This design comes from an exercise in tuning for small area on the open sky130 flow, not from production work. Where RTL was checked, it was by simulation tests only, not by an equivalence proof against the original. The series may have gaps, and a smaller design here may also do less where the tests do not look. Only the layout flow was run in runs 2 to 4; the RTL was not checked for function there. In runs 5, 6, 9 to 13, 16 and 17 the design's own scripts or RTL, not TritonCTS, make the clock network. The clock input has no modelled driver; a real chip could not lean on it and would need a root buffer or a full tree. Power figures rest on the tool's default switching activity, not on a simulated workload.

--- design.v ---
`timescale 1ns / 1ps
module synchronizer #(
    parameter WIDTH = 1
    ) (
    input wire clk,
    input wire [WIDTH-1:0] asynclk,
    output reg [WIDTH-1:0] syn_clk
    );
    reg [WIDTH-1:0] sync1;
always @(posedge clk)
begin
    sync1 <= asynclk;
    syn_clk <= sync1;
end
endmodule
`timescale 1ns / 1ps
module odd_detector(
    input wire clk,
    input wire reset,
    input wire [7:0] integers,
    input wire [7:0] N,
    input wire latch_in,
    output wire [7:0] out_value,
    output wire ready
    );
    wire sync_latch_in;
    wire [7:0] sync_integers;
    wire [7:0] sync_N;
    synchronizer #(.WIDTH(17)) in_sync(
        .clk(clk),
        .asynclk({latch_in, N, integers}),
        .syn_clk({sync_latch_in, sync_N, sync_integers}));
    reg latch_d_reg;         
    reg [7:0] cnt_reg;       
    reg [7:0] xor_reg;       
    wire latch_edge = sync_latch_in & ~latch_d_reg;
    wire first = (cnt_reg == 8'd0);
    wire [7:0] cnt_inc = cnt_reg + 8'd1;
    wire last = (cnt_inc == sync_N);
    assign out_value = (first ? 8'h00 : xor_reg) ^ sync_integers;
    assign ready = latch_edge & last;
    always @(posedge clk)
        latch_d_reg <= sync_latch_in;
    always @(posedge clk)
        if (latch_edge)
            xor_reg <= out_value;
    always @(posedge clk, posedge reset) begin
        if (reset)
            cnt_reg <= 8'd0;
        else if (latch_edge)
            cnt_reg <= last ? 8'd0 : cnt_inc;
    end
endmodule
--- constraint.sdc ---
create_clock -name core_clock -period 10.0 [get_ports {clk}]
set_input_delay 2.0000 -clock core_clock [delete_from_list [all_inputs] [get_ports {clk}]]
set_output_delay 2.0000 -clock core_clock [all_outputs]
set_load 0.01 [all_outputs]
--- run.sh ---
#!/bin/bash
# synth_recipe.tcl (not shown) runs the flow's synth.tcl, then flattens the netlist and writes it again
# the make line also repeats each setting of config.mk as NAME=value (left out here)
make -C /OpenROAD-flow-scripts/flow DESIGN_CONFIG=/design/flow/config.mk WORK_HOME=/design/flow/orfs CLKGATE_MAP_FILE= SYNTH_SCRIPT=/design/flow/synth_recipe.tcl finish
--- config.mk ---
export PLATFORM = sky130hd
export DESIGN_NAME = odd_detector
export DESIGN_NICKNAME = odd_detector
export VERILOG_FILES = /design/flow/design.v
export SDC_FILE = /design/flow/constraint.sdc
export NUM_CORES = 8
export LEC_CHECK = 0
export CAP_MARGIN = 20
export CORE_MARGIN = 2
export CORE_UTILIZATION = 30
export SLEW_MARGIN = 40
Figure 1. Clock routing (run 1).
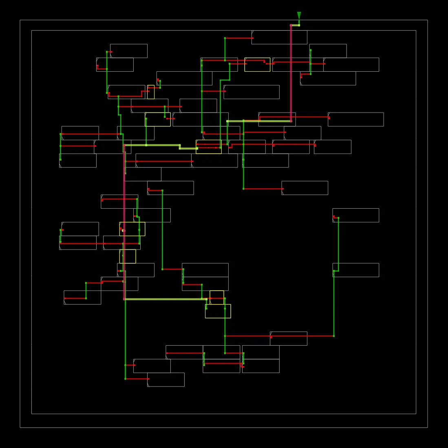
num sequential: 51
clock buffer count in the final layout: 5
TritonCTS Buffers: 5
Clock Power: 115 µW
Clock Latency Late Sink: 0.30 ns

Figure 2. Register map, names as in the netlist (run 1).
Bar = 20 µm.
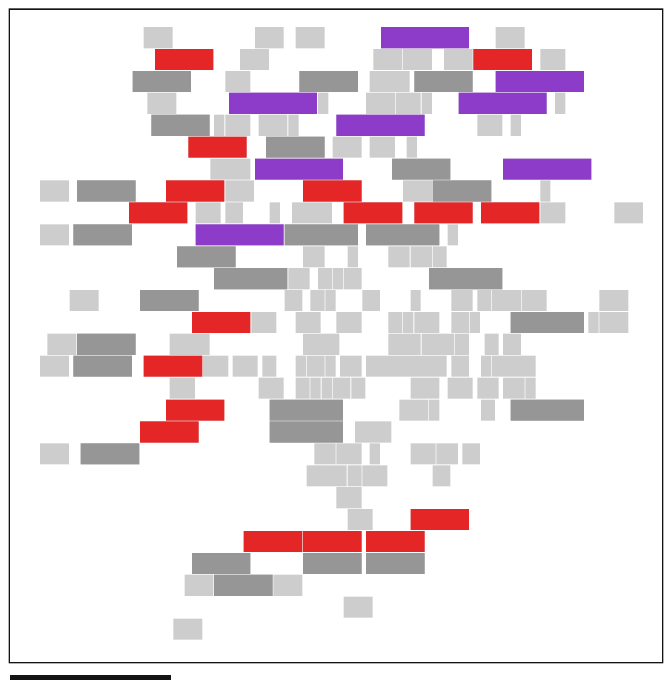
colour	netlist name	flops
purple	xor_reg	8
red	in_sync.syn_clk	17

Figure 3. Cells coloured by class (run 1).
Bar = 20 µm.
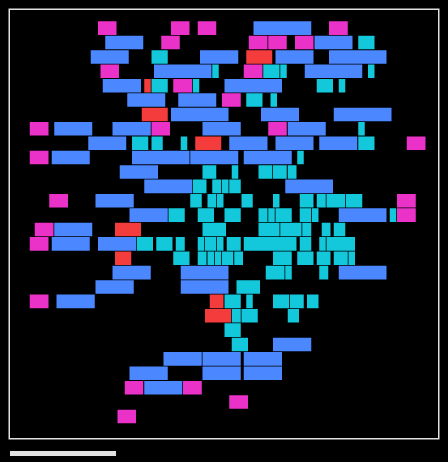
colour	class	cells
blue	sequential cells	51
red	clock drivers and dummy loads	8
magenta	remaining buffers and delay cells	27
cyan	combinational and other logic	87

==> impl_metrics.json, run 1 <==
{
  "instance_area_at_placement_um2": 2100,
  "whs_path_depth": 0,
  "total_power_uw": 420,
  "final-clk-cell-share_pct": 4.05,
  "timing.fmax_mhz": 196,
  "antenna_violating_nets_post_route": 0,
  "synthesis.area_per_instance_um2": 12.3,
  "insertedDiodeCount": 0,
  "n_fill_cell": 591,
  "worst_path_largest_cell_delay_ns": 0.55,
  "die_area_um2": 6550,
  "post-cts-setup-buffers": 0,
  "clockRootBuffer": "sky130_fd_sc_hd__clkbuf_8",
  "drive_gt1_share_pct": 9.25,
  "dominant_power_group": "sequential cells",
  "reg_top3": "in_sync.syn_clk x17, in_sync.sync1 x17",
  "clock-skew-final_ns": 0.0116,
  "met3_length_um": 112,
  "place_hpwl_um": 1990,
  "final_nets": 193,
  "yosys.area.top_type": "sky130_fd_sc_hd__dfxtp_1",
  "cts-root-to-sink-buffers": 2,
  "seq_share_pct": 52.0,
  "drc": 0,
  "worst-slew-pin-transition_ns": 0.566,
  "drt_wl_total_um": 2820,
  "synth-seq-area-share_pct": 64.2,
  "globalRoute.totalOverflow": 0,
  "wl_met1_um": 1310,
  "dieHeight_um": 81.0,
  "netlist_top_cells_area": "sky130_fd_sc_hd__dfxtp_1, sky130_fd_sc_hd__edfxtp_1, sky130_fd_sc_hd__dfrtp_1",
  "startpoint_type": "flip-flop",
  "holdCritStartpoint": "in_sync.sync1[10]",
  "worst-path-max-fanout": 8,
  "first_pass_grt_wire_length_um": 4520,
  "grt_pass1_vias": 978,
  "powerSeq_uw": 236,
  "ys_warn_count": 2,
  "max-slew-margin-rel_pct": 62.3,
  "detail_route.vias_per_cell": 4.23,
  "hold_path_end": "in_sync.syn_clk[10]",
  "synthDominantCellAreaShare_pct": 39.4,
  "pwr_per_cell_area_nw_per_um2": 191,
  "seqPwrFrac_pct": 56.3,
  "syn-cell-area_um2": 1780,
  "wl_met2_um": 1350,
  "num-multi-input-gates": 82,
  "cp.depth": 7,
  "critical_path.reg2reg.startpoint": "cnt_reg[0]",
  "largestClassByArea": "sequential cells",
  "grt_setup_unrepaired": "no",
  "cp_cell_sequence": "ha_1, a21o_1, a211o_2, o311a_1, a2111oi_4, and2_4, clkdlybuf4s50_1",
  "yosys_register_bits": 51,
  "timing.rr.end": "cnt_reg[7]",
  "max_cap_viol_count": 0,
  "grtUsageMet1_pct": 11.7,
  "n_all_buffers": 27,
  "setup.worst_path.class": "reg2out",
  "cts_resized": 0,
  "power.ir.vdd_worst_v": 0.0000954,
  "multi_input_area_share_pct": 26.5,
  "cts_tree": "done",
  "postSynth.asyncResetShare_pct": 15.7,
  "power.internal_uw": 309,
  "io_buffer_count": 27,
  "setup_viol_count_final": 0,
  "cts_sinks": 51,
  "fin_cells": 248,
  "final.hold.worst_slack_ns": 0.324,
  "yosysUniqueCellTypes": 40,
  "net-switching-power_uw": 110,
  "setup.worst_path.start": "cnt_reg[0]",
  "nWellTaps": 75,
  "detail_route.first_pass.iterations": 4,
  "num_io_pins": 28,
  "top_signal_layer_used": "met4",
  "power.clock.fraction_pct": 27.3,
  "layout-area-overhead-vs-synth_pct": 23.5,
  "multi_input_gate_area_in_the_final_layout_um2": 581,
  "core_area_um2": 5820,
  "count_leader_synth": "sky130_fd_sc_hd__dfxtp_1",
  "timing.final.hold_violations": 0,
  "cts_hold_repair.buffers": 0,
  "crit_buf_inv": 1,
  "finish.utilization_pct": 37.7,
  "wire_per_inst_um": 11.4,
  "worst_setup_path_endpoint": "ready",
  "synth_flop_cell": "sky130_fd_sc_hd__dfxtp_1",
  "final.setup.worst_slack_ns": 4.91,
  "final_max_slew_viols": 0,
  "gp_congestion": 0.770,
  "power.share.combinational_pct": 16.4,
  "timing.final.crit_period_ns": 5.09,
  "detailedRoute.firstIterationViolations": 32,
  "synthesis.instances": 144,
  "pg_comb_uw": 68.7,
  "mappedNetlistNets": 165,
  "fin_crit_sh_pct": 50.9,
  "reg2reg_slack_ns": 7.56,
  "floorplan.die.width_um": 81.0,
  "standard_cell_rows": 28,
  "clkTransAtPathRegs_ns": 0.09,
  "place_inst": 240,
  "critPathArrivalTime_ns": 3.09,
  "seq_area_um2": 1140,
  "synth_edf_count": 8,
  "worstPathRequired_ns": 8.00,
  "grt_most_used_layer": "met2",
  "leakagePower_nw": 0.836,
  "track_usage_pct": 9.28,
  "vias": 1050,
  "cts-htree-levels": 2,
  "buffer_area_share_pct": 12.3,
  "post-place-ws_ns": 5.24,
  "fin_tns_setup_ns": 0,
  "switching_share_pct": 26.3,
  "initial_utilization_pct": 30.6,
  "grt_util_met3_pct": 3.00,
  "groute.layer.met2.usage_pct": 14.3,
  "cp-end-kind": "primary output",
  "design_area_um2": 2190,
  "critical-path-top-delay-family": "compound AO/OA/AOI/OAI gates",
  "reg2regPathDepth": 7,
  "class_of_the_tightest_hold_or_removal_check": "reg2reg",
  "grt_max_degree": 17,
  "timing.critical_path.slowest_stage_cell": "sky130_fd_sc_hd__a2111oi_4",
  "synth_common_cells": "sky130_fd_sc_hd__dfxtp_1, sky130_fd_sc_hd__nand2_1, sky130_fd_sc_hd__xnor2_1, sky130_fd_sc_hd__dfrtp_1, sky130_fd_sc_hd__edfxtp_1",
  "grt_antenna_before_repair": 0,
  "n_all_inverters": 5,
  "status": "timing/DRC/antenna clean"
}
[run 1: cells by family after synthesis]
group / share of synthesized area [%]
flops: 64.2
simple gates: 12.3
compound gates: 9.65
xor+xnor: 9.37
buf+inv: 3.10
fa+ha+maj: 1.41
[run 1: layout by cell type, fill, tap and decap left out, drive strengths merged]
cell type | Yosys | layout
nand2b | 4 | 4
dfxtp | 35 | 35
a2111o | 1 | 1
inv | 5 | 5
a211o | 1 | 1
nand4 | 1 | 1
o31a | 1 | 1
edfxtp | 8 | 8
o21a | 1 | 1
xor2 | 4 | 4
and2 | 2 | 2
clkbuf | 2 | 5
dfrtp | 8 | 8
nor3 | 2 | 2
a21o | 5 | 5
nor2 | 1 | 1
a21oi | 4 | 4
a2bb2oi | 1 | 1
nand3b | 1 | 1
xnor2 | 15 | 15
and4 | 1 | 1
o21ai | 2 | 2
or3 | 4 | 4
nand3 | 5 | 5
ha | 2 | 2
clkinv | 0 | 2
clkdlybuf4s50 | 0 | 27
clkinvlp | 0 | 1
nor4b | 1 | 1
nand2 | 19 | 19
a2111oi | 1 | 1
o311a | 1 | 1
o31ai | 1 | 1
o22ai | 1 | 1
Figure 4. Pin map (run 1).
Bar = 20 µm. Pins as bars across the die edge, other pins in grey.
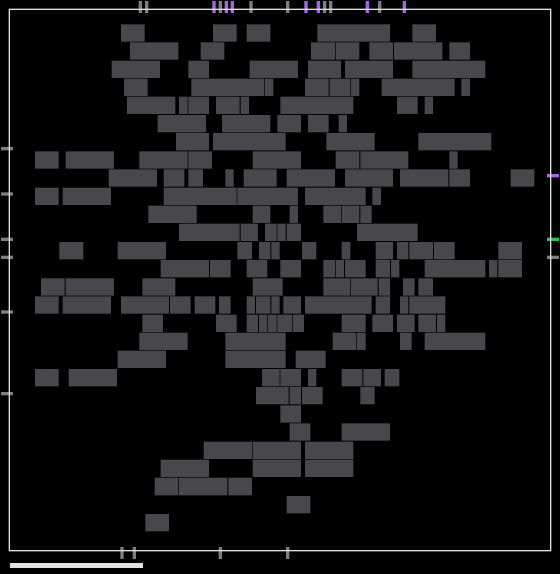

==> inputs of run 2 (changes only) <==
--- a/design.v
+++ b/design.v
@@ -35,7 +35,7 @@
     reg [7:0] xor_reg;       
     wire latch_edge = sync_latch_in & ~latch_d_reg;
-    wire first = (cnt_reg == 8'd0);
+    wire first = (cnt_reg == 8'd1);
     wire [7:0] cnt_inc = cnt_reg + 8'd1;
-    wire last = (cnt_inc == sync_N);
+    wire last = (cnt_reg == sync_N);
     assign out_value = (first ? 8'h00 : xor_reg) ^ sync_integers;
     assign ready = latch_edge & last;
@@ -47,7 +47,7 @@
     always @(posedge clk, posedge reset) begin
         if (reset)
-            cnt_reg <= 8'd0;
+            cnt_reg <= 8'd1;
         else if (latch_edge)
-            cnt_reg <= last ? 8'd0 : cnt_inc;
+            cnt_reg <= last ? 8'd1 : cnt_inc;
     end
 endmodule
--- a/config.mk
+++ b/config.mk
@@ -6,6 +6,8 @@
 export NUM_CORES = 8
 export LEC_CHECK = 0
+export ABC_AREA = 0
 export CAP_MARGIN = 20
 export CORE_MARGIN = 2
-export CORE_UTILIZATION = 30
+export CORE_UTILIZATION = 70
+export CTS_BUF_LIST = sky130_fd_sc_hd__clkbuf_8
 export SLEW_MARGIN = 40
Figure 5. Pin map (run 2).
Bar = 20 µm. Pins as bars across the die edge, other pins in grey.
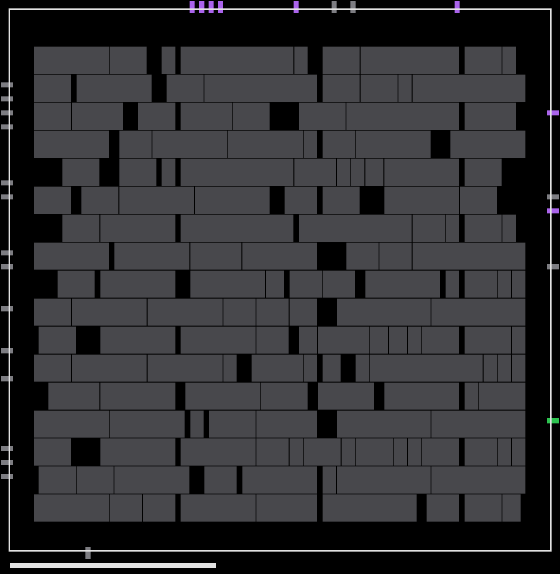
colour	port	pins	direction	edge
green	ready	1	output	right
purple	out_value	8	output	6 top, 2 right
all pins by edge	14 left, 8 top, 5 right, 1 bottom

Figure 6. Register map, names as in the netlist (run 2).
Bar = 20 µm.
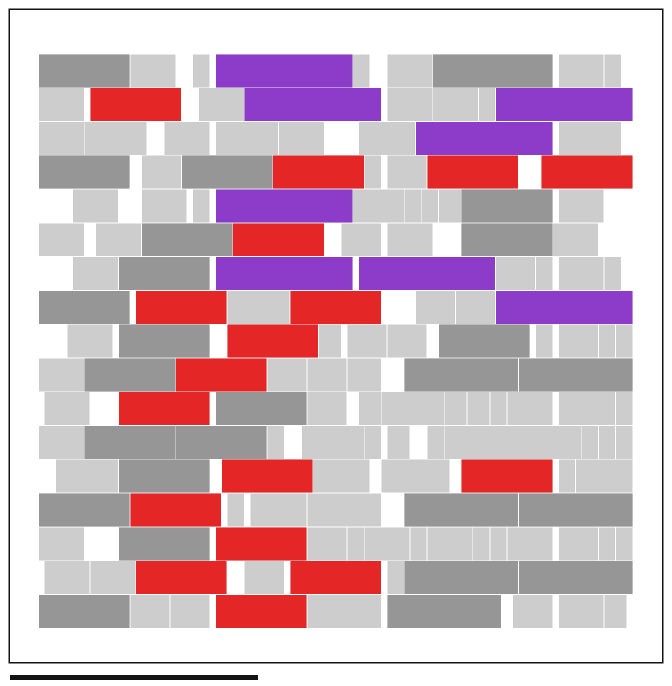
colour	netlist name	flops
red	in_sync.syn_clk	17
purple	xor_reg	8
Seq area share: 55.8%
power dissipated in sequential cells: 240 µW

==> impl_metrics.json, run 2 <==
{
  "place_inst": 175,
  "post-place-ws_ns": 5.90,
  "class_of_the_tightest_hold_or_removal_check": "reg2reg",
  "fin_crit_sh_pct": 46.6,
  "critPathArrivalTime_ns": 2.66,
  "antenna_violating_nets_post_route": 0,
  "fin_cells": 183,
  "synth_common_cells": "sky130_fd_sc_hd__dfxtp_1, sky130_fd_sc_hd__xnor2_1, sky130_fd_sc_hd__nand2_1, sky130_fd_sc_hd__nor2_1, sky130_fd_sc_hd__edfxtp_1",
  "timing.final.hold_violations": 0,
  "timing.fmax_mhz": 214,
  "gp_congestion": 0.841,
  "synthDominantCellAreaShare_pct": 42.6,
  "layout-area-overhead-vs-synth_pct": 24.4,
  "dominant_combinational_cell_family_by_area_after_synthesis": "simple AND/OR/NAND/NOR gates",
  "clkTransAtPathRegs_ns": 0.09,
  "num_io_pins": 28,
  "drc": 0,
  "wire_per_inst_um": 20.7,
  "hold_path_end": "in_sync.syn_clk[6]",
  "max-slew-margin-rel_pct": 69.2,
  "cts_buffers": 5,
  "reg2reg_slack_ns": 8.06,
  "mostFrequentLayoutCells": "sky130_fd_sc_hd__dfxtp_1, sky130_fd_sc_hd__clkdlybuf4s50_1, sky130_fd_sc_hd__xnor2_1",
  "setup.worst_path.class": "reg2out",
  "pwr_per_cell_area_nw_per_um2": 217,
  "final.hold.worst_slack_ns": 0.332,
  "holdCritStartpoint": "in_sync.sync1[6]",
  "synthAdderAreaFrac_pct": 1.52,
  "clock_latency_ns": 0.31,
  "cp-end-kind": "primary output",
  "grt_antenna_before_repair": 0,
  "count_leader_synth": "sky130_fd_sc_hd__dfxtp_1",
  "design_area_um2": 2050,
  "setup.worst_path.start": "cnt_reg[0]",
  "setup_viol_count_final": 0,
  "post_synthesis_simple_gate_area_fraction_pct": 12.7,
  "first_pass_grt_wire_length_um": 5630,
  "cts_resized": 0,
  "yosys_register_bits": 51,
  "vias": 1025,
  "worst-path-max-fanout": 8,
  "drt_wl_total_um": 3790,
  "reg_top3": "in_sync.syn_clk x17, in_sync.sync1 x17",
  "synth-seq-area-share_pct": 69.4,
  "yosysUniqueCellTypes": 25,
  "clock-skew-final_ns": 0.00669,
  "yosys.area.top_type": "sky130_fd_sc_hd__dfxtp_1",
  "grt_setup_unrepaired": "no",
  "synth_compound_gate_area_share_pct": 1.37,
  "reg2regPathDepth": 5,
  "insertedDiodeCount": 0,
  "power.ir.vdd_worst_v": 0.000254,
  "grt_max_degree": 16,
  "dieHeight_um": 52.5,
  "final_max_slew_viols": 0,
  "cts-root-to-sink-buffers": 2,
  "timing.final.crit_period_ns": 4.66,
  "fin_tns_setup_ns": 0,
  "cts_hold_repair.buffers": 0,
  "standard_cell_rows": 17,
  "instance_area_at_placement_um2": 1930,
  "status": "timing/DRC/antenna clean",
  "final.setup.worst_slack_ns": 5.34,
  "detail_route.first_pass.iterations": 7,
  "synth_edf_count": 8,
  "die_area_um2": 2760,
  "track_usage_pct": 31.6,
  "cts_tree": "done",
  "whs_path_depth": 0,
  "io_buffer_count": 27,
  "synthesis.area_per_instance_um2": 13.4,
  "globalRoute.totalOverflow": 0,
  "max_cap_viol_count": 0,
  "place_hpwl_um": 1940,
  "cts-htree-levels": 2,
  "initial_utilization_pct": 74.4,
  "clockRootBuffer": "sky130_fd_sc_hd__clkbuf_8",
  "total_power_uw": 445,
  "detailedRoute.firstIterationViolations": 37,
  "layout_commonest_cell": "sky130_fd_sc_hd__dfxtp_1",
  "synth.mux.area_fraction_pct": 2.51,
  "timing.rr.end": "xor_reg[7]"
}
-- run 2: cell count changes after synthesis, sizes merged, moves of 4 or more --
cell	delta
a21o	-5
or3	-4
xor2	-4
a21oi	-4
xnor2	+4
nor2	+10
-- run 2: cell families (layout without fill, tap and decap cells) --
group	after synthesis	in the layout
flip-flops	51	51
buffers and inverters	6	38
multiplexers	4	4
AND/OR/NAND/NOR	37	37
XOR/XNOR	19	19
adder cells (fa/ha/maj)	2	2
AO/OA/AOI/OAI	4	4
-- run 2: routing by layer --
metal | vias to the layer above | share of wire [%] | global-route usage [%]
met2 | 56 | 51 | 52.7
met4 | 0 | 3.6 | 17.5
met1 | 499 | 37 | 34.1
met3 | 13 | 7.7 | 12.0
li1 | 457 | - | -
met5 | - | 0 | 0
-- run 2: cell type report --
type,count,area [µm²]
sequential,51,1140
multi-input combinational,66,472
clock inverter,2,35.0
tap,28,35.0
timing repair buffer,27,270
inverter,3,11.3
clock buffer,6,82.6
fill,68,164
-- run 2: power breakdown --
part           switching, mW  internal [mW]  total [mW]
combinational         0.0272         0.0294      0.0566
clock                 0.0668         0.0810       0.148
sequential            0.0152          0.225       0.240
total                  0.109          0.335       0.445
Figure 7. Cells coloured by class (run 2).
Bar = 20 µm.
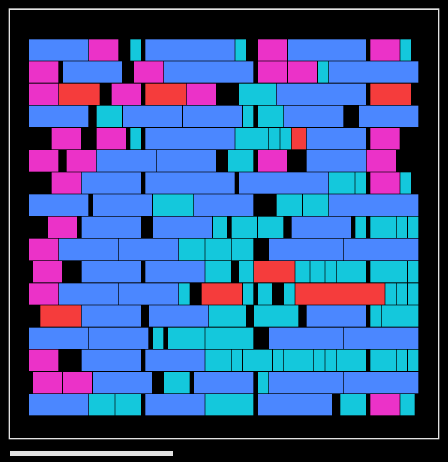

==> inputs of run 3 (changes only) <==
==> flow/run.sh (new file) <==
#!/bin/bash
# Standard ORFS layout with small port buffers and a lean clock tree.
set -euo pipefail
export BUFFER_PORTS_ARGS="-buffer_cell sky130_fd_sc_hd__buf_1"
export CTS_ARGS="-sink_clustering_enable -repair_clock_nets -dont_use_dummy_load -buf_list sky130_fd_sc_hd__clkbuf_8"
bash standard.sh > standard.log 2>&1
==> standard.sh (new file) <==
#!/bin/bash
# synth_recipe.tcl (not shown) runs the flow's synth.tcl, then flattens the netlist and writes it again
# the make line also repeats each setting of config.mk as NAME=value (left out here)
make -C /OpenROAD-flow-scripts/flow DESIGN_CONFIG=/design/flow/config.mk WORK_HOME=/design/flow/orfs CLKGATE_MAP_FILE= SYNTH_SCRIPT=/design/flow/synth_recipe.tcl "${@:-finish}"
--- a/config.mk
+++ b/config.mk
@@ -6,8 +6,6 @@
 export NUM_CORES = 8
 export LEC_CHECK = 0
-export ABC_AREA = 0
 export CAP_MARGIN = 20
 export CORE_MARGIN = 2
 export CORE_UTILIZATION = 70
-export CTS_BUF_LIST = sky130_fd_sc_hd__clkbuf_8
 export SLEW_MARGIN = 40
removed: run.sh
Figure 8. Cells coloured by class (run 3).
Bar = 20 µm.
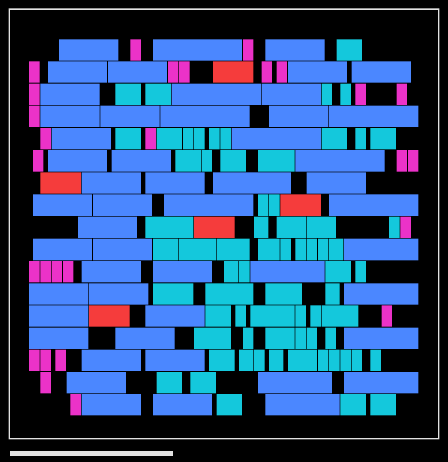
colour	class	cells
red	clock drivers	5
cyan	combinational and other logic	69
magenta	remaining buffers and delay cells	27
blue	sequential cells	51

==> impl_metrics.json, run 3 <==
{
  "powerSeq_uw": 238,
  "num_io_pins": 28,
  "post_synthesis_simple_gate_area_fraction_pct": 12.7,
  "synth_edf_count": 8,
  "synth-seq-area-share_pct": 69.4,
  "clock-skew-final_ns": 0.0181,
  "netlist_top_cells_area": "sky130_fd_sc_hd__dfxtp_1, sky130_fd_sc_hd__edfxtp_1, sky130_fd_sc_hd__dfrtp_1",
  "cts_sinks": 51,
  "grt_antenna_before_repair": 0,
  "timing.final.crit_period_ns": 3.95,
  "die_area_um2": 2760,
  "worst_path_largest_cell_delay_ns": 0.60,
  "leakagePower_nw": 0.724,
  "fin_crit_sh_pct": 39.5,
  "count_leader_synth": "sky130_fd_sc_hd__dfxtp_1",
  "grt_max_degree": 17,
  "synth.mux.area_fraction_pct": 2.51,
  "cts_resized": 0,
  "top_signal_layer_used": "met4",
  "clock_latency_ns": 0.29,
  "power.clock.fraction_pct": 26.3,
  "clock_power_uw": 98.8,
  "power.ir.vdd_worst_v": 0.000193,
  "synthAdderAreaFrac_pct": 1.52,
  "grt_util_met3_pct": 6.00,
  "final_max_slew_viols": 0,
  "dominant_power_group": "sequential cells",
  "mappedNetlistNets": 144,
  "antenna_violating_nets_post_route": 0,
  "core_area_um2": 2210,
  "cts-root-to-sink-buffers": 2,
  "ys_warn_count": 2,
  "cp_cell_sequence": "ha_1, nor4b_2, nand2_1, nand2_1, xnor2_1, buf_1",
  "max_cap_viol_count": 0,
  "detail_route.first_pass.iterations": 4,
  "cp-end-kind": "primary output",
  "syn-cell-area_um2": 1650,
  "mostFrequentLayoutCells": "sky130_fd_sc_hd__dfxtp_1, sky130_fd_sc_hd__buf_1, sky130_fd_sc_hd__xnor2_1",
  "cts_hold_repair.buffers": 0,
  "pwr_per_cell_area_nw_per_um2": 205,
  "met3_length_um": 130,
  "yosysUniqueCellTypes": 25,
  "layout-area-overhead-vs-synth_pct": 11.2,
  "clkTransAtPathRegs_ns": 0.07,
  "synthesis.area_per_instance_um2": 13.4,
  "first_pass_grt_wire_length_um": 3460,
  "drt_wl_total_um": 2190,
  "timing.final.hold_violations": 0,
  "switching_share_pct": 23.0,
  "drive_gt1_share_pct": 9.87,
  "drc": 0,
  "synthesized_area_fraction_occupied_by_xor_and_xnor_cells_pct": 10.6,
  "synth_flop_cell": "sky130_fd_sc_hd__dfxtp_1",
  "synth_common_cells": "sky130_fd_sc_hd__dfxtp_1, sky130_fd_sc_hd__xnor2_1, sky130_fd_sc_hd__nand2_1, sky130_fd_sc_hd__nor2_1, sky130_fd_sc_hd__edfxtp_1",
  "max-slew-margin-rel_pct": 73.5,
  "standard_cell_rows": 17,
  "track_usage_pct": 18.1,
  "insertedDiodeCount": 0,
  "synthesis.instances": 123,
  "cts-htree-levels": 2,
  "yosys_register_bits": 51,
  "setup_viol_count_final": 0,
  "initial_utilization_pct": 74.4,
  "status": "timing/DRC/antenna clean",
  "synthDominantCellAreaShare_pct": 42.6,
  "critical-path-top-delay-family": "flip-flops",
  "net-switching-power_uw": 86.4,
  "crit_buf_inv": 1,
  "grt_most_used_layer": "met2",
  "yosys.area.top_type": "sky130_fd_sc_hd__dfxtp_1",
  "power.share.combinational_pct": 10.3,
  "startpoint_type": "flip-flop",
  "wire_per_inst_um": 12.2,
  "detail_route.vias_per_cell": 4.99,
  "n_fill_cell": 133,
  "dominant_combinational_cell_family_by_area_after_synthesis": "simple AND/OR/NAND/NOR gates",
  "cts_buffers": 5,
  "worst-slew-pin-transition_ns": 0.397,
  "pg_comb_uw": 38.8,
  "wl_met2_um": 1070,
  "globalRoute.totalOverflow": 0,
  "clockRootBuffer": "sky130_fd_sc_hd__clkbuf_8",
  "timing.fmax_mhz": 253,
  "total_power_uw": 375,
  "timing.critical_path.slowest_stage_cell": "sky130_fd_sc_hd__dfstp_2",
  "wl_met1_um": 964,
  "final_nets": 175,
  "postSynth.asyncResetShare_pct": 15.7,
  "worst-path-max-fanout": 8,
  "gp_congestion": 0.821,
  "detailedRoute.firstIterationViolations": 32,
  "grtUsageMet1_pct": 20.8,
  "seqPwrFrac_pct": 63.4,
  "cts_tree": "done",
  "post-cts-setup-buffers": 0,
  "class_of_the_tightest_hold_or_removal_check": "reg2reg",
  "seq_area_um2": 1140,
  "grt_setup_unrepaired": "no",
  "layout_commonest_cell": "sky130_fd_sc_hd__dfxtp_1",
  "reg_top3": "in_sync.syn_clk x17, in_sync.sync1 x17",
  "power.internal_uw": 289,
  "synth_compound_gate_area_share_pct": 1.37,
  "crit_path_frequent_cell": "sky130_fd_sc_hd__nand2_1",
  "fin_tns_setup_ns": 0,
  "place_hpwl_um": 1670,
  "critPathArrivalTime_ns": 1.95,
  "setup.worst_path.class": "reg2out",
  "worstPathRequired_ns": 8.00,
  "vias": 898,
  "grt_pass1_vias": 862,
  "groute.layer.met2.usage_pct": 30.0,
  "multi_input_gate_area_in_the_final_layout_um2": 472
}
Figure 9. Pin map (run 3).
Bar = 20 µm. Pins as bars across the die edge, other pins in grey.
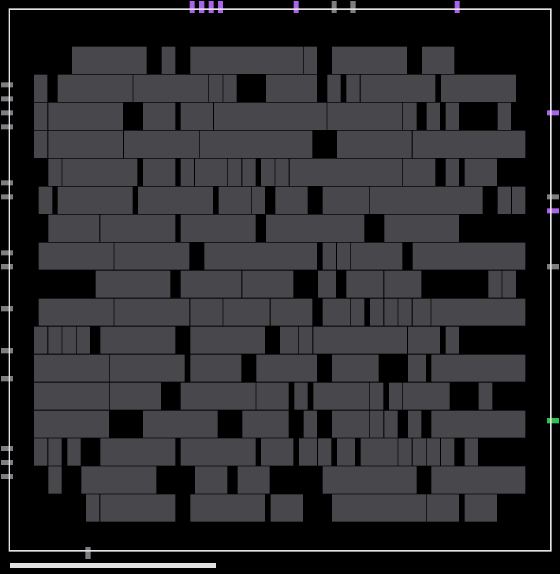
vertical extent of the die: 52.5 µm
die width: 52.5 µm
I/O Buffers: 27

[run 3: layout make-up]
type	count	area share (%)
multi-input combinational	66	25.8
clock buffer	5	3.76
timing repair buffer	27	5.54
inverter	3	0.615
sequential	51	62.4
tap	28	1.91
[run 3: stage by stage]
stage	hold WS [ns]	instances	area, µm²	utilization [%]	setup WS [ns]
2_1_floorplan	0.310	123	1650	-	6.69
6_report	0.329	180	1830	82.7	6.05
3_5_place_dp	0.312	175	1760	79.6	6.35
5_1_grt	0.333	180	1830	82.7	5.88
4_1_cts	0.330	180	1830	82.7	6.02
3_3_place_gp	0.310	175	1760	79.6	6.47
[run 3: worst paths after layout]
path / to / cells after the start / slack (ns) / start
setup / recovery: out_value[5] / 6 / 6.05 / cnt_reg[0]
hold / removal: in_sync.syn_clk[16] / 0 / 0.33 / in_sync.sync1[16]
setup reg to reg: xor_reg[4] / 5 / 8.33 / cnt_reg[0]
hold reg to reg: in_sync.syn_clk[16] / 0 / 0.33 / in_sync.sync1[16]
max in group asynchronous: cnt_reg[0] / 2 / 8.10 / reset
min in group asynchronous: cnt_reg[2] / 2 / 1.63 / reset
Figure 10. Routing congestion (run 3).
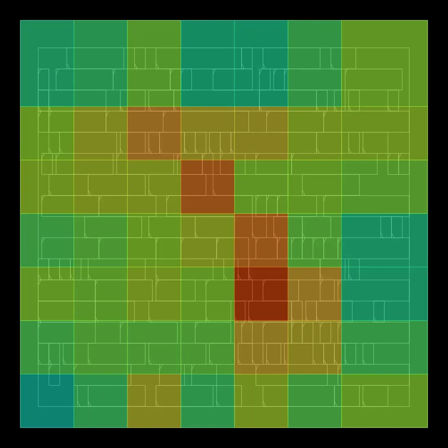

==> inputs of run 4 (changes only) <==
==> flow/run.sh (replaced) <==
#!/bin/bash
# Standard ORFS layout with small port buffers and a lean clock tree.
set -euo pipefail
export BUFFER_PORTS_ARGS="-buffer_cell sky130_fd_sc_hd__buf_1"
export CTS_ARGS="-sink_clustering_enable -repair_clock_nets -dont_use_dummy_load -buf_list sky130_fd_sc_hd__clkbuf_16 -sink_clustering_size 60 -sink_clustering_max_diameter 200"
bash standard.sh > standard.log 2>&1
Figure 11. Routing congestion (run 4).
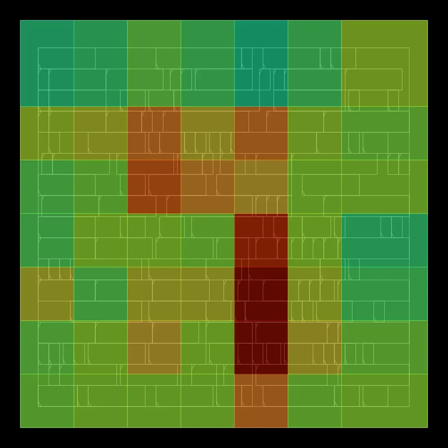
drt wl/cell: 14.8 µm
busiest layer in global routing: met2
fraction of met3 tracks used by global routing: 6.00%

==> impl_metrics.json, run 4 <==
{
  "critical_path.reg2reg.startpoint": "cnt_reg[0]",
  "timing.fmax_mhz": 251,
  "setup_viol_count_final": 0,
  "powerSeq_uw": 239,
  "synth_flop_cell": "sky130_fd_sc_hd__dfxtp_1",
  "fin_crit_sh_pct": 39.8,
  "timing.final.hold_violations": 0,
  "clock_latency_ns": 0.28,
  "post-place-ws_ns": 6.35,
  "status": "timing/DRC/antenna clean",
  "globalRoute.totalOverflow": 0,
  "standard_cell_rows": 17,
  "post_synthesis_simple_gate_area_fraction_pct": 12.7,
  "max_cap_viol_count": 0,
  "post-cts-setup-buffers": 0,
  "fin_tns_setup_ns": 0,
  "reg2regPathDepth": 5,
  "worst-slew-pin-transition_ns": 0.403,
  "cts-root-to-sink-buffers": 2,
  "n_fill_cell": 118,
  "yosys_register_bits": 51,
  "yosys.area.top_type": "sky130_fd_sc_hd__dfxtp_1",
  "leakagePower_nw": 0.749,
  "drc": 0,
  "cts_sinks": 51,
  "mappedNetlistNets": 144,
  "finish.utilization_pct": 85.3,
  "die_area_um2": 2760,
  "insertedDiodeCount": 0,
  "synth_compound_gate_area_share_pct": 1.37,
  "drt_wl_total_um": 2670,
  "cp-end-kind": "primary output",
  "instance_area_at_placement_um2": 1760,
  "reg2reg_slack_ns": 8.28,
  "cts_hold_repair.buffers": 0,
  "gp_congestion": 0.821,
  "num_io_pins": 28,
  "cts_tree": "done",
  "detail_route.first_pass.iterations": 4,
  "clkTransAtPathRegs_ns": 0.06,
  "synthDominantCellAreaShare_pct": 42.6,
  "hold_path_end": "in_sync.syn_clk[16]",
  "detail_route.vias_per_cell": 5.16,
  "clock-skew-final_ns": 0.0154,
  "net-switching-power_uw": 96.0,
  "worstPathRequired_ns": 8.00,
  "seqPwrFrac_pct": 55.7,
  "netlist_top_cells_area": "sky130_fd_sc_hd__dfxtp_1, sky130_fd_sc_hd__edfxtp_1, sky130_fd_sc_hd__dfrtp_1",
  "cts_resized": 0,
  "initial_utilization_pct": 74.4,
  "layout_commonest_cell": "sky130_fd_sc_hd__dfxtp_1",
  "yosysUniqueCellTypes": 25,
  "final_max_slew_viols": 0,
  "cp_cell_sequence": "ha_1, nor4b_2, nand2_1, nand2_1, xnor2_1, buf_1",
  "grt_max_degree": 17,
  "whs_path_depth": 0,
  "pg_comb_uw": 40.9,
  "floorplan.die.width_um": 52.5,
  "worst_path_largest_cell_delay_ns": 0.59,
  "crit_path_frequent_cell": "sky130_fd_sc_hd__nand2_1",
  "clockRootBuffer": "sky130_fd_sc_hd__clkbuf_16",
  "synthesis.area_per_instance_um2": 13.4,
  "power.internal_uw": 333,
  "detailedRoute.firstIterationViolations": 18,
  "drive_gt1_share_pct": 9.87,
  "setup.worst_path.start": "cnt_reg[0]",
  "reg_top3": "in_sync.syn_clk x17, in_sync.sync1 x17",
  "holdCritStartpoint": "in_sync.sync1[16]",
  "worst_setup_path_endpoint": "out_value[0]",
  "layout-area-overhead-vs-synth_pct": 14.6,
  "grt_pass1_vias": 921,
  "grt_setup_unrepaired": "no",
  "mostFrequentLayoutCells": "sky130_fd_sc_hd__dfxtp_1, sky130_fd_sc_hd__buf_1, sky130_fd_sc_hd__xnor2_1",
  "dieHeight_um": 52.5,
  "synthesized_area_fraction_occupied_by_xor_and_xnor_cells_pct": 10.6,
  "cts_buffers": 5,
  "setup.worst_path.class": "reg2out",
  "power.ir.vdd_worst_v": 0.000215,
  "final_nets": 175,
  "timing.rr.end": "xor_reg[0]",
  "power.clock.fraction_pct": 34.7,
  "dominant_power_group": "sequential cells",
  "synthesis.instances": 123,
  "design_area_um2": 1890,
  "vias": 928,
  "startpoint_type": "flip-flop",
  "pwr_per_cell_area_nw_per_um2": 227,
  "critPathArrivalTime_ns": 1.98,
  "first_pass_grt_wire_length_um": 4200,
  "total_power_uw": 429,
  "synthAdderAreaFrac_pct": 1.52,
  "count_leader_synth": "sky130_fd_sc_hd__dfxtp_1",
  "track_usage_pct": 22.5,
  "postSynth.asyncResetShare_pct": 15.7,
  "worst-path-max-fanout": 8,
  "class_of_the_tightest_hold_or_removal_check": "reg2reg",
  "final.setup.worst_slack_ns": 6.02,
  "io_buffer_count": 27,
  "dominant_combinational_cell_family_by_area_after_synthesis": "simple AND/OR/NAND/NOR gates",
  "syn-cell-area_um2": 1650,
  "clock_power_uw": 149,
  "synth-seq-area-share_pct": 69.4,
  "synth_edf_count": 8,
  "max-slew-margin-rel_pct": 73.1,
  "antenna_violating_nets_post_route": 0,
  "final.hold.worst_slack_ns": 0.325,
  "core_area_um2": 2210,
  "cts-htree-levels": 2,
  "timing.final.crit_period_ns": 3.98,
  "synth_common_cells": "sky130_fd_sc_hd__dfxtp_1, sky130_fd_sc_hd__xnor2_1, sky130_fd_sc_hd__nand2_1, sky130_fd_sc_hd__nor2_1, sky130_fd_sc_hd__edfxtp_1",
  "timing.critical_path.slowest_stage_cell": "sky130_fd_sc_hd__dfstp_2",
  "place_hpwl_um": 1670,
  "fin_cells": 180,
  "power.share.combinational_pct": 9.6,
  "place_inst": 175,
  "switching_share_pct": 22.4,
  "grt_antenna_before_repair": 0,
  "ys_warn_count": 2,
  "synth.mux.area_fraction_pct": 2.51
}
Figure 12. Pin map (run 4).
Bar = 20 µm. Pins as bars across the die edge, other pins in grey.
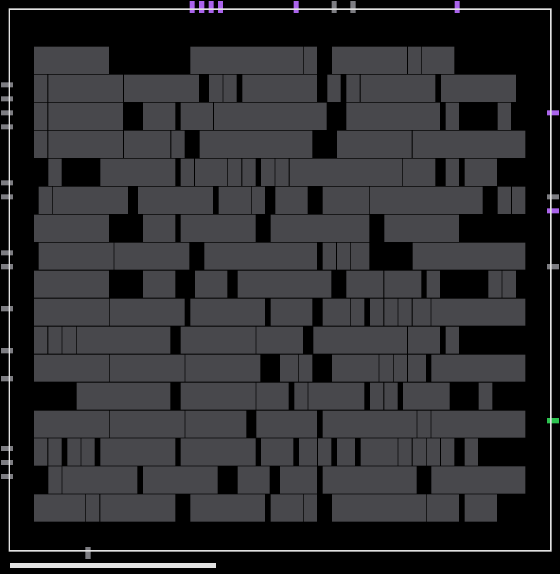

## run 4: cell counts after synthesis
No cell type changed its count.
## run 4: cell families (layout without fill, tap and decap cells)
| logic type | after synthesis | count (layout) |
|---|---|---|
| and+or+nand+nor | 37 | 37 |
| AOI/OAI and AO/OA | 4 | 4 |
| muxes | 4 | 4 |
| buffers and inverters | 6 | 35 |
| DFF | 51 | 51 |
| adders and majority gates | 2 | 2 |
| xor gates and xnor gates | 19 | 19 |
## run 4: layout make-up
type	instances	area (µm²)	share of cell area [%]
clock buffer	5	125	6.63
tap	28	35.0	1.86
sequential	51	1140	60.5
inverter	3	11.3	0.597
multi-input combinational	66	472	25.0
timing repair buffer	27	101	5.37
## run 4: worst max-delay path, delay by kind of cell (launching register included)
family,cells,cell delay (ns)
DFF,1,0.59
buffers and inverters,1,0.19
xor gates and xnor gates,1,0.16
and+or+nand+nor,3,0.60
adders and majority gates,1,0.17
## run 4: metal layers
layer	share of wire [%]	wire length, µm	global-route usage [%]	vias up
met5	0	0	0	-
met4	1.5	40	8.97	0
met3	6.0	159	6.00	5
met2	51	1370	39.0	43
met1	41	1090	26.4	426
li1	-	-	-	454
Figure 13. Signal metal coverage by tile (run 4).
Bar = 20 µm. The die is cut into 10 by 10 equal tiles; dark blue is low, red is high, scaled to the fullest tile. Values are wire area over tile area, all layers added.
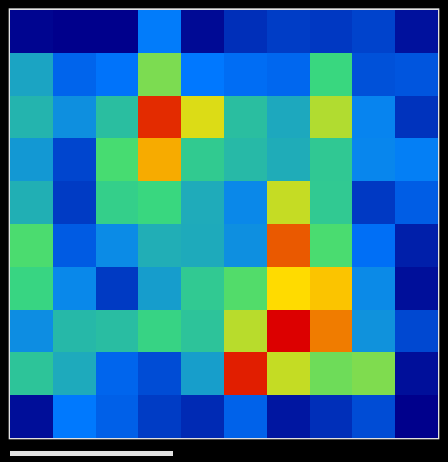

==> run 5: a larger rewrite; changed files in full <==
==> design.v <==
`timescale 1ns / 1ps
module synchronizer #(
    parameter WIDTH = 1
    ) (
    input wire clk,
    input wire [WIDTH-1:0] asynclk,
    output reg [WIDTH-1:0] syn_clk
    );
    reg [WIDTH-1:0] sync1;
always @(posedge clk)
begin
    sync1 <= asynclk;
    syn_clk <= sync1;
end
endmodule
`timescale 1ns / 1ps
module odd_detector(
    input wire clk,
    input wire reset,
    input wire [7:0] integers,
    input wire [7:0] N,
    input wire latch_in,
    output wire [7:0] out_value,
    output wire ready
    );
    wire sync_latch_in;
    wire [7:0] sync_integers;
    wire [7:0] sync_N;
    synchronizer #(.WIDTH(17)) in_sync(
        .clk(clk),
        .asynclk({latch_in, N, integers}),
        .syn_clk({sync_latch_in, sync_N, sync_integers}));
    reg latch_d_reg;         
    reg [7:0] left_reg;      
    reg [7:0] xor_reg;       
    wire latch_edge = sync_latch_in & ~latch_d_reg;
    wire idle = (left_reg == 8'd0);
    wire first = idle & latch_edge;      
    wire [7:0] left_cur = left_reg | (sync_N & {8{first}});
    wire [7:0] left_next = left_cur - {7'd0, latch_edge};
    wire [7:0] xor_next = (xor_reg & ~{8{first}}) ^ (sync_integers & {8{latch_edge}});
    assign out_value = xor_next;
    assign ready = latch_edge & (left_cur == 8'd1);
    always @(posedge clk) begin
        latch_d_reg <= sync_latch_in;
        xor_reg <= xor_next;
    end
    always @(posedge clk, posedge reset) begin
        if (reset)
            left_reg <= 8'd0;
        else
            left_reg <= left_next;
    end
endmodule
==> flow/run.sh <==
#!/bin/bash
# The standard layout (standard.sh) with these changes:
# - synthesis: ABC maps the logic with the area script in area.abc, and Yosys
#   does not extract half/full adders first (ADDER_MAP_FILE empty); the
#   flip-flops are mapped before either step, so they keep the standard
#   synthesis's cells and names;
# - every port gets the smallest buffer, sky130_fd_sc_hd__buf_1;
# - clock_tree.tcl builds the clock tree: the clock port drives four clock
#   buffers, one per group of nearby flip-flops.
# ORFS writes each step's full log to orfs/logs/; make's output goes to standard.log.
set -euo pipefail
work=$PWD
flow=$work/flow
export AREA_ABC_SCRIPT=$flow/area.abc
export FLOW_SYNTH_TCL=$work/synth_recipe.tcl
export BUFFER_PORTS_ARGS="-buffer_cell sky130_fd_sc_hd__buf_1"
export PRE_CTS_TCL=$flow/clock_tree.tcl
export CLOCK_PORT_NAME=clk
export CLOCK_BUFFER_CELL=sky130_fd_sc_hd__clkbuf_4
sed -e "s#SYNTH_SCRIPT=[^ ]*#SYNTH_SCRIPT=$flow/synth.tcl ADDER_MAP_FILE=#" standard.sh > run_standard.sh
grep -q "SYNTH_SCRIPT=$flow/synth.tcl ADDER_MAP_FILE=" run_standard.sh
bash run_standard.sh > standard.log 2>&1
==> flow/area.abc <==
strash
&get -n
&st
&dch -f
&nf -R 1000
&put
==> flow/clock_tree.tcl <==
# Sourced by ORFS's cts.tcl before clock_tree_synthesis (PRE_CTS_TCL). Builds a
# one-level clock tree by hand: the flip-flops are split into four groups of
# nearly equal size by position (halves by x, then each half by y), and the
# clock port drives one clock buffer per group, placed at the group's centre.
# clock_tree_synthesis then has nothing left to do and is skipped.
set block [ord::get_db_block]
set clk_net [$block findNet $::env(CLOCK_PORT_NAME)]
set master [[ord::get_db] findMaster $::env(CLOCK_BUFFER_CELL)]

set sinks {}
foreach iterm [$clk_net getITerms] {
  set loc [[$iterm getInst] getLocation]
  lappend sinks [list [lindex $loc 0] [lindex $loc 1] $iterm]
}

proc halves { items key } {
  set items [lsort -integer -index $key $items]
  set mid [expr {([llength $items] + 1) / 2}]
  return [list [lrange $items 0 [expr {$mid - 1}]] [lrange $items $mid end]]
}

set groups {}
foreach half [halves $sinks 0] {
  foreach quarter [halves $half 1] { lappend groups $quarter }
}

set k 0
foreach group $groups {
  set buf [odb::dbInst_create $block $master clkbuf_leaf_$k]
  set net [odb::dbNet_create $block clknet_leaf_$k]
  $net setSigType CLOCK
  set sx 0
  set sy 0
  foreach sink $group {
    set sx [expr {$sx + [lindex $sink 0]}]
    set sy [expr {$sy + [lindex $sink 1]}]
    set iterm [lindex $sink 2]
    $iterm disconnect
    $iterm connect $net
  }
  [$buf findITerm A] connect $clk_net
  [$buf findITerm X] connect $net
  set n [llength $group]
  $buf setLocation [expr {$sx / $n}] [expr {$sy / $n}]
  $buf setPlacementStatus PLACED
  puts "clock tree: $::env(CLOCK_BUFFER_CELL) clkbuf_leaf_$k drives $n clock pins"
  incr k
}

proc clock_tree_synthesis { args } {
  puts "clock_tree_synthesis skipped: the clock tree is already built"
}
==> flow/synth.tcl <==
# The standard synthesis, with ABC mapping the logic for area with the
# script in area.abc instead of ORFS's speed script. The flip-flops are mapped
# before ABC runs, so they keep the standard synthesis's cells and names.
proc abc {args} {
  set i [lsearch -exact $args -script]
  if { $i >= 0 } { lset args [expr {$i + 1}] $::env(AREA_ABC_SCRIPT) }
  yosys abc {*}$args
}
source $::env(FLOW_SYNTH_TCL)
==> config.mk <==
export PLATFORM = sky130hd
export DESIGN_NAME = odd_detector
export DESIGN_NICKNAME = odd_detector
export VERILOG_FILES = /design/flow/design.v
export SDC_FILE = /design/flow/constraint.sdc
export NUM_CORES = 8
export LEC_CHECK = 0
export CAP_MARGIN = 20
export CORE_MARGIN = 2
export CORE_UTILIZATION = 30
export SLEW_MARGIN = 40
Figure 14. Signal metal coverage by tile (run 5).
Bar = 20 µm. The die is cut into 14 by 14 equal tiles; dark blue is low, red is high, scaled to the fullest tile. Values are wire area over tile area, all layers added.
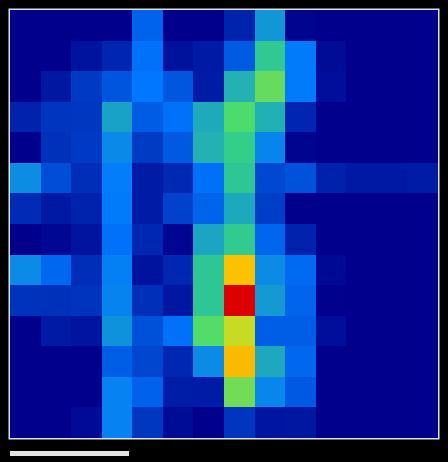
nearly empty tiles	38%
mean over tiles	0.070
fullest tile	0.53
emptiest ninth of the die	upper right
tiles over half the peak	4.1%
Tot GR Track Use: 8.78%
Post-Route WL: 2240 µm
total via count after detailed routing: 839

Figure 15. Clock routing (run 5).
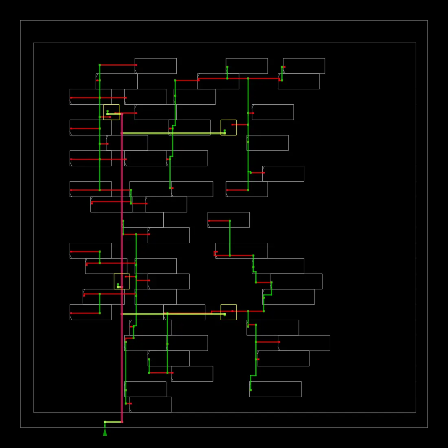
Clock Power: 65.0 µW
Clock Latency Late Sink: 0.18 ns
largest clock skew in the final design: 0.00996 ns

==> impl_metrics.json, run 5 <==
{
  "status": "timing/DRC/antenna clean",
  "standard_cell_rows": 24,
  "clkTransAtPathRegs_ns": 0.12,
  "instance_area_at_placement_um2": 1550,
  "synth_common_cells": "sky130_fd_sc_hd__dfxtp_1, sky130_fd_sc_hd__nand2_1, sky130_fd_sc_hd__xor2_1, sky130_fd_sc_hd__a21oi_1, sky130_fd_sc_hd__dfrtp_1",
  "initial_utilization_pct": 31.4,
  "ys_warn_count": 2,
  "critPathArrivalTime_ns": 2.09,
  "final_nets": 162,
  "synth.mux.area_fraction_pct": 0,
  "timing.final.crit_period_ns": 4.09,
  "grt_most_used_layer": "met2",
  "layout-area-overhead-vs-synth_pct": 14.4,
  "post-cts-setup-buffers": 0,
  "synthesized_area_fraction_occupied_by_xor_and_xnor_cells_pct": 8.21,
  "setup_viol_count_final": 0,
  "post-place-ws_ns": 5.97,
  "worstPathRequired_ns": 8.00,
  "synthAdderAreaFrac_pct": 0,
  "grtUsageMet1_pct": 10.1,
  "seq_area_um2": 1060,
  "antenna_violating_nets_post_route": 0,
  "synth_edf_count": 0,
  "reg2reg_slack_ns": 7.92,
  "design_area_um2": 1590,
  "yosysUniqueCellTypes": 17,
  "grt_max_degree": 15,
  "top_signal_layer_used": "met4",
  "setup.worst_path.class": "reg2out",
  "cp-end-kind": "primary output",
  "fin_cells": 193,
  "synth_compound_gate_area_share_pct": 4.15,
  "critical_path.reg2reg.startpoint": "in_sync.syn_clk[16]",
  "num_io_pins": 28,
  "netlist_top_cells_area": "sky130_fd_sc_hd__dfxtp_1, sky130_fd_sc_hd__dfrtp_1, sky130_fd_sc_hd__xor2_1",
  "timing.fmax_mhz": 244,
  "mostFrequentLayoutCells": "sky130_fd_sc_hd__dfxtp_1, sky130_fd_sc_hd__buf_1, sky130_fd_sc_hd__nand2_1",
  "yosys.area.top_type": "sky130_fd_sc_hd__dfxtp_1",
  "synth-seq-area-share_pct": 76.5,
  "io_buffer_count": 27,
  "globalRoute.totalOverflow": 0,
  "setup.worst_path.start": "in_sync.syn_clk[16]",
  "timing.rr.end": "left_reg[5]",
  "synthesis.area_per_instance_um2": 12.6,
  "wire_per_inst_um": 11.6,
  "power.ir.vdd_worst_v": 0.0000825,
  "detail_route.vias_per_cell": 4.35,
  "syn-cell-area_um2": 1390,
  "dieHeight_um": 72.0,
  "mappedNetlistNets": 129,
  "groute.layer.met2.usage_pct": 16.4,
  "drive_gt1_share_pct": 3.55,
  "yosys_register_bits": 51,
  "fin_crit_sh_pct": 40.9,
  "finish.utilization_pct": 35.9,
  "timing.final.hold_violations": 0,
  "drc": 0,
  "detail_route.first_pass.iterations": 4,
  "grt_setup_unrepaired": "no",
  "max_cap_viol_count": 0,
  "reg2regPathDepth": 8,
  "core_area_um2": 4410,
  "reg_top3": "in_sync.syn_clk x17, in_sync.sync1 x17",
  "count_leader_synth": "sky130_fd_sc_hd__dfxtp_1",
  "grt_util_met3_pct": 1.53,
  "synthesis.instances": 110,
  "worst-path-max-fanout": 14,
  "final.setup.worst_slack_ns": 5.91,
  "leakagePower_nw": 0.631,
  "synth_flop_cell": "sky130_fd_sc_hd__dfxtp_1",
  "post_synthesis_simple_gate_area_fraction_pct": 10.6,
  "synthDominantCellAreaShare_pct": 62.1,
  "cts_hold_repair.buffers": 0,
  "grt_pass1_vias": 903,
  "holdCritStartpoint": "in_sync.sync1[14]",
  "pwr_per_cell_area_nw_per_um2": 266,
  "startpoint_type": "flip-flop",
  "floorplan.die.width_um": 72.0,
  "place_hpwl_um": 1750,
  "first_pass_grt_wire_length_um": 3780,
  "die_area_um2": 5180,
  "final.hold.worst_slack_ns": 0.330,
  "met3_length_um": 112,
  "fin_tns_setup_ns": 0,
  "insertedDiodeCount": 0,
  "multi_input_gate_area_in_the_final_layout_um2": 320,
  "layout_commonest_cell": "sky130_fd_sc_hd__dfxtp_1",
  "whs_path_depth": 0,
  "total_power_uw": 422,
  "final_max_slew_viols": 0,
  "wl_met1_um": 934,
  "detailedRoute.firstIterationViolations": 13,
  "worst-slew-pin-transition_ns": 0.460,
  "cts_resized": 0,
  "wl_met2_um": 1130,
  "place_inst": 189,
  "class_of_the_tightest_hold_or_removal_check": "reg2reg",
  "grt_antenna_before_repair": 0,
  "worst_setup_path_endpoint": "ready",
  "n_fill_cell": 444,
  "hold_path_end": "in_sync.syn_clk[14]",
  "postSynth.asyncResetShare_pct": 15.7,
  "dominant_combinational_cell_family_by_area_after_synthesis": "simple AND/OR/NAND/NOR gates",
  "max-slew-margin-rel_pct": 69.2,
  "gp_congestion": 0.892
}
[run 5: changes by cell type after synthesis, moves of 5 or more]
cell                       previous run  this run
sky130_fd_sc_hd__xnor2_1             18         3
sky130_fd_sc_hd__nor2_1              11         2
sky130_fd_sc_hd__nand2_1             16        21
sky130_fd_sc_hd__edfxtp_1             8         0
sky130_fd_sc_hd__dfxtp_1             35        43
sky130_fd_sc_hd__a21oi_1              0         8
sky130_fd_sc_hd__xor2_1               0        10
[run 5: where the power goes]
part | internal [mW] | switching, mW
Clock | 0.0193 | 0.0457
Sequential | 0.243 | 0.0183
Combinational | 0.0348 | 0.0610
[run 5: layout make-up]
type                       instances  area share, %
sequential                        51           66.9
multi-input combinational         57           20.2
tap                               52           4.10
timing repair buffer              27           6.39
buffer                             4           1.89
inverter                           2          0.474
[run 5: worst max-delay path, stage by stage, from the launching register on]
cell	delay, ns
sky130_fd_sc_hd__dfxtp_1	0.33
sky130_fd_sc_hd__nor2b_2	0.22
sky130_fd_sc_hd__and3_1	0.28
sky130_fd_sc_hd__a21oi_1	0.35
sky130_fd_sc_hd__nand4_1	0.20
sky130_fd_sc_hd__nor4_1	0.36
sky130_fd_sc_hd__buf_1	0.19
==> inputs of run 6 (changes only) <==
--- a/flow/clock_tree.tcl
+++ b/flow/clock_tree.tcl
@@ -51,2 +51,12 @@
   puts "clock_tree_synthesis skipped: the clock tree is already built"
 }
+
+# Estimate each group's clock slew from the placement and print it
+set_propagated_clock [all_clocks]
+estimate_parasitics -placement
+foreach iterm [[$block findNet $::env(CLOCK_PORT_NAME)] getITerms] {
+  set inst [$iterm getInst]
+  set pin [get_pins [$inst getName]/X]
+  puts "clock tree estimate: [$inst getName] [[$inst getMaster] getName] slew [get_property $pin slew_max_rise] [get_property $pin slew_max_fall]"
+}
+unset_propagated_clock [all_clocks]
Figure 16. Routing congestion (run 6).
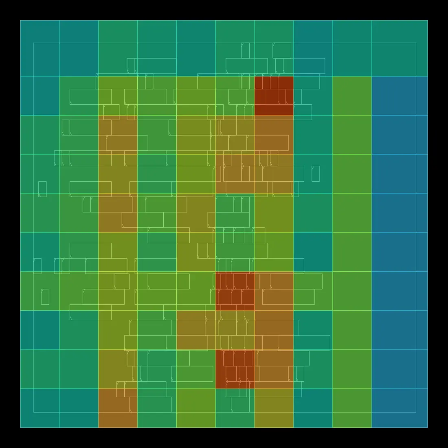
fraction of met3 tracks used by global routing: 1.53%
global routing met2 resource utilization: 16.4%
drt wl/cell: 11.6 µm
end-of-flow core utilization: 35.9%
met1 Use GR: 10.1%

Figure 17. Cells coloured by class (run 6).
Bar = 20 µm.
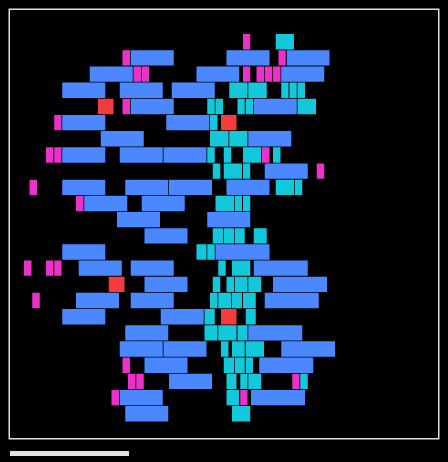
colour	class	cells
magenta	remaining buffers and delay cells	27
cyan	combinational and other logic	59
blue	sequential cells	51
red	clock drivers	4

==> impl_metrics.json, run 6 <==
{
  "die_area_um2": 5180,
  "yosys_register_bits": 51,
  "first_pass_grt_wire_length_um": 3780,
  "layout_commonest_cell": "sky130_fd_sc_hd__dfxtp_1",
  "startpoint_type": "flip-flop",
  "leakagePower_nw": 0.631,
  "gp_congestion": 0.892,
  "timing.critical_path.slowest_stage_cell": "sky130_fd_sc_hd__nor4_1",
  "synth_common_cells": "sky130_fd_sc_hd__dfxtp_1, sky130_fd_sc_hd__nand2_1, sky130_fd_sc_hd__xor2_1, sky130_fd_sc_hd__a21oi_1, sky130_fd_sc_hd__dfrtp_1",
  "io_buffer_count": 27,
  "final.setup.worst_slack_ns": 5.91,
  "postSynth.asyncResetShare_pct": 15.7,
  "total_power_uw": 422,
  "max_cap_viol_count": 0,
  "detail_route.first_pass.iterations": 4,
  "vias": 839,
  "timing.final.crit_period_ns": 4.09,
  "floorplan.die.width_um": 72.0,
  "synthesis.instances": 110,
  "status": "timing/DRC/antenna clean",
  "fin_cells": 193,
  "max-slew-margin-rel_pct": 69.2,
  "fin_tns_setup_ns": 0,
  "track_usage_pct": 8.78,
  "setup_viol_count_final": 0,
  "worst_path_largest_cell_delay_ns": 0.36,
  "top_signal_layer_used": "met4",
  "dieHeight_um": 72.0,
  "timing.final.hold_violations": 0,
  "num_io_pins": 28,
  "synth_flop_cell": "sky130_fd_sc_hd__dfxtp_1",
  "drive_gt1_share_pct": 3.55,
  "standard_cell_rows": 24,
  "insertedDiodeCount": 0,
  "grt_antenna_before_repair": 0,
  "wl_met1_um": 934,
  "critPathArrivalTime_ns": 2.09,
  "setup.worst_path.class": "reg2out",
  "worst-slew-pin-transition_ns": 0.460,
  "worst-path-max-fanout": 14,
  "post-place-ws_ns": 5.97,
  "yosys.area.top_type": "sky130_fd_sc_hd__dfxtp_1",
  "place_inst": 189,
  "grt_setup_unrepaired": "no",
  "synthesis.area_per_instance_um2": 12.6,
  "antenna_violating_nets_post_route": 0,
  "globalRoute.totalOverflow": 0,
  "mostFrequentLayoutCells": "sky130_fd_sc_hd__dfxtp_1, sky130_fd_sc_hd__buf_1, sky130_fd_sc_hd__nand2_1",
  "grt_pass1_vias": 903,
  "drc": 0,
  "clock-skew-final_ns": 0.00996,
  "netlist_top_cells_area": "sky130_fd_sc_hd__dfxtp_1, sky130_fd_sc_hd__dfrtp_1, sky130_fd_sc_hd__xor2_1",
  "cts_hold_repair.buffers": 0,
  "reg_top3": "in_sync.syn_clk x17, in_sync.sync1 x17",
  "final_nets": 162,
  "count_leader_synth": "sky130_fd_sc_hd__dfxtp_1",
  "initial_utilization_pct": 31.4,
  "final.hold.worst_slack_ns": 0.330,
  "critical-path-top-delay-family": "simple AND/OR/NAND/NOR gates",
  "class_of_the_tightest_hold_or_removal_check": "reg2reg",
  "design_area_um2": 1590,
  "grt_max_degree": 15,
  "timing.fmax_mhz": 244,
  "cts_resized": 0,
  "mappedNetlistNets": 129,
  "core_area_um2": 4410,
  "detail_route.vias_per_cell": 4.35,
  "post-cts-setup-buffers": 0,
  "pwr_per_cell_area_nw_per_um2": 266,
  "detailedRoute.firstIterationViolations": 13,
  "fin_crit_sh_pct": 40.9,
  "synthDominantCellAreaShare_pct": 62.1,
  "wl_met2_um": 1130,
  "place_hpwl_um": 1750,
  "cp_cell_sequence": "nor2b_2, and3_1, a21oi_1, nand4_1, nor4_1, buf_1",
  "clkTransAtPathRegs_ns": 0.12,
  "worstPathRequired_ns": 8.00,
  "grt_most_used_layer": "met2",
  "layout-area-overhead-vs-synth_pct": 14.4
}
==> run 6: logic make-up after synthesis <==
logic type	after synthesis	synth area share [%]
AND/OR/NAND/NOR	33	10.6
buffers and inverters	2	0.542
AO/OA/AOI/OAI	11	4.15
flip-flops	51	76.5
XOR/XNOR	13	8.21
==> run 6: final timing paths <==
path                                          start                   to  slack [ns]  cells past startpoint
worst max-delay path            in_sync.syn_clk[16]                ready        5.91                      6
worst min-delay path              in_sync.sync1[14]  in_sync.syn_clk[14]        0.33                      0
worst max register to register  in_sync.syn_clk[16]          left_reg[5]        7.92                      8
worst min register to register    in_sync.sync1[14]  in_sync.syn_clk[14]        0.33                      0
max in group asynchronous                     reset          left_reg[7]        8.17                      2
min in group asynchronous                     reset          left_reg[6]        1.66                      2
==> run 6: area by class of cell <==
class	count	area, µm²
fill	444	2830
sequential	51	1060
multi-input combinational	57	320
timing repair buffer	27	101
tap	52	65.1
buffer	4	30.0
inverter	2	7.51
==> run 6: power breakdown <==
part           switching (mW)  internal, mW
logic                  0.0610        0.0348
registers              0.0183         0.243
clock network          0.0457        0.0193
total                   0.125         0.297
==> inputs of run 7 (changes only) <==
--- a/flow/run.sh
+++ b/flow/run.sh
@@ -17,4 +17,5 @@
 export PRE_CTS_TCL=$flow/clock_tree.tcl
 export CLOCK_PORT_NAME=clk
+export IO_CONSTRAINTS=$flow/io.tcl
 export CLOCK_BUFFER_CELL=sky130_fd_sc_hd__clkbuf_4
 sed -e "s#SYNTH_SCRIPT=[^ ]*#SYNTH_SCRIPT=$flow/synth.tcl ADDER_MAP_FILE=#" standard.sh > run_standard.sh
==> flow/io.tcl (new file) <==
# Keep every port together on the middle of one edge, so that the logic, and
# with it the flip-flops each clock buffer drives, is placed close together.
set_io_pin_constraint -region bottom:20-55 -pin_names [get_object_name [all_inputs]]
set_io_pin_constraint -region bottom:20-55 -pin_names [get_object_name [all_outputs]]
--- a/config.mk
+++ b/config.mk
@@ -9,3 +9,4 @@
 export CORE_MARGIN = 2
 export CORE_UTILIZATION = 30
+export PLACE_DENSITY = 0.9
 export SLEW_MARGIN = 40
==> impl_metrics.json, run 7 <==
{
  "synth_flop_cell": "sky130_fd_sc_hd__dfxtp_1",
  "initial_utilization_pct": 31.4,
  "yosysUniqueCellTypes": 17,
  "failed_stage": "floorplan (2_1_floorplan)",
  "dieHeight_um": 72.0,
  "synth-seq-area-share_pct": 76.5,
  "netlist_top_cells_area": "sky130_fd_sc_hd__dfxtp_1, sky130_fd_sc_hd__dfrtp_1, sky130_fd_sc_hd__xor2_1",
  "synthesis.instances": 110,
  "yosys_register_bits": 51,
  "mappedNetlistNets": 129,
  "status": "aborted with a tool error",
  "count_leader_synth": "sky130_fd_sc_hd__dfxtp_1",
  "synth_common_cells": "sky130_fd_sc_hd__dfxtp_1, sky130_fd_sc_hd__nand2_1, sky130_fd_sc_hd__xor2_1, sky130_fd_sc_hd__a21oi_1, sky130_fd_sc_hd__dfrtp_1",
  "postSynth.asyncResetShare_pct": 15.7,
  "syn-cell-area_um2": 1390,
  "standard_cell_rows": 24,
  "synthDominantCellAreaShare_pct": 62.1,
  "synthesis.area_per_instance_um2": 12.6,
  "floorplan.die.width_um": 72.0,
  "first-error": "Error: floorplan.tcl, 162 invalid command name \"get_object_name\"",
  "synth_edf_count": 0,
  "yosys.area.top_type": "sky130_fd_sc_hd__dfxtp_1",
  "ys_warn_count": 2
}
-- run 7: cell counts after synthesis --
Identical to the previous run, type by type.
-- run 7: kinds of logic after synthesis --
logic type / Yosys count / share of synthesized area, %
XOR/XNOR: 13 / 8.21
buffers and inverters: 2 / 0.542
AO/OA/AOI/OAI: 11 / 4.15
flip-flops: 51 / 76.5
AND/OR/NAND/NOR: 33 / 10.6
==> inputs of run 8 (changes only) <==
--- a/config.mk
+++ b/config.mk
@@ -9,4 +9,3 @@
 export CORE_MARGIN = 2
 export CORE_UTILIZATION = 30
-export PLACE_DENSITY = 0.9
 export SLEW_MARGIN = 40
==> impl_metrics.json, run 8 <==
{
  "status": "aborted with a tool error",
  "failed_stage": "floorplan (2_1_floorplan)",
  "first-error": "Error: floorplan.tcl, 162 invalid command name \"get_object_name\"",
  "synth_edf_count": 0,
  "synth_flop_cell": "sky130_fd_sc_hd__dfxtp_1",
  "floorplan.die.width_um": 72.0,
  "synth_common_cells": "sky130_fd_sc_hd__dfxtp_1, sky130_fd_sc_hd__nand2_1, sky130_fd_sc_hd__xor2_1, sky130_fd_sc_hd__a21oi_1, sky130_fd_sc_hd__dfrtp_1",
  "dieHeight_um": 72.0,
  "standard_cell_rows": 24,
  "postSynth.asyncResetShare_pct": 15.7,
  "count_leader_synth": "sky130_fd_sc_hd__dfxtp_1",
  "yosys_register_bits": 51,
  "synthDominantCellAreaShare_pct": 62.1,
  "synthesis.area_per_instance_um2": 12.6,
  "yosys.area.top_type": "sky130_fd_sc_hd__dfxtp_1",
  "initial_utilization_pct": 31.4,
  "synth-seq-area-share_pct": 76.5,
  "mappedNetlistNets": 129,
  "netlist_top_cells_area": "sky130_fd_sc_hd__dfxtp_1, sky130_fd_sc_hd__dfrtp_1, sky130_fd_sc_hd__xor2_1",
  "yosysUniqueCellTypes": 17,
  "ys_warn_count": 2,
  "syn-cell-area_um2": 1390,
  "synthesis.instances": 110
}
==> run 8: cell counts after synthesis <==
Identical to the previous run, type by type.
==> run 8: kinds of logic after synthesis <==
| group | synth area share [%] |
|---|---|
| flops | 76.5 |
| simple gates | 10.6 |
| xor+xnor | 8.21 |
| compound gates | 4.15 |
| buf+inv | 0.542 |
==> inputs of run 9 (changes only) <==
==> flow/io.tcl (replaced) <==
# Keep every port together on the middle of one edge, so that the logic, and
# with it the flip-flops each clock buffer drives, is placed close together.
set io_pins {}
foreach port [concat [all_inputs] [all_outputs]] { lappend io_pins [get_name $port] }
set_io_pin_constraint -region bottom:20-55 -pin_names $io_pins
--- a/config.mk
+++ b/config.mk
@@ -9,3 +9,4 @@
 export CORE_MARGIN = 2
 export CORE_UTILIZATION = 30
+export PLACE_DENSITY = 0.9
 export SLEW_MARGIN = 40
Figure 18. Signal metal coverage by tile (run 9).
Bar = 20 µm. The die is cut into 14 by 14 equal tiles; dark blue is low, red is high, scaled to the fullest tile. Values are wire area over tile area, all layers added.
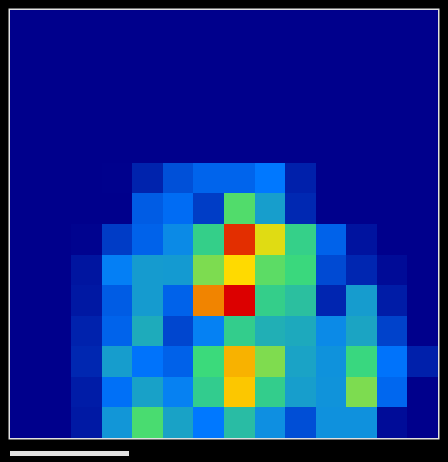
Tot GR Track Use: 8.70%
Post-Route WL: 2250 µm
drt wl/cell: 11.6 µm
total via count after detailed routing: 836

==> impl_metrics.json, run 9 <==
{
  "postSynth.asyncResetShare_pct": 15.7,
  "leakagePower_nw": 0.631,
  "design_area_um2": 1590,
  "cts_resized": 0,
  "syn-cell-area_um2": 1390,
  "synth_flop_cell": "sky130_fd_sc_hd__dfxtp_1",
  "reg2regPathDepth": 8,
  "detail_route.vias_per_cell": 4.33,
  "count_leader_synth": "sky130_fd_sc_hd__dfxtp_1",
  "initial_utilization_pct": 31.4,
  "die_area_um2": 5180,
  "seqPwrFrac_pct": 62.0,
  "fin_crit_sh_pct": 40.4,
  "netlist_top_cells_area": "sky130_fd_sc_hd__dfxtp_1, sky130_fd_sc_hd__dfrtp_1, sky130_fd_sc_hd__xor2_1",
  "worstPathRequired_ns": 8.00,
  "ys_warn_count": 2,
  "layout-area-overhead-vs-synth_pct": 14.4,
  "power.internal_uw": 297,
  "final.setup.worst_slack_ns": 5.96,
  "hold_path_end": "in_sync.syn_clk[9]",
  "power.share.combinational_pct": 22.6,
  "worst_setup_path_endpoint": "ready",
  "mostFrequentLayoutCells": "sky130_fd_sc_hd__dfxtp_1, sky130_fd_sc_hd__buf_1, sky130_fd_sc_hd__nand2_1",
  "post-place-ws_ns": 6.01,
  "insertedDiodeCount": 0,
  "max-slew-margin-rel_pct": 67.9,
  "grt_most_used_layer": "met2",
  "synth-seq-area-share_pct": 76.5,
  "worst-path-max-fanout": 14,
  "core_area_um2": 4410,
  "timing.rr.end": "left_reg[5]",
  "globalRoute.totalOverflow": 0,
  "clock_latency_ns": 0.17,
  "grt_util_met3_pct": 0.417,
  "place_inst": 189,
  "synth_edf_count": 0,
  "critical_path.reg2reg.startpoint": "in_sync.syn_clk[16]",
  "class_of_the_tightest_hold_or_removal_check": "reg2reg",
  "reg2reg_slack_ns": 7.90,
  "fin_cells": 193,
  "synth_common_cells": "sky130_fd_sc_hd__dfxtp_1, sky130_fd_sc_hd__nand2_1, sky130_fd_sc_hd__xor2_1, sky130_fd_sc_hd__a21oi_1, sky130_fd_sc_hd__dfrtp_1",
  "groute.layer.met2.usage_pct": 17.2,
  "gp_congestion": 0.832,
  "holdCritStartpoint": "in_sync.sync1[9]",
  "num_io_pins": 28,
  "timing.fmax_mhz": 248,
  "met3_length_um": 57,
  "cts_hold_repair.buffers": 0,
  "timing.final.hold_violations": 0,
  "yosys_register_bits": 51,
  "timing.critical_path.slowest_stage_cell": "sky130_fd_sc_hd__dfxtp_1",
  "timing.final.crit_period_ns": 4.04,
  "switching_share_pct": 28.9,
  "startpoint_type": "flip-flop",
  "yosys.area.top_type": "sky130_fd_sc_hd__dfxtp_1",
  "power.clock.fraction_pct": 15.4,
  "pwr_per_cell_area_nw_per_um2": 264,
  "synthesis.area_per_instance_um2": 12.6,
  "detailedRoute.firstIterationViolations": 36,
  "net-switching-power_uw": 121,
  "total_power_uw": 418,
  "reg_top3": "in_sync.syn_clk x17, in_sync.sync1 x17",
  "crit_buf_inv": 1,
  "status": "timing/DRC/antenna clean",
  "cp_cell_sequence": "nor2b_2, and3_1, a21oi_1, nand4_1, nor4_1, buf_1",
  "grt_antenna_before_repair": 0
}
Figure 19. Pin map (run 9).
Bar = 20 µm. Pins as bars across the die edge, other pins in grey.
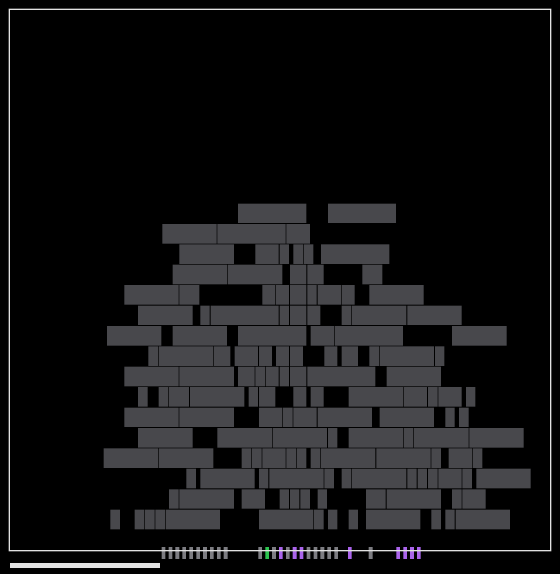
colour	port	pins	direction	edge
green	ready	1	output	bottom
purple	out_value	8	output	bottom
die width: 72.0 µm
vertical extent of the die: 72.0 µm

[run 9: cell counts after synthesis]
Identical to the previous run, type by type.
[run 9: area by class of cell]
| cell class | instances | area (µm²) |
|---|---|---|
| plain buffers | 4 | 30.0 |
| well taps | 52 | 65.1 |
| flip-flops and latches | 51 | 1060 |
| repair buffers | 27 | 101 |
| multi-input cells | 57 | 320 |
| inverters | 2 | 7.51 |
| fillers | 409 | 2830 |
[run 9: power groups by stage]
stage	registers, mW	clock network [mW]	logic, mW
after floorplan	0.258	0	0.0682
after global placement	0.262	0	0.0910
after detailed placement	0.264	0	0.0948
after CTS	0.264	0.0501	0.0953
after global routing	0.264	0.0752	0.106
final	0.259	0.0644	0.0946
[run 9: cell families after synthesis]
kind of cell | synth area share (%)
buffers and inverters | 0.542
AO/OA/AOI/OAI | 4.15
flip-flops | 76.5
XOR/XNOR | 8.21
AND/OR/NAND/NOR | 10.6
[run 9: worst reg2reg max path: cells and delay by family (launching register included)]
family,cells,cell delay (ns)
flip-flops,1,0.34
AND/OR/NAND/NOR,7,1.49
AO/OA/AOI/OAI,1,0.15
Figure 20. Routing congestion (run 9).
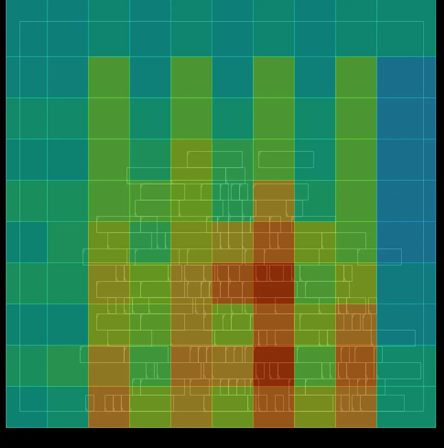

==> inputs of run 10 (changes only) <==
--- a/flow/run.sh
+++ b/flow/run.sh
@@ -6,7 +6,4 @@
 #   synthesis's cells and names;
 # - every port gets the smallest buffer, sky130_fd_sc_hd__buf_1;
-# - clock_tree.tcl builds the clock tree: the clock port drives four clock
-#   buffers, one per group of nearby flip-flops.
-# ORFS writes each step's full log to orfs/logs/; make's output goes to standard.log.
 set -euo pipefail
 work=$PWD
@@ -17,6 +14,7 @@
 export PRE_CTS_TCL=$flow/clock_tree.tcl
 export CLOCK_PORT_NAME=clk
-export IO_CONSTRAINTS=$flow/io.tcl
 export CLOCK_BUFFER_CELL=sky130_fd_sc_hd__clkbuf_4
+export CLOCK_BUFFER_BIG_CELL=sky130_fd_sc_hd__clkbuf_8
+export CLOCK_SLEW_TARGET_NS=0.112
 sed -e "s#SYNTH_SCRIPT=[^ ]*#SYNTH_SCRIPT=$flow/synth.tcl ADDER_MAP_FILE=#" standard.sh > run_standard.sh
 grep -q "SYNTH_SCRIPT=$flow/synth.tcl ADDER_MAP_FILE=" run_standard.sh
--- a/flow/clock_tree.tcl
+++ b/flow/clock_tree.tcl
@@ -52,11 +52,16 @@
 }
 
-# Estimate each group's clock slew from the placement and print it
 set_propagated_clock [all_clocks]
-estimate_parasitics -placement
 foreach iterm [[$block findNet $::env(CLOCK_PORT_NAME)] getITerms] {
   set inst [$iterm getInst]
   set pin [get_pins [$inst getName]/X]
-  puts "clock tree estimate: [$inst getName] [[$inst getMaster] getName] slew [get_property $pin slew_max_rise] [get_property $pin slew_max_fall]"
+  estimate_parasitics -placement
+  set slew [get_property $pin slew_max_rise]
+  puts "clock tree estimate: [$inst getName] [[$inst getMaster] getName] slew $slew"
+  if { $slew > $::env(CLOCK_SLEW_TARGET_NS) } {
+    $inst swapMaster [[ord::get_db] findMaster $::env(CLOCK_BUFFER_BIG_CELL)]
+    estimate_parasitics -placement
+    puts "clock tree estimate: [$inst getName] [[$inst getMaster] getName] slew [get_property $pin slew_max_rise]"
+  }
 }
 unset_propagated_clock [all_clocks]
--- a/config.mk
+++ b/config.mk
@@ -9,4 +9,3 @@
 export CORE_MARGIN = 2
 export CORE_UTILIZATION = 30
-export PLACE_DENSITY = 0.9
 export SLEW_MARGIN = 40
removed: flow/io.tcl
Figure 21. Routing congestion (run 10).
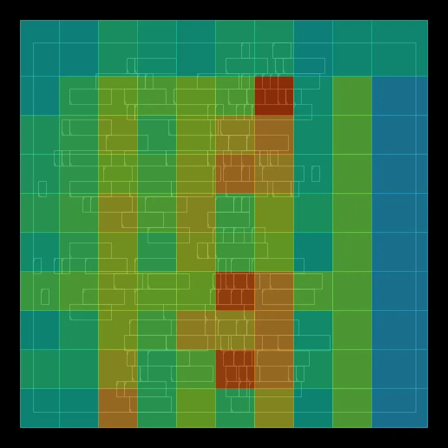
drt wl/cell: 11.6 µm
Tot GR Track Use: 8.75%
end-of-flow core utilization: 36.5%

==> impl_metrics.json, run 10 <==
{
  "floorplan.die.width_um": 72.0,
  "synthesis.instances": 110,
  "detail_route.vias_per_cell": 4.34,
  "yosysUniqueCellTypes": 17,
  "whs_path_depth": 0,
  "grt_most_used_layer": "met2",
  "synth_flop_cell": "sky130_fd_sc_hd__dfxtp_1",
  "top_signal_layer_used": "met4",
  "timing.rr.end": "left_reg[5]",
  "clkTransAtPathRegs_ns": 0.08,
  "cp-end-kind": "primary output",
  "synthesis.area_per_instance_um2": 12.6,
  "leakagePower_nw": 0.642,
  "mostFrequentLayoutCells": "sky130_fd_sc_hd__dfxtp_1, sky130_fd_sc_hd__buf_1, sky130_fd_sc_hd__nand2_1",
  "class_of_the_tightest_hold_or_removal_check": "reg2reg",
  "instance_area_at_placement_um2": 1550,
  "startpoint_type": "flip-flop",
  "cp.depth": 6,
  "drive_gt1_share_pct": 3.55,
  "yosys_register_bits": 51,
  "vias": 837,
  "layout_commonest_cell": "sky130_fd_sc_hd__dfxtp_1",
  "setup.worst_path.class": "reg2out",
  "critPathArrivalTime_ns": 2.04,
  "status": "timing/DRC/antenna clean",
  "worstPathRequired_ns": 8.00,
  "timing.final.hold_violations": 0,
  "clock-skew-final_ns": 0.00614,
  "wl_met2_um": 1140,
  "power.ir.vdd_worst_v": 0.0000945,
  "syn-cell-area_um2": 1390,
  "cp_cell_sequence": "nor2b_2, and3_1, a21oi_1, nand4_1, nor4_1, buf_1",
  "final_max_slew_viols": 0,
  "layout-area-overhead-vs-synth_pct": 16.2,
  "first_pass_grt_wire_length_um": 3770,
  "fin_crit_sh_pct": 40.4,
  "detail_route.first_pass.iterations": 4,
  "switching_share_pct": 28.3,
  "ys_warn_count": 2,
  "globalRoute.totalOverflow": 0,
  "synth_common_cells": "sky130_fd_sc_hd__dfxtp_1, sky130_fd_sc_hd__nand2_1, sky130_fd_sc_hd__xor2_1, sky130_fd_sc_hd__a21oi_1, sky130_fd_sc_hd__dfrtp_1",
  "place_inst": 189,
  "grt_pass1_vias": 906,
  "count_leader_synth": "sky130_fd_sc_hd__dfxtp_1",
  "mappedNetlistNets": 129,
  "worst-slew-pin-transition_ns": 0.461,
  "io_buffer_count": 27,
  "critical-path-top-delay-family": "simple AND/OR/NAND/NOR gates",
  "setup.worst_path.start": "in_sync.syn_clk[16]",
  "post-cts-setup-buffers": 0,
  "grt_setup_unrepaired": "no",
  "cts_hold_repair.buffers": 0,
  "clock_latency_ns": 0.14,
  "n_fill_cell": 439,
  "antenna_violating_nets_post_route": 0,
  "max-slew-margin-rel_pct": 69.1,
  "final.hold.worst_slack_ns": 0.323,
  "crit_buf_inv": 1,
  "critical_path.reg2reg.startpoint": "in_sync.syn_clk[16]",
  "grtUsageMet1_pct": 10.1
}
Figure 22. Signal metal coverage by tile (run 10).
Bar = 20 µm. The die is cut into 14 by 14 equal tiles; dark blue is low, red is high, scaled to the fullest tile. Values are wire area over tile area, all layers added.
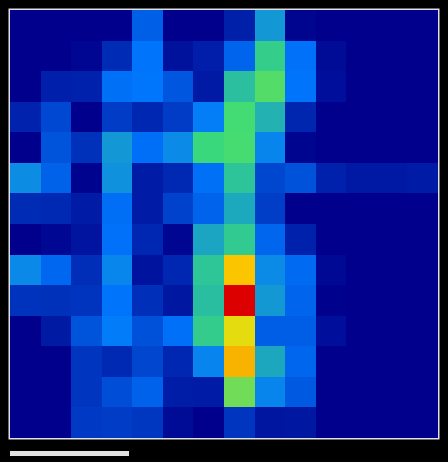
fullest tile	0.53
tiles over half the peak	4.1%
mean over tiles	0.069

[run 10: cell counts after synthesis]
Identical to the previous run, type by type.
[run 10: stage by stage]
step                setup slack [ns]  util, %
CTS                             5.97     36.4
floorplan                       6.26        -
global route                    5.83     36.5
global placement                6.07     35.2
finish                          5.96     36.5
detailed placement              5.97     35.2
[run 10: power by group through the flow]
stage	combinational, mW	clock [mW]	sequential [mW]
floorplan	0.0682	0	0.258
global placement	0.0893	0	0.264
detailed placement	0.0974	0	0.264
CTS	0.0962	0.0672	0.266
global route	0.106	0.0934	0.266
finish	0.0956	0.0819	0.262
[run 10: final cells by class]
cell class / instances / area [µm²] / area share, %
Multi-Input combinational cell: 57 / 320 / 19.9
Sequential cell: 51 / 1060 / 65.9
Inverter: 2 / 7.51 / 0.466
Tap cell: 52 / 65.1 / 4.04
Timing Repair Buffer: 27 / 101 / 6.29
Buffer: 4 / 55.1 / 3.42
[run 10: kinds of logic (layout without fill, tap and decap cells)]
logic type,count (synthesis),in the layout,share of synthesized area (%)
buffers and inverters,2,33,0.542
DFF,51,51,76.5
and+or+nand+nor,33,33,10.6
AOI/OAI and AO/OA,11,11,4.15
xor gates and xnor gates,13,13,8.21
Figure 23. Register map, names as in the netlist (run 10).
Bar = 20 µm.
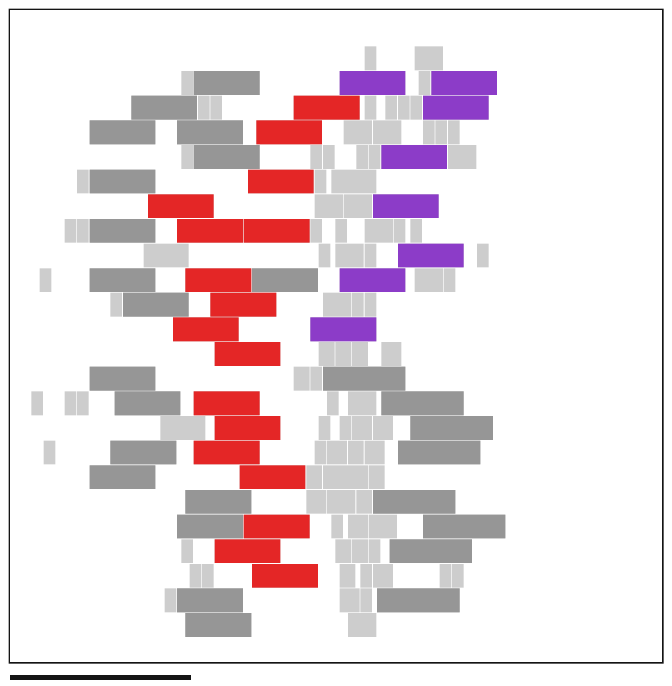

==> inputs of run 11 (changes only) <==
--- a/flow/run.sh
+++ b/flow/run.sh
@@ -14,6 +14,6 @@
 export PRE_CTS_TCL=$flow/clock_tree.tcl
 export CLOCK_PORT_NAME=clk
-export CLOCK_BUFFER_CELL=sky130_fd_sc_hd__clkbuf_4
-export CLOCK_BUFFER_BIG_CELL=sky130_fd_sc_hd__clkbuf_8
+export CLOCK_BUFFER_CELL=sky130_fd_sc_hd__buf_4
+export CLOCK_BUFFER_BIG_CELL=sky130_fd_sc_hd__buf_6
 export CLOCK_SLEW_TARGET_NS=0.112
 sed -e "s#SYNTH_SCRIPT=[^ ]*#SYNTH_SCRIPT=$flow/synth.tcl ADDER_MAP_FILE=#" standard.sh > run_standard.sh
Figure 24. Register map, names as in the netlist (run 11).
Bar = 20 µm.
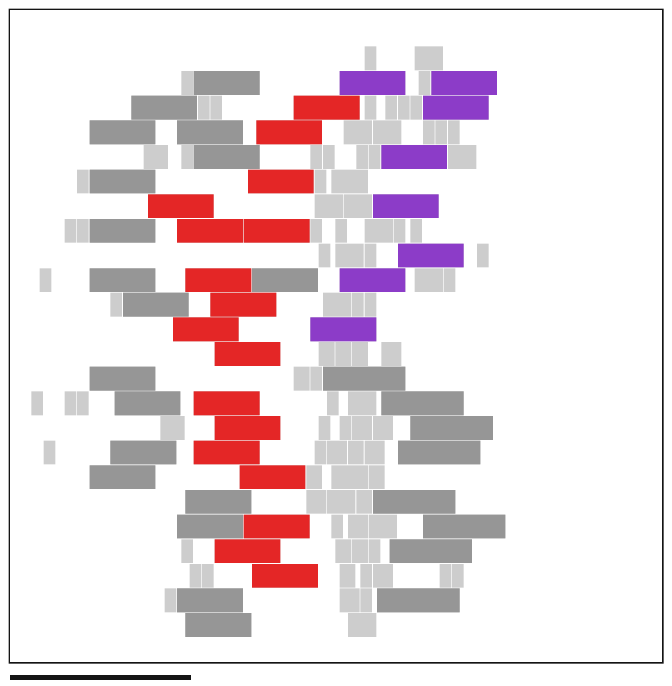
colour	netlist name	flops
purple	xor_reg	8
red	in_sync.syn_clk	17
not coloured	26
Seq area share: 66.6%
Storage cell area: 1060 µm²
end-of-flow core utilization: 36.1%

Figure 25. Clock routing (run 11).
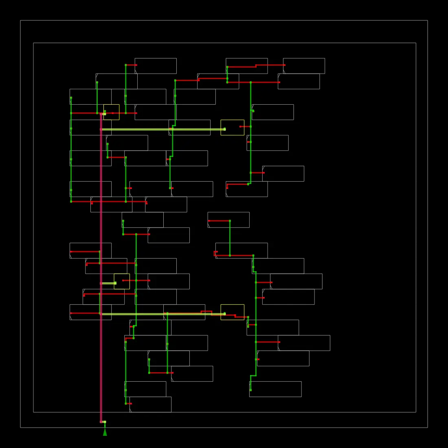
Clock Latency Late Sink: 0.14 ns
Clock Power: 71.3 µW

==> impl_metrics.json, run 11 <==
{
  "synth_flop_cell": "sky130_fd_sc_hd__dfxtp_1",
  "synthDominantCellAreaShare_pct": 62.1,
  "cts_hold_repair.buffers": 0,
  "die_area_um2": 5180,
  "netlist_top_cells_area": "sky130_fd_sc_hd__dfxtp_1, sky130_fd_sc_hd__dfrtp_1, sky130_fd_sc_hd__xor2_1",
  "fin_cells": 193,
  "gp_congestion": 0.892,
  "wire_per_inst_um": 11.6,
  "place_inst": 189,
  "yosys_register_bits": 51,
  "synthesized_area_fraction_occupied_by_xor_and_xnor_cells_pct": 8.21,
  "cp-end-kind": "primary output",
  "timing.fmax_mhz": 247,
  "max-slew-margin-rel_pct": 69.1,
  "layout-area-overhead-vs-synth_pct": 14.9,
  "syn-cell-area_um2": 1390,
  "grt_most_used_layer": "met2",
  "drive_gt1_share_pct": 3.55,
  "track_usage_pct": 8.78,
  "met3_length_um": 110,
  "mostFrequentLayoutCells": "sky130_fd_sc_hd__dfxtp_1, sky130_fd_sc_hd__buf_1, sky130_fd_sc_hd__nand2_1",
  "layout_commonest_cell": "sky130_fd_sc_hd__dfxtp_1",
  "groute.layer.met2.usage_pct": 16.4,
  "cp.depth": 6,
  "leakagePower_nw": 0.635,
  "critPathArrivalTime_ns": 2.04,
  "grt_antenna_before_repair": 0,
  "critical_path.reg2reg.startpoint": "in_sync.syn_clk[16]",
  "globalRoute.totalOverflow": 0,
  "drc": 0,
  "dominant_combinational_cell_family_by_area_after_synthesis": "simple AND/OR/NAND/NOR gates",
  "class_of_the_tightest_hold_or_removal_check": "reg2reg",
  "post_synthesis_simple_gate_area_fraction_pct": 10.6,
  "worst_path_largest_cell_delay_ns": 0.35,
  "final_nets": 162,
  "synth_compound_gate_area_share_pct": 4.15,
  "timing.final.crit_period_ns": 4.04,
  "synth_edf_count": 0,
  "vias": 832,
  "clock-skew-final_ns": 0.0317,
  "reg_top3": "in_sync.syn_clk x17, in_sync.sync1 x17",
  "pwr_per_cell_area_nw_per_um2": 269,
  "initial_utilization_pct": 31.4,
  "yosys.area.top_type": "sky130_fd_sc_hd__dfxtp_1",
  "postSynth.asyncResetShare_pct": 15.7,
  "hold_path_end": "in_sync.syn_clk[7]",
  "yosysUniqueCellTypes": 17,
  "synthAdderAreaFrac_pct": 0,
  "max_cap_viol_count": 0,
  "synthesis.area_per_instance_um2": 12.6,
  "synth_common_cells": "sky130_fd_sc_hd__dfxtp_1, sky130_fd_sc_hd__nand2_1, sky130_fd_sc_hd__xor2_1, sky130_fd_sc_hd__a21oi_1, sky130_fd_sc_hd__dfrtp_1",
  "detail_route.vias_per_cell": 4.31,
  "reg2regPathDepth": 8,
  "grtUsageMet1_pct": 10.1,
  "timing.critical_path.slowest_stage_cell": "sky130_fd_sc_hd__a21oi_1",
  "insertedDiodeCount": 0,
  "timing.rr.end": "left_reg[5]",
  "core_area_um2": 4410,
  "critical-path-top-delay-family": "simple AND/OR/NAND/NOR gates",
  "io_buffer_count": 27,
  "worst-path-max-fanout": 14,
  "clkTransAtPathRegs_ns": 0.10,
  "detailedRoute.firstIterationViolations": 14,
  "dieHeight_um": 72.0,
  "fin_crit_sh_pct": 40.4,
  "holdCritStartpoint": "in_sync.sync1[7]",
  "cts_resized": 0,
  "worstPathRequired_ns": 8.00,
  "grt_pass1_vias": 910,
  "power.ir.vdd_worst_v": 0.0000848,
  "grt_util_met3_pct": 1.53,
  "grt_setup_unrepaired": "no",
  "synthesis.instances": 110,
  "startpoint_type": "flip-flop",
  "fin_tns_setup_ns": 0,
  "timing.final.hold_violations": 0,
  "grt_max_degree": 15,
  "setup_viol_count_final": 0,
  "worst-slew-pin-transition_ns": 0.461,
  "whs_path_depth": 0,
  "ys_warn_count": 2,
  "crit_buf_inv": 1,
  "antenna_violating_nets_post_route": 0,
  "place_hpwl_um": 1750,
  "reg2reg_slack_ns": 7.90,
  "status": "timing/DRC/antenna clean",
  "floorplan.die.width_um": 72.0,
  "count_leader_synth": "sky130_fd_sc_hd__dfxtp_1",
  "final_max_slew_viols": 0,
  "num_io_pins": 28,
  "mappedNetlistNets": 129,
  "worst_setup_path_endpoint": "ready",
  "detail_route.first_pass.iterations": 4,
  "setup.worst_path.class": "reg2out",
  "synth-seq-area-share_pct": 76.5,
  "wl_met1_um": 906,
  "wl_met2_um": 1130,
  "standard_cell_rows": 24,
  "synth.mux.area_fraction_pct": 0,
  "cp_cell_sequence": "nor2b_2, and3_1, a21oi_1, nand4_1, nor4_1, buf_1",
  "first_pass_grt_wire_length_um": 3770,
  "top_signal_layer_used": "met4",
  "post-cts-setup-buffers": 0,
  "setup.worst_path.start": "in_sync.syn_clk[16]",
  "drt_wl_total_um": 2230
}
run 11: power breakdown:
group | internal, mW | switching, mW | total, mW
sequential | 0.244 | 0.0184 | 0.262
combinational | 0.0348 | 0.0606 | 0.0953
clock | 0.0265 | 0.0448 | 0.0713
run 11: stage by stage:
| stage | cell area, µm² | hold WS, ns | worst slack, ns | total power, mW |
|---|---|---|---|---|
| after global routing | 1590 | 0.346 | 5.81 | 0.455 |
| after detailed placement | 1550 | 0.312 | 5.97 | 0.362 |
| after floorplan | 1390 | 0.310 | 6.26 | 0.326 |
| final | 1590 | 0.338 | 5.96 | 0.429 |
| after global placement | 1550 | 0.312 | 6.07 | 0.353 |
| after CTS | 1590 | 0.312 | 5.97 | 0.420 |
run 11: kinds of logic (layout without fill, tap and decap cells):
group	count (synthesis)	in the layout
XOR/XNOR	13	13
AO/OA/AOI/OAI	11	11
AND/OR/NAND/NOR	33	33
buffers and inverters	2	33
flip-flops	51	51
run 11: area by class of cell:
type	count	area, µm²
Fill cell	442	2820
Sequential cell	51	1060
Buffer	4	37.5
Multi-Input combinational cell	57	320
Inverter	2	7.51
Tap cell	52	65.1
Timing Repair Buffer	27	101
Figure 26. Pin map (run 11).
Bar = 20 µm. Pins as bars across the die edge, other pins in grey.
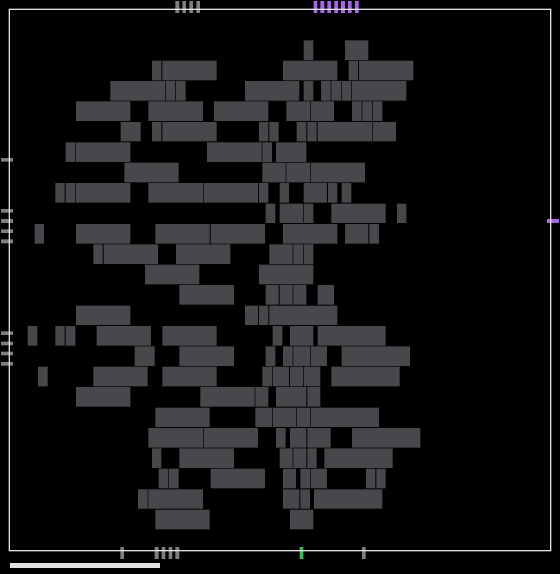

==> inputs of run 12 (changes only) <==
--- a/design.v
+++ b/design.v
@@ -46,5 +46,5 @@
         xor_reg <= xor_next;
     end
-    always @(posedge clk, posedge reset) begin
+    always @(posedge clk) begin
         if (reset)
             left_reg <= 8'd0;
==> flow/area.abc (replaced) <==
strash
&get -n
&st
&dc2
&dc2
&dch -f
&nf -R 1000
&put
Figure 27. Pin map (run 12).
Bar = 20 µm. Pins as bars across the die edge, other pins in grey.
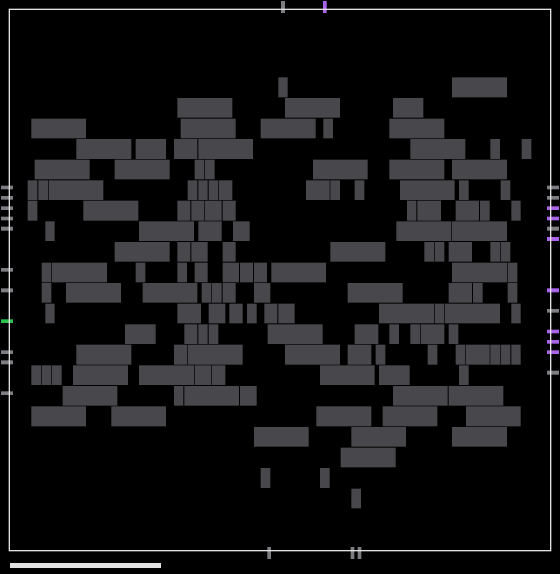
colour	port	pins	direction	edge
purple	out_value	8	output	7 right, 1 top
green	ready	1	output	left
die width: 71.4 µm
vertical extent of the die: 71.4 µm

Figure 28. Cells coloured by class (run 12).
Bar = 20 µm.
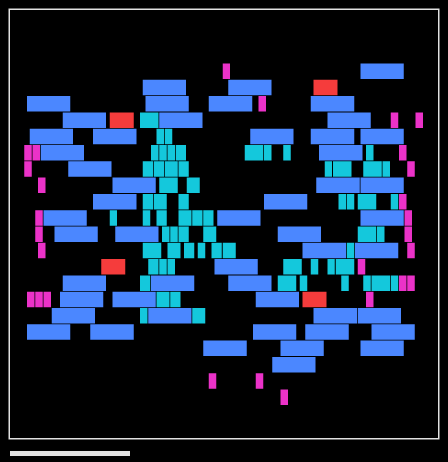
colour	class	cells
cyan	combinational and other logic	65
magenta	remaining buffers and delay cells	27
red	clock drivers	4
blue	sequential cells	51

==> impl_metrics.json, run 12 <==
{
  "switching_share_pct": 26.9,
  "wire_per_inst_um": 10.9,
  "post-cts-setup-buffers": 0,
  "seq_share_pct": 64.7,
  "critical_path.reg2reg.startpoint": "in_sync.syn_clk[16]",
  "status": "timing/DRC/antenna clean",
  "detail_route.first_pass.iterations": 4,
  "timing.critical_path.slowest_stage_cell": "sky130_fd_sc_hd__nor2b_2",
  "num_io_pins": 28,
  "numSequentialCells": 51,
  "mappedNetlistNets": 135,
  "design_area_um2": 1580,
  "antenna_violating_nets_post_route": 0,
  "postSynth.asyncResetShare_pct": 0,
  "reg2reg_slack_ns": 7.80,
  "clkTransAtPathRegs_ns": 0.08,
  "grt_pass1_vias": 830,
  "power.internal_uw": 296,
  "synth_common_cells": "sky130_fd_sc_hd__dfxtp_1, sky130_fd_sc_hd__nand2_1, sky130_fd_sc_hd__a21oi_1, sky130_fd_sc_hd__xor2_1, sky130_fd_sc_hd__nor2_1",
  "cp.depth": 5,
  "leakagePower_nw": 0.619,
  "seqPwrFrac_pct": 60.2,
  "final.setup.worst_slack_ns": 6.05,
  "class_of_the_tightest_hold_or_removal_check": "reg2reg",
  "worst_setup_path_endpoint": "ready",
  "yosys_register_bits": 51,
  "max_cap_viol_count": 0,
  "synth-seq-area-share_pct": 74.9,
  "largestClassByArea": "sequential cells",
  "fin_crit_sh_pct": 39.5,
  "power.clock.fraction_pct": 19.3,
  "place_inst": 195,
  "fin_tns_setup_ns": 0,
  "yosys.area.top_type": "sky130_fd_sc_hd__dfxtp_1",
  "detail_route.vias_per_cell": 4.26,
  "post-place-ws_ns": 5.89,
  "num-multi-input-gates": 64,
  "worst_path_largest_cell_delay_ns": 0.44,
  "n_fill_cell": 452,
  "grt_antenna_before_repair": 0,
  "gp_congestion": 0.813,
  "clock_latency_ns": 0.12,
  "final_nets": 168,
  "final.hold.worst_slack_ns": 0.331,
  "timing.final.crit_period_ns": 3.95,
  "dominant_power_group": "sequential cells",
  "pg_comb_uw": 83.1,
  "drive_gt1_share_pct": 3.40,
  "synth_edf_count": 0,
  "drc": 0,
  "fin_cells": 199,
  "reg2regPathDepth": 9,
  "instance_area_at_placement_um2": 1530,
  "pwr_per_cell_area_nw_per_um2": 257,
  "reg_top3": "in_sync.syn_clk x17, in_sync.sync1 x17",
  "initial_utilization_pct": 31.3,
  "vias": 847,
  "grt_max_degree": 15,
  "powerSeq_uw": 244,
  "ys_warn_count": 2,
  "worstPathRequired_ns": 8.00,
  "cp-end-kind": "primary output",
  "insertedDiodeCount": 0,
  "final_max_slew_viols": 0,
  "io_buffer_count": 27,
  "detailedRoute.firstIterationViolations": 35,
  "grt_setup_unrepaired": "no",
  "setup_viol_count_final": 0,
  "synthesis.instances": 116,
  "total_power_uw": 405,
  "globalRoute.totalOverflow": 0,
  "max-slew-margin-rel_pct": 67.3,
  "netlist_top_cells_area": "sky130_fd_sc_hd__dfxtp_1, sky130_fd_sc_hd__xor2_1, sky130_fd_sc_hd__nand2_1",
  "timing.rr.end": "left_reg[5]",
  "die_area_um2": 5100,
  "multi_input_area_share_pct": 21.6,
  "clock-skew-final_ns": 0.00795,
  "syn-cell-area_um2": 1360,
  "cts_hold_repair.buffers": 0,
  "whs_path_depth": 0,
  "cp_cell_sequence": "nor2b_2, and3_1, a21oi_1, nor4_1, buf_1",
  "cts_resized": 0,
  "synthesis.area_per_instance_um2": 11.8,
  "seq_area_um2": 1020,
  "layout_commonest_cell": "sky130_fd_sc_hd__dfxtp_1",
  "timing.fmax_mhz": 253,
  "standard_cell_rows": 24,
  "worst-slew-pin-transition_ns": 0.488,
  "n_all_inverters": 1,
  "yosysUniqueCellTypes": 14,
  "clock_power_uw": 78.4,
  "critPathArrivalTime_ns": 1.95,
  "timing.final.hold_violations": 0,
  "drt_wl_total_um": 2180,
  "net-switching-power_uw": 109,
  "power.ir.vdd_worst_v": 0.0000953,
  "core_area_um2": 4350,
  "setup.worst_path.class": "reg2out",
  "synth_flop_cell": "sky130_fd_sc_hd__dfxtp_1",
  "nWellTaps": 52,
  "layout-area-overhead-vs-synth_pct": 15.7,
  "count_leader_synth": "sky130_fd_sc_hd__dfxtp_1",
  "place_hpwl_um": 1610,
  "finish.utilization_pct": 36.2,
  "setup.worst_path.start": "in_sync.syn_clk[16]",
  "critical-path-top-delay-family": "simple AND/OR/NAND/NOR gates",
  "startpoint_type": "flip-flop",
  "multi_input_gate_area_in_the_final_layout_um2": 342,
  "mostFrequentLayoutCells": "sky130_fd_sc_hd__dfxtp_1, sky130_fd_sc_hd__buf_1, sky130_fd_sc_hd__nand2_1",
  "synthDominantCellAreaShare_pct": 74.9,
  "first_pass_grt_wire_length_um": 3550,
  "track_usage_pct": 8.31,
  "crit_buf_inv": 1,
  "worst-path-max-fanout": 14,
  "power.share.combinational_pct": 20.5
}
run 12: cell count changes in the layout (fill, tap and decap cells not counted), sizes merged, moves of 2 or more:
cell / delta
nand2b: +2
a21oi: +5
nor2: +6
dfxtp: +8
a31oi: -2
dfrtp: -8
run 12: worst min-delay path by stage:
stage                          endpoint              start  slack, ns
global route         in_sync.syn_clk[3]   in_sync.sync1[3]       0.34
detailed placement  in_sync.syn_clk[10]  in_sync.sync1[10]       0.31
CTS                 in_sync.syn_clk[10]  in_sync.sync1[10]       0.31
finish              in_sync.syn_clk[10]  in_sync.sync1[10]       0.33
global placement    in_sync.syn_clk[13]  in_sync.sync1[13]       0.31
floorplan            in_sync.syn_clk[0]   in_sync.sync1[0]       0.31
run 12: logic make-up (layout without fill, tap and decap cells):
logic type,count (synthesis),after routing,synth area share [%]
DFF,51,51,74.9
AOI/OAI and AO/OA,13,13,4.77
and+or+nand+nor,40,40,13.0
buffers and inverters,1,32,0.275
xor gates and xnor gates,11,11,7.06
run 12: routing by layer:
layer  track usage, %  vias up  share of wire [%]
li1                 -      435                  -
met1             11.2      376                 44
met2             14.2       30                 45
met3             1.27        6                7.6
met4             1.68        0                2.5
met5                0        -                  0
Figure 29. Clock routing (run 12).
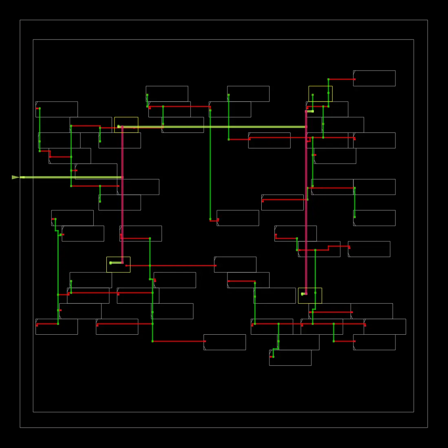

==> inputs of run 13 (changes only) <==
==> flow/area.abc (replaced) <==
strash
&get -n
&st
&dch -f
&nf -R 1000
&put
Figure 30. Clock routing (run 13).
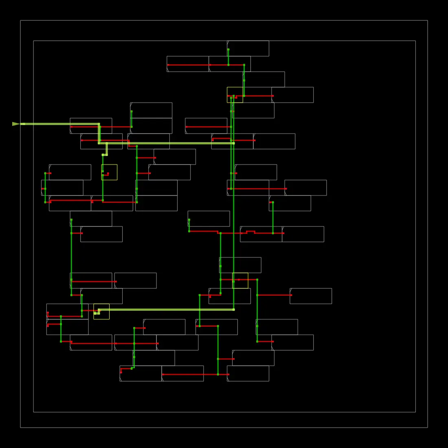
largest clock skew in the final design: 0.00889 ns
Clock Power: 65.0 µW

Figure 31. Routing congestion (run 13).
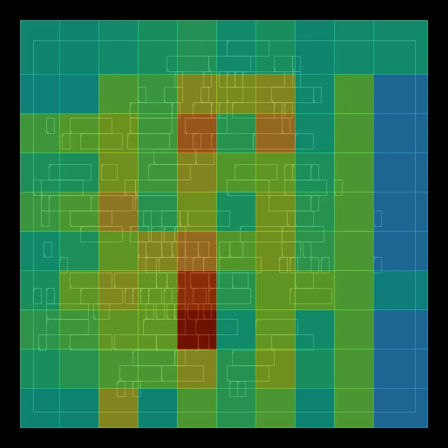
fraction of met3 tracks used by global routing: 1.41%
Tot GR Track Use: 7.84%
end-of-flow core utilization: 35.8%

==> impl_metrics.json, run 13 <==
{
  "pwr_per_cell_area_nw_per_um2": 249,
  "reg_top3": "in_sync.syn_clk x17, in_sync.sync1 x17",
  "gp_congestion": 0.789,
  "io_buffer_count": 27,
  "post-cts-setup-buffers": 0,
  "seq_area_um2": 1020,
  "grt_setup_unrepaired": "no",
  "clkTransAtPathRegs_ns": 0.11,
  "layout_commonest_cell": "sky130_fd_sc_hd__dfxtp_1",
  "whs_path_depth": 0,
  "postSynth.asyncResetShare_pct": 0,
  "instance_area_at_placement_um2": 1540,
  "reg2regPathDepth": 9,
  "worst-slew-pin-transition_ns": 0.499,
  "num_io_pins": 28,
  "timing.fmax_mhz": 250,
  "grt_max_degree": 15,
  "drt_wl_total_um": 1970,
  "mappedNetlistNets": 136,
  "critPathArrivalTime_ns": 2.00,
  "standard_cell_rows": 24,
  "setup_viol_count_final": 0,
  "synthDominantCellAreaShare_pct": 74.5,
  "synth_compound_gate_area_share_pct": 4.57,
  "net-switching-power_uw": 105,
  "timing.final.hold_violations": 0,
  "pg_comb_uw": 82.7,
  "core_area_um2": 4380,
  "max_cap_viol_count": 0,
  "syn-cell-area_um2": 1370,
  "die_area_um2": 5120,
  "clock_latency_ns": 0.14,
  "dominant_combinational_cell_family_by_area_after_synthesis": "simple AND/OR/NAND/NOR gates",
  "seqPwrFrac_pct": 62.1,
  "globalRoute.totalOverflow": 0,
  "power.internal_uw": 285,
  "count_leader_synth": "sky130_fd_sc_hd__dfxtp_1",
  "drive_gt1_share_pct": 3.38,
  "power.share.combinational_pct": 21.2,
  "post_synthesis_simple_gate_area_fraction_pct": 13.9,
  "fin_cells": 200,
  "final_max_slew_viols": 0,
  "fin_tns_setup_ns": 0,
  "synth_edf_count": 0,
  "timing.critical_path.slowest_stage_cell": "sky130_fd_sc_hd__nor2b_2",
  "cp_cell_sequence": "nor2b_2, and3_1, a21oi_1, nand4b_1, nor3_1, buf_1",
  "setup.worst_path.class": "reg2out",
  "final.hold.worst_slack_ns": 0.331,
  "drc": 0,
  "critical_path.reg2reg.startpoint": "in_sync.syn_clk[16]",
  "final_nets": 169,
  "initial_utilization_pct": 31.2,
  "grt_antenna_before_repair": 0,
  "class_of_the_tightest_hold_or_removal_check": "reg2reg",
  "wire_per_inst_um": 9.85,
  "post-place-ws_ns": 5.88,
  "antenna_violating_nets_post_route": 0,
  "synthesis.area_per_instance_um2": 11.7,
  "total_power_uw": 390,
  "vias": 835,
  "max-slew-margin-rel_pct": 66.6,
  "first_pass_grt_wire_length_um": 3420,
  "place_hpwl_um": 1480,
  "floorplan.die.width_um": 71.6,
  "insertedDiodeCount": 0,
  "synthAdderAreaFrac_pct": 0,
  "final.setup.worst_slack_ns": 6.00,
  "cts_hold_repair.buffers": 0,
  "worst-path-max-fanout": 14,
  "synth-seq-area-share_pct": 74.5,
  "ys_warn_count": 2,
  "setup.worst_path.start": "in_sync.syn_clk[16]",
  "detail_route.first_pass.iterations": 4,
  "yosysUniqueCellTypes": 15,
  "status": "timing/DRC/antenna clean",
  "synth_common_cells": "sky130_fd_sc_hd__dfxtp_1, sky130_fd_sc_hd__nand2_1, sky130_fd_sc_hd__a21oi_1, sky130_fd_sc_hd__nor2_1, sky130_fd_sc_hd__xor2_1",
  "netlist_top_cells_area": "sky130_fd_sc_hd__dfxtp_1, sky130_fd_sc_hd__xor2_1, sky130_fd_sc_hd__nand2_1",
  "grt_pass1_vias": 851,
  "place_inst": 196,
  "worst_path_largest_cell_delay_ns": 0.45,
  "timing.final.crit_period_ns": 4.00,
  "power.clock.fraction_pct": 16.7,
  "fin_crit_sh_pct": 40.0,
  "yosys.area.top_type": "sky130_fd_sc_hd__dfxtp_1",
  "synthesized_area_fraction_occupied_by_xor_and_xnor_cells_pct": 7.03,
  "layout-area-overhead-vs-synth_pct": 14.5,
  "holdCritStartpoint": "in_sync.sync1[10]",
  "power.ir.vdd_worst_v": 0.000113,
  "worstPathRequired_ns": 8.00,
  "leakagePower_nw": 0.620,
  "synth_flop_cell": "sky130_fd_sc_hd__dfxtp_1",
  "synth.mux.area_fraction_pct": 0,
  "multi_input_gate_area_in_the_final_layout_um2": 352,
  "dieHeight_um": 71.6,
  "powerSeq_uw": 242,
  "dominant_power_group": "sequential cells",
  "design_area_um2": 1570,
  "n_fill_cell": 460,
  "synthesis.instances": 117,
  "startpoint_type": "flip-flop",
  "mostFrequentLayoutCells": "sky130_fd_sc_hd__dfxtp_1, sky130_fd_sc_hd__buf_1, sky130_fd_sc_hd__nand2_1",
  "cp-end-kind": "primary output",
  "switching_share_pct": 26.9,
  "yosys_register_bits": 51,
  "detail_route.vias_per_cell": 4.18,
  "cts_resized": 0,
  "detailedRoute.firstIterationViolations": 17
}
[run 13: path summary, 6_finish.rpt]
| kind | end | slack, ns |
|---|---|---|
| setup / recovery | ready | 6.00 |
| hold reg to reg | in_sync.syn_clk[10] | 0.33 |
| hold / removal | in_sync.syn_clk[10] | 0.33 |
| setup reg to reg | left_reg[7] | 7.77 |
[run 13: per-layer routing]
layer  wire length (µm)  up-vias  global-route usage (%)
met4                  0        0                    1.68
met5                  0        -                       0
met3                147        0                    1.41
met2                961       27                    14.9
li1                   -      438                       -
met1                860      370                    9.11
[run 13: worst max-delay path: cells and delay by family, from the launching register on]
family                 cells  cell delay, ns
AOI/OAI and AO/OA          1            0.14
buffers and inverters      1            0.18
DFF                        1            0.33
and+or+nand+nor            4            1.21
[run 13: layout make-up]
| class | count | area share, % |
|---|---|---|
| multi-input cells | 66 | 22.4 |
| flip-flops and latches | 51 | 65.1 |
| repair buffers | 27 | 6.46 |
| plain buffers | 4 | 1.91 |
| well taps | 52 | 4.15 |
[run 13: logic make-up after synthesis]
group	after synthesis
AO/OA/AOI/OAI	12
XOR/XNOR	11
flip-flops	51
AND/OR/NAND/NOR	43
==> inputs of run 14 (changes only) <==
--- a/flow/run.sh
+++ b/flow/run.sh
@@ -12,5 +12,7 @@
 export FLOW_SYNTH_TCL=$work/synth_recipe.tcl
 export BUFFER_PORTS_ARGS="-buffer_cell sky130_fd_sc_hd__buf_1"
-export PRE_CTS_TCL=$flow/clock_tree.tcl
+export CLOCK_TREE_TCL=$flow/clock_tree.tcl
+export POST_GLOBAL_PLACE_TCL=$flow/post_gpl.tcl
+export PRE_CTS_TCL=$flow/pre_cts.tcl
 export CLOCK_PORT_NAME=clk
 export CLOCK_BUFFER_CELL=sky130_fd_sc_hd__buf_4
==> flow/clock_tree.tcl (replaced) <==

proc clock_tree_build {} {
  set block [ord::get_db_block]
  set clk_net [$block findNet $::env(CLOCK_PORT_NAME)]
  set master [[ord::get_db] findMaster $::env(CLOCK_BUFFER_CELL)]

  set sinks {}
  foreach iterm [$clk_net getITerms] {
    set loc [[$iterm getInst] getLocation]
    lappend sinks [list [lindex $loc 0] [lindex $loc 1] $iterm]
  }

  set groups {}
  foreach half [clock_tree_halves $sinks 0] {
    foreach quarter [clock_tree_halves $half 1] { lappend groups $quarter }
  }

  set k 0
  foreach group $groups {
    set buf [odb::dbInst_create $block $master clkbuf_leaf_$k]
    set net [odb::dbNet_create $block clknet_leaf_$k]
    $net setSigType CLOCK
    set sx 0
    set sy 0
    foreach sink $group {
      set sx [expr {$sx + [lindex $sink 0]}]
      set sy [expr {$sy + [lindex $sink 1]}]
      set iterm [lindex $sink 2]
      $iterm disconnect
      $iterm connect $net
    }
    [$buf findITerm A] connect $clk_net
    [$buf findITerm X] connect $net
    set n [llength $group]
    $buf setLocation [expr {$sx / $n}] [expr {$sy / $n}]
    $buf setPlacementStatus PLACED
    puts "clock tree: $::env(CLOCK_BUFFER_CELL) clkbuf_leaf_$k drives $n clock pins"
    incr k
  }
}

proc clock_tree_halves { items key } {
  set items [lsort -integer -index $key $items]
  set mid [expr {([llength $items] + 1) / 2}]
  return [list [lrange $items 0 [expr {$mid - 1}]] [lrange $items $mid end]]
}

proc clock_tree_size {} {
  set block [ord::get_db_block]
  set_propagated_clock [all_clocks]
  foreach iterm [[$block findNet $::env(CLOCK_PORT_NAME)] getITerms] {
    set inst [$iterm getInst]
    set pin [get_pins [$inst getName]/X]
    estimate_parasitics -placement
    set slew [get_property $pin slew_max_rise]
    puts "clock tree estimate: [$inst getName] [[$inst getMaster] getName] slew $slew"
    if { $slew > $::env(CLOCK_SLEW_TARGET_NS) } {
      $inst swapMaster [[ord::get_db] findMaster $::env(CLOCK_BUFFER_BIG_CELL)]
      estimate_parasitics -placement
      puts "clock tree estimate: [$inst getName] [[$inst getMaster] getName] slew [get_property $pin slew_max_rise]"
    }
  }
  unset_propagated_clock [all_clocks]
}

if { $::env(CLOCK_TREE_STEP) eq "build" } {
  clock_tree_build
  do_placement $global_placement_args
} else {
  clock_tree_size
  proc clock_tree_synthesis { args } {
    puts "clock_tree_synthesis skipped: the clock tree is already built"
  }
}
==> flow/post_gpl.tcl (new file) <==
set ::env(CLOCK_TREE_STEP) build
source $::env(CLOCK_TREE_TCL)
==> flow/pre_cts.tcl (new file) <==
set ::env(CLOCK_TREE_STEP) size
source $::env(CLOCK_TREE_TCL)
==> impl_metrics.json, run 14 <==
{
  "status": "aborted with a tool error",
  "initial_utilization_pct": 31.2,
  "yosysUniqueCellTypes": 15,
  "mappedNetlistNets": 136,
  "failed_stage": "global placement (3_3_place_gp)",
  "dieHeight_um": 71.6,
  "synth_edf_count": 0,
  "synthDominantCellAreaShare_pct": 74.5,
  "synthesis.instances": 117,
  "postSynth.asyncResetShare_pct": 0,
  "first-error": "Error: global_place.tcl, 78 can't read \"global_placement_args\": no such variable",
  "standard_cell_rows": 24,
  "ys_warn_count": 2,
  "synthesis.area_per_instance_um2": 11.7,
  "yosys_register_bits": 51,
  "yosys.area.top_type": "sky130_fd_sc_hd__dfxtp_1",
  "io_buffer_count": 27,
  "count_leader_synth": "sky130_fd_sc_hd__dfxtp_1",
  "synth-seq-area-share_pct": 74.5,
  "num_io_pins": 28,
  "synth_common_cells": "sky130_fd_sc_hd__dfxtp_1, sky130_fd_sc_hd__nand2_1, sky130_fd_sc_hd__a21oi_1, sky130_fd_sc_hd__nor2_1, sky130_fd_sc_hd__xor2_1",
  "floorplan.die.width_um": 71.6,
  "synth_flop_cell": "sky130_fd_sc_hd__dfxtp_1",
  "syn-cell-area_um2": 1370,
  "netlist_top_cells_area": "sky130_fd_sc_hd__dfxtp_1, sky130_fd_sc_hd__xor2_1, sky130_fd_sc_hd__nand2_1"
}
## run 14: cell counts after synthesis
No cell type changed its count.
## run 14: cell families after synthesis
kind of cell | synth area share, %
AOI/OAI and AO/OA | 4.57
xor gates and xnor gates | 7.03
DFF | 74.5
and+or+nand+nor | 13.9
==> inputs of run 15 (changes only) <==
--- a/flow/clock_tree.tcl
+++ b/flow/clock_tree.tcl
@@ -66,5 +66,5 @@
 if { $::env(CLOCK_TREE_STEP) eq "build" } {
   clock_tree_build
-  do_placement $global_placement_args
+  do_placement $::global_placement_args
 } else {
   clock_tree_size
==> impl_metrics.json, run 15 <==
{
  "synth_common_cells": "sky130_fd_sc_hd__dfxtp_1, sky130_fd_sc_hd__nand2_1, sky130_fd_sc_hd__a21oi_1, sky130_fd_sc_hd__nor2_1, sky130_fd_sc_hd__xor2_1",
  "synthesis.instances": 117,
  "netlist_top_cells_area": "sky130_fd_sc_hd__dfxtp_1, sky130_fd_sc_hd__xor2_1, sky130_fd_sc_hd__nand2_1",
  "ys_warn_count": 2,
  "mappedNetlistNets": 136,
  "first-error": "[ERROR EST-0104] inconsistent parasitics state",
  "yosys_register_bits": 51,
  "postSynth.asyncResetShare_pct": 0,
  "syn-cell-area_um2": 1370,
  "failed_stage": "global placement (3_3_place_gp)",
  "count_leader_synth": "sky130_fd_sc_hd__dfxtp_1",
  "synthDominantCellAreaShare_pct": 74.5,
  "yosysUniqueCellTypes": 15,
  "yosys.area.top_type": "sky130_fd_sc_hd__dfxtp_1",
  "floorplan.die.width_um": 71.6,
  "status": "aborted with a tool error",
  "standard_cell_rows": 24,
  "io_buffer_count": 27,
  "num_io_pins": 28,
  "synth_flop_cell": "sky130_fd_sc_hd__dfxtp_1",
  "synth_edf_count": 0,
  "initial_utilization_pct": 31.2,
  "dieHeight_um": 71.6,
  "synth-seq-area-share_pct": 74.5,
  "synthesis.area_per_instance_um2": 11.7
}
## run 15: cell families after synthesis
| logic type | after synthesis | synth area share (%) |
|---|---|---|
| XOR/XNOR | 11 | 7.03 |
| AO/OA/AOI/OAI | 12 | 4.57 |
| AND/OR/NAND/NOR | 43 | 13.9 |
| flip-flops | 51 | 74.5 |
==> inputs of run 16 (changes only) <==
--- a/flow/clock_tree.tcl
+++ b/flow/clock_tree.tcl
@@ -66,5 +66,7 @@
 if { $::env(CLOCK_TREE_STEP) eq "build" } {
   clock_tree_build
+  estimate_parasitics -placement
   do_placement $::global_placement_args
+  estimate_parasitics -placement
 } else {
   clock_tree_size
Figure 32. Cells coloured by class (run 16).
Bar = 20 µm.
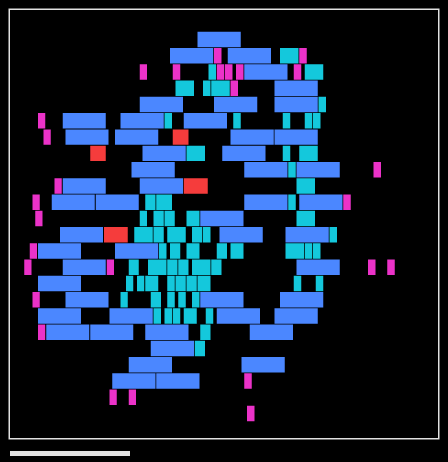
Seq area share: 64.8%
core footprint: 4380 µm²
end-of-flow core utilization: 36.0%
Post-Layout Inst Area: 1580 µm²
standard-cell rows: 24

Figure 33. Signal metal coverage by tile (run 16).
Bar = 20 µm. The die is cut into 14 by 14 equal tiles; dark blue is low, red is high, scaled to the fullest tile. Values are wire area over tile area, all layers added.
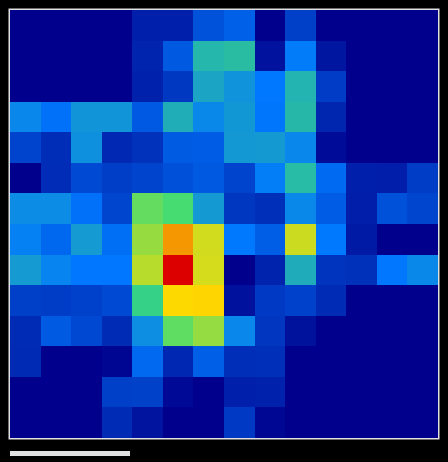
tiles over half the peak	6.6%
nearly empty tiles	35%
emptiest ninth of the die	lower right
fullest tile	0.40
densest ninth of the die	centre
Post-Route WL: 1990 µm
drt wl/cell: 9.95 µm

==> impl_metrics.json, run 16 <==
{
  "status": "timing/DRC/antenna clean",
  "worst_path_largest_cell_delay_ns": 0.45,
  "cp_cell_sequence": "nor2b_2, and3_1, a21oi_1, nand4b_1, nor3_1, buf_1",
  "drive_gt1_share_pct": 3.38,
  "seq_area_um2": 1020,
  "max_cap_viol_count": 0,
  "clkTransAtPathRegs_ns": 0.10,
  "wl_met2_um": 980,
  "groute.layer.met2.usage_pct": 14.7,
  "synth-seq-area-share_pct": 74.5,
  "floorplan.die.width_um": 71.6,
  "netlist_top_cells_area": "sky130_fd_sc_hd__dfxtp_1, sky130_fd_sc_hd__xor2_1, sky130_fd_sc_hd__nand2_1",
  "multi_input_gate_area_in_the_final_layout_um2": 352,
  "synth.mux.area_fraction_pct": 0,
  "total_power_uw": 398,
  "final.hold.worst_slack_ns": 0.305,
  "fin_tns_setup_ns": 0,
  "synthesis.area_per_instance_um2": 11.7,
  "layout-area-overhead-vs-synth_pct": 15.1,
  "first_pass_grt_wire_length_um": 3480,
  "detailedRoute.firstIterationViolations": 27,
  "yosys_register_bits": 51,
  "synthDominantCellAreaShare_pct": 74.5,
  "timing.fmax_mhz": 249,
  "clock_latency_ns": 0.14,
  "critical-path-top-delay-family": "simple AND/OR/NAND/NOR gates",
  "grt_most_used_layer": "met2",
  "cp-end-kind": "primary output",
  "pwr_per_cell_area_nw_per_um2": 252,
  "dieHeight_um": 71.6,
  "synthAdderAreaFrac_pct": 0,
  "initial_utilization_pct": 31.2,
  "reg_top3": "in_sync.syn_clk x17, in_sync.sync1 x17",
  "setup.worst_path.class": "reg2out",
  "dominant_combinational_cell_family_by_area_after_synthesis": "simple AND/OR/NAND/NOR gates",
  "synth_edf_count": 0,
  "class_of_the_tightest_hold_or_removal_check": "reg2reg",
  "n_fill_cell": 462,
  "timing.final.hold_violations": 0,
  "ys_warn_count": 2,
  "synthesis.instances": 117,
  "synthesized_area_fraction_occupied_by_xor_and_xnor_cells_pct": 7.03,
  "yosys.area.top_type": "sky130_fd_sc_hd__dfxtp_1",
  "io_buffer_count": 27,
  "grt_util_met3_pct": 1.27,
  "final.setup.worst_slack_ns": 5.98,
  "insertedDiodeCount": 0,
  "synth_flop_cell": "sky130_fd_sc_hd__dfxtp_1",
  "synth_common_cells": "sky130_fd_sc_hd__dfxtp_1, sky130_fd_sc_hd__nand2_1, sky130_fd_sc_hd__a21oi_1, sky130_fd_sc_hd__nor2_1, sky130_fd_sc_hd__xor2_1",
  "switching_share_pct": 26.9,
  "worst-path-max-fanout": 14,
  "final_max_slew_viols": 0,
  "timing.critical_path.slowest_stage_cell": "sky130_fd_sc_hd__nor2b_2",
  "seqPwrFrac_pct": 61.0,
  "top_signal_layer_used": "met4",
  "fin_crit_sh_pct": 40.2,
  "leakagePower_nw": 0.623,
  "net-switching-power_uw": 107,
  "worstPathRequired_ns": 8.00,
  "critPathArrivalTime_ns": 2.02,
  "die_area_um2": 5120,
  "grt_pass1_vias": 845,
  "track_usage_pct": 7.92
}
[run 16: path summary, 6_finish.rpt]
kind,startpoint,to,slack (ns),depth (start not counted)
worst min-delay path,in_sync.sync1[15],in_sync.syn_clk[15],0.30,0
worst min register to register,in_sync.sync1[15],in_sync.syn_clk[15],0.30,0
worst max register to register,in_sync.syn_clk[16],left_reg[7],7.71,9
worst max-delay path,in_sync.syn_clk[16],ready,5.98,6
[run 16: area by class of cell]
cell class / count / area share [%]
plain buffers: 4 / 2.38
repair buffers: 27 / 6.43
multi-input cells: 66 / 22.3
well taps: 52 / 4.13
flip-flops and latches: 51 / 64.8
[run 16: logic make-up (layout without fill, tap and decap cells)]
kind of cell | count (synthesis) | in the layout
xor gates and xnor gates | 11 | 11
buffers and inverters | 0 | 31
and+or+nand+nor | 43 | 43
AOI/OAI and AO/OA | 12 | 12
DFF | 51 | 51
[run 16: power by group through the flow]
stage / logic (mW) / clock network [mW] / registers [mW]
finish: 0.0836 / 0.0714 / 0.243
global placement: 0.0819 / 0 / 0.247
CTS: 0.0856 / 0.0573 / 0.248
detailed placement: 0.0854 / 0.0519 / 0.247
global route: 0.0967 / 0.0831 / 0.245
floorplan: 0.0599 / 0 / 0.244
Figure 34. Register map, names as in the netlist (run 16).
Bar = 20 µm.
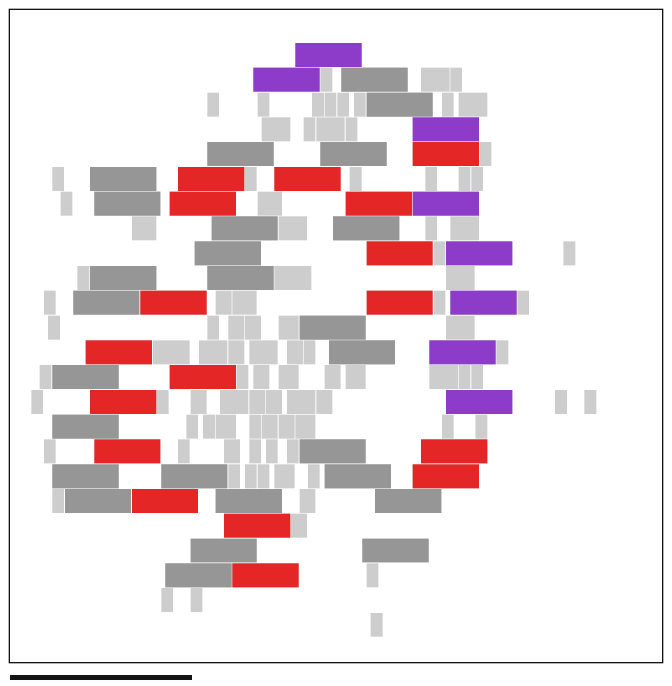

==> inputs of run 17 (changes only) <==
--- a/flow/run.sh
+++ b/flow/run.sh
@@ -18,5 +18,5 @@
 export CLOCK_BUFFER_CELL=sky130_fd_sc_hd__buf_4
 export CLOCK_BUFFER_BIG_CELL=sky130_fd_sc_hd__buf_6
-export CLOCK_SLEW_TARGET_NS=0.112
+export CLOCK_SLEW_TARGET_NS=0.118
 sed -e "s#SYNTH_SCRIPT=[^ ]*#SYNTH_SCRIPT=$flow/synth.tcl ADDER_MAP_FILE=#" standard.sh > run_standard.sh
 grep -q "SYNTH_SCRIPT=$flow/synth.tcl ADDER_MAP_FILE=" run_standard.sh
Figure 35. Register map, names as in the netlist (run 17).
Bar = 20 µm.
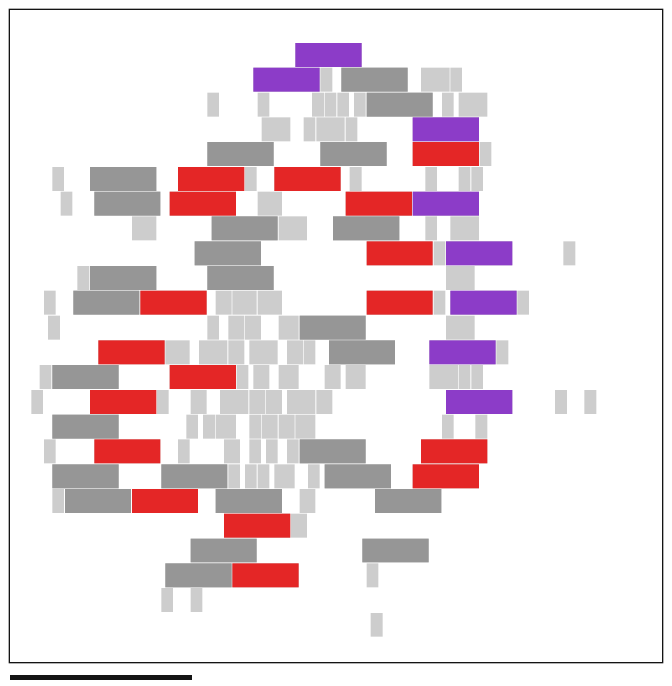
Seq area share: 65.1%
power dissipated in sequential cells: 243 µW
end-of-flow core utilization: 35.8%
Storage cell area: 1020 µm²

Figure 36. Cells coloured by class (run 17).
Bar = 20 µm.
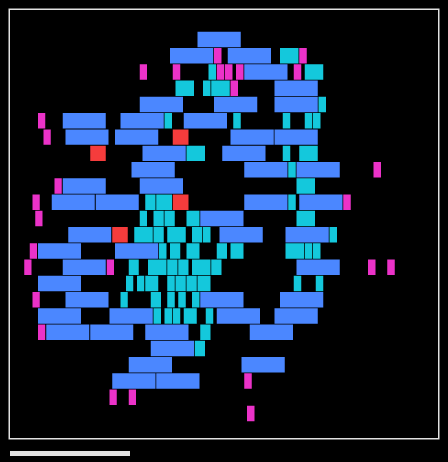
Post-Layout Inst Area: 1570 µm²

==> impl_metrics.json, run 17 <==
{
  "layout_commonest_cell": "sky130_fd_sc_hd__dfxtp_1",
  "cp_cell_sequence": "nor2b_2, and3_1, a21oi_1, nand4b_1, nor3_1, buf_1",
  "core_area_um2": 4380,
  "count_leader_synth": "sky130_fd_sc_hd__dfxtp_1",
  "fin_crit_sh_pct": 40.1,
  "post-place-ws_ns": 5.86,
  "detail_route.first_pass.iterations": 4,
  "worstPathRequired_ns": 8.00,
  "reg2regPathDepth": 9,
  "met3_length_um": 128,
  "status": "timing/DRC/antenna clean",
  "post-cts-setup-buffers": 0,
  "reg2reg_slack_ns": 7.75,
  "groute.layer.met2.usage_pct": 14.6,
  "yosysUniqueCellTypes": 15,
  "reg_top3": "in_sync.syn_clk x17, in_sync.sync1 x17",
  "max-slew-margin-rel_pct": 66.0,
  "die_area_um2": 5120,
  "postSynth.asyncResetShare_pct": 0,
  "synth.mux.area_fraction_pct": 0,
  "holdCritStartpoint": "in_sync.sync1[13]",
  "setup_viol_count_final": 0,
  "timing.fmax_mhz": 249,
  "grt_util_met3_pct": 1.13,
  "wl_met1_um": 880,
  "synth_common_cells": "sky130_fd_sc_hd__dfxtp_1, sky130_fd_sc_hd__nand2_1, sky130_fd_sc_hd__a21oi_1, sky130_fd_sc_hd__nor2_1, sky130_fd_sc_hd__xor2_1",
  "synth_flop_cell": "sky130_fd_sc_hd__dfxtp_1",
  "synth-seq-area-share_pct": 74.5,
  "synth_compound_gate_area_share_pct": 4.57,
  "yosys.area.top_type": "sky130_fd_sc_hd__dfxtp_1",
  "cts_hold_repair.buffers": 0,
  "cp.depth": 6,
  "floorplan.die.width_um": 71.6,
  "critical-path-top-delay-family": "simple AND/OR/NAND/NOR gates",
  "yosys_register_bits": 51,
  "dominant_combinational_cell_family_by_area_after_synthesis": "simple AND/OR/NAND/NOR gates",
  "grt_most_used_layer": "met2",
  "timing.final.hold_violations": 0,
  "detailedRoute.firstIterationViolations": 14,
  "timing.rr.end": "left_reg[7]",
  "startpoint_type": "flip-flop",
  "wl_met2_um": 969,
  "leakagePower_nw": 0.620,
  "worst-path-max-fanout": 14,
  "layout-area-overhead-vs-synth_pct": 14.5,
  "worst_path_largest_cell_delay_ns": 0.45,
  "synth_edf_count": 0,
  "fin_tns_setup_ns": 0,
  "insertedDiodeCount": 0,
  "clock-skew-final_ns": 0.00619,
  "place_hpwl_um": 1620,
  "synthDominantCellAreaShare_pct": 74.5,
  "pwr_per_cell_area_nw_per_um2": 250,
  "crit_buf_inv": 1,
  "grt_setup_unrepaired": "no",
  "dieHeight_um": 71.6,
  "syn-cell-area_um2": 1370,
  "whs_path_depth": 0,
  "critical_path.reg2reg.startpoint": "in_sync.syn_clk[16]",
  "total_power_uw": 391,
  "synthAdderAreaFrac_pct": 0,
  "track_usage_pct": 7.83,
  "timing.final.crit_period_ns": 4.01,
  "vias": 841,
  "final_max_slew_viols": 0,
  "mostFrequentLayoutCells": "sky130_fd_sc_hd__dfxtp_1, sky130_fd_sc_hd__buf_1, sky130_fd_sc_hd__nand2_1",
  "synthesis.area_per_instance_um2": 11.7,
  "num_io_pins": 28,
  "drive_gt1_share_pct": 3.38,
  "io_buffer_count": 27,
  "cp-end-kind": "primary output",
  "mappedNetlistNets": 136,
  "detail_route.vias_per_cell": 4.21,
  "cts_resized": 0,
  "worst_setup_path_endpoint": "ready",
  "grt_pass1_vias": 833,
  "class_of_the_tightest_hold_or_removal_check": "reg2reg",
  "setup.worst_path.start": "in_sync.syn_clk[16]",
  "antenna_violating_nets_post_route": 0,
  "final_nets": 169,
  "globalRoute.totalOverflow": 0,
  "worst-slew-pin-transition_ns": 0.508,
  "standard_cell_rows": 24,
  "synthesis.instances": 117,
  "ys_warn_count": 2,
  "clock_latency_ns": 0.14,
  "drc": 0,
  "drt_wl_total_um": 1980,
  "hold_path_end": "in_sync.syn_clk[13]",
  "grt_antenna_before_repair": 0,
  "post_synthesis_simple_gate_area_fraction_pct": 13.9,
  "setup.worst_path.class": "reg2out",
  "synthesized_area_fraction_occupied_by_xor_and_xnor_cells_pct": 7.03,
  "final.setup.worst_slack_ns": 5.99,
  "grtUsageMet1_pct": 9.70,
  "instance_area_at_placement_um2": 1570,
  "max_cap_viol_count": 0,
  "wire_per_inst_um": 9.92,
  "critPathArrivalTime_ns": 2.01,
  "power.ir.vdd_worst_v": 0.000105,
  "clkTransAtPathRegs_ns": 0.10,
  "initial_utilization_pct": 31.2,
  "top_signal_layer_used": "met4",
  "netlist_top_cells_area": "sky130_fd_sc_hd__dfxtp_1, sky130_fd_sc_hd__xor2_1, sky130_fd_sc_hd__nand2_1",
  "grt_max_degree": 15,
  "first_pass_grt_wire_length_um": 3450,
  "timing.critical_path.slowest_stage_cell": "sky130_fd_sc_hd__nor2b_2"
}
[run 17: cell counts after synthesis]
Identical to the previous run, type by type.
[run 17: metrics by stage]
step / hold slack [ns] / utilization (%) / std cells
after global routing: 0.346 / 35.8 / 200
after global placement: 0.310 / 35.0 / 196
after floorplan: 0.310 / - / 117
after CTS: 0.312 / 35.7 / 200
after detailed placement: 0.312 / 35.7 / 200
final: 0.337 / 35.8 / 200
[run 17: logic make-up (layout without fill, tap and decap cells)]
kind of cell	count (synthesis)	after routing
DFF	51	51
xor gates and xnor gates	11	11
and+or+nand+nor	43	43
AOI/OAI and AO/OA	12	12
buffers and inverters	0	31
[run 17: cell type report]
type / count / area [µm²]
fill: 458 / 2820
sequential: 51 / 1020
multi-input combinational: 66 / 352
timing repair buffer: 27 / 101
tap: 52 / 65.1
buffer: 4 / 30.0
[run 17: report_power, final]
part	total (mW)	internal, mW	switching (mW)
logic	0.0836	0.0308	0.0528
clock network	0.0654	0.0211	0.0443
registers	0.243	0.233	0.00930
total	0.391	0.285	0.106

==> separate check: timing with driven ports <==
How much do the figures lean on ideal ports? The routed layouts below were timed once more, with nothing changed but the port constraints. Step 1, drivers: a clkbuf_16 drives clk and a buf_2 each remaining input, both assumed. Step 2, shift: input delay + t, output delay - t, t = (earliest + latest rising clock arrival at the registers) / 2. This alone moves slack from input paths to output paths. Three values: ideal, step 1, step 2; two values: the first two.
run | t, ns | setup WS [ns]
run 1 | 0.321 | 4.911 / 4.887 / 5.208
run 2 | 0.328 | 5.337 / 5.311 / 5.639
run 3 | 0.306 | 6.051 / 6.028 / 6.335
run 4 | 0.304 | 6.021 / 5.994 / 6.298
run 5 | 0.213 | 5.905 / 5.865 / 6.078
run 6 | 0.213 | 5.905 / 5.865 / 6.078
run 9 | 0.212 | 5.963 / 5.922 / 6.135
run 10 | 0.187 | 5.958 / 5.908 / 6.095
run 11 | 0.173 | 5.957 / 5.909 / 6.082
run 12 | 0.167 | 6.048 / 5.994 / 6.161
run 13 | 0.182 | 5.996 / 5.954 / 6.137
run 16 | 0.165 | 5.982 / 5.943 / 6.108
run 17 | 0.174 | 5.988 / 5.954 / 6.129
After both steps setup and hold are still met in every run listed.
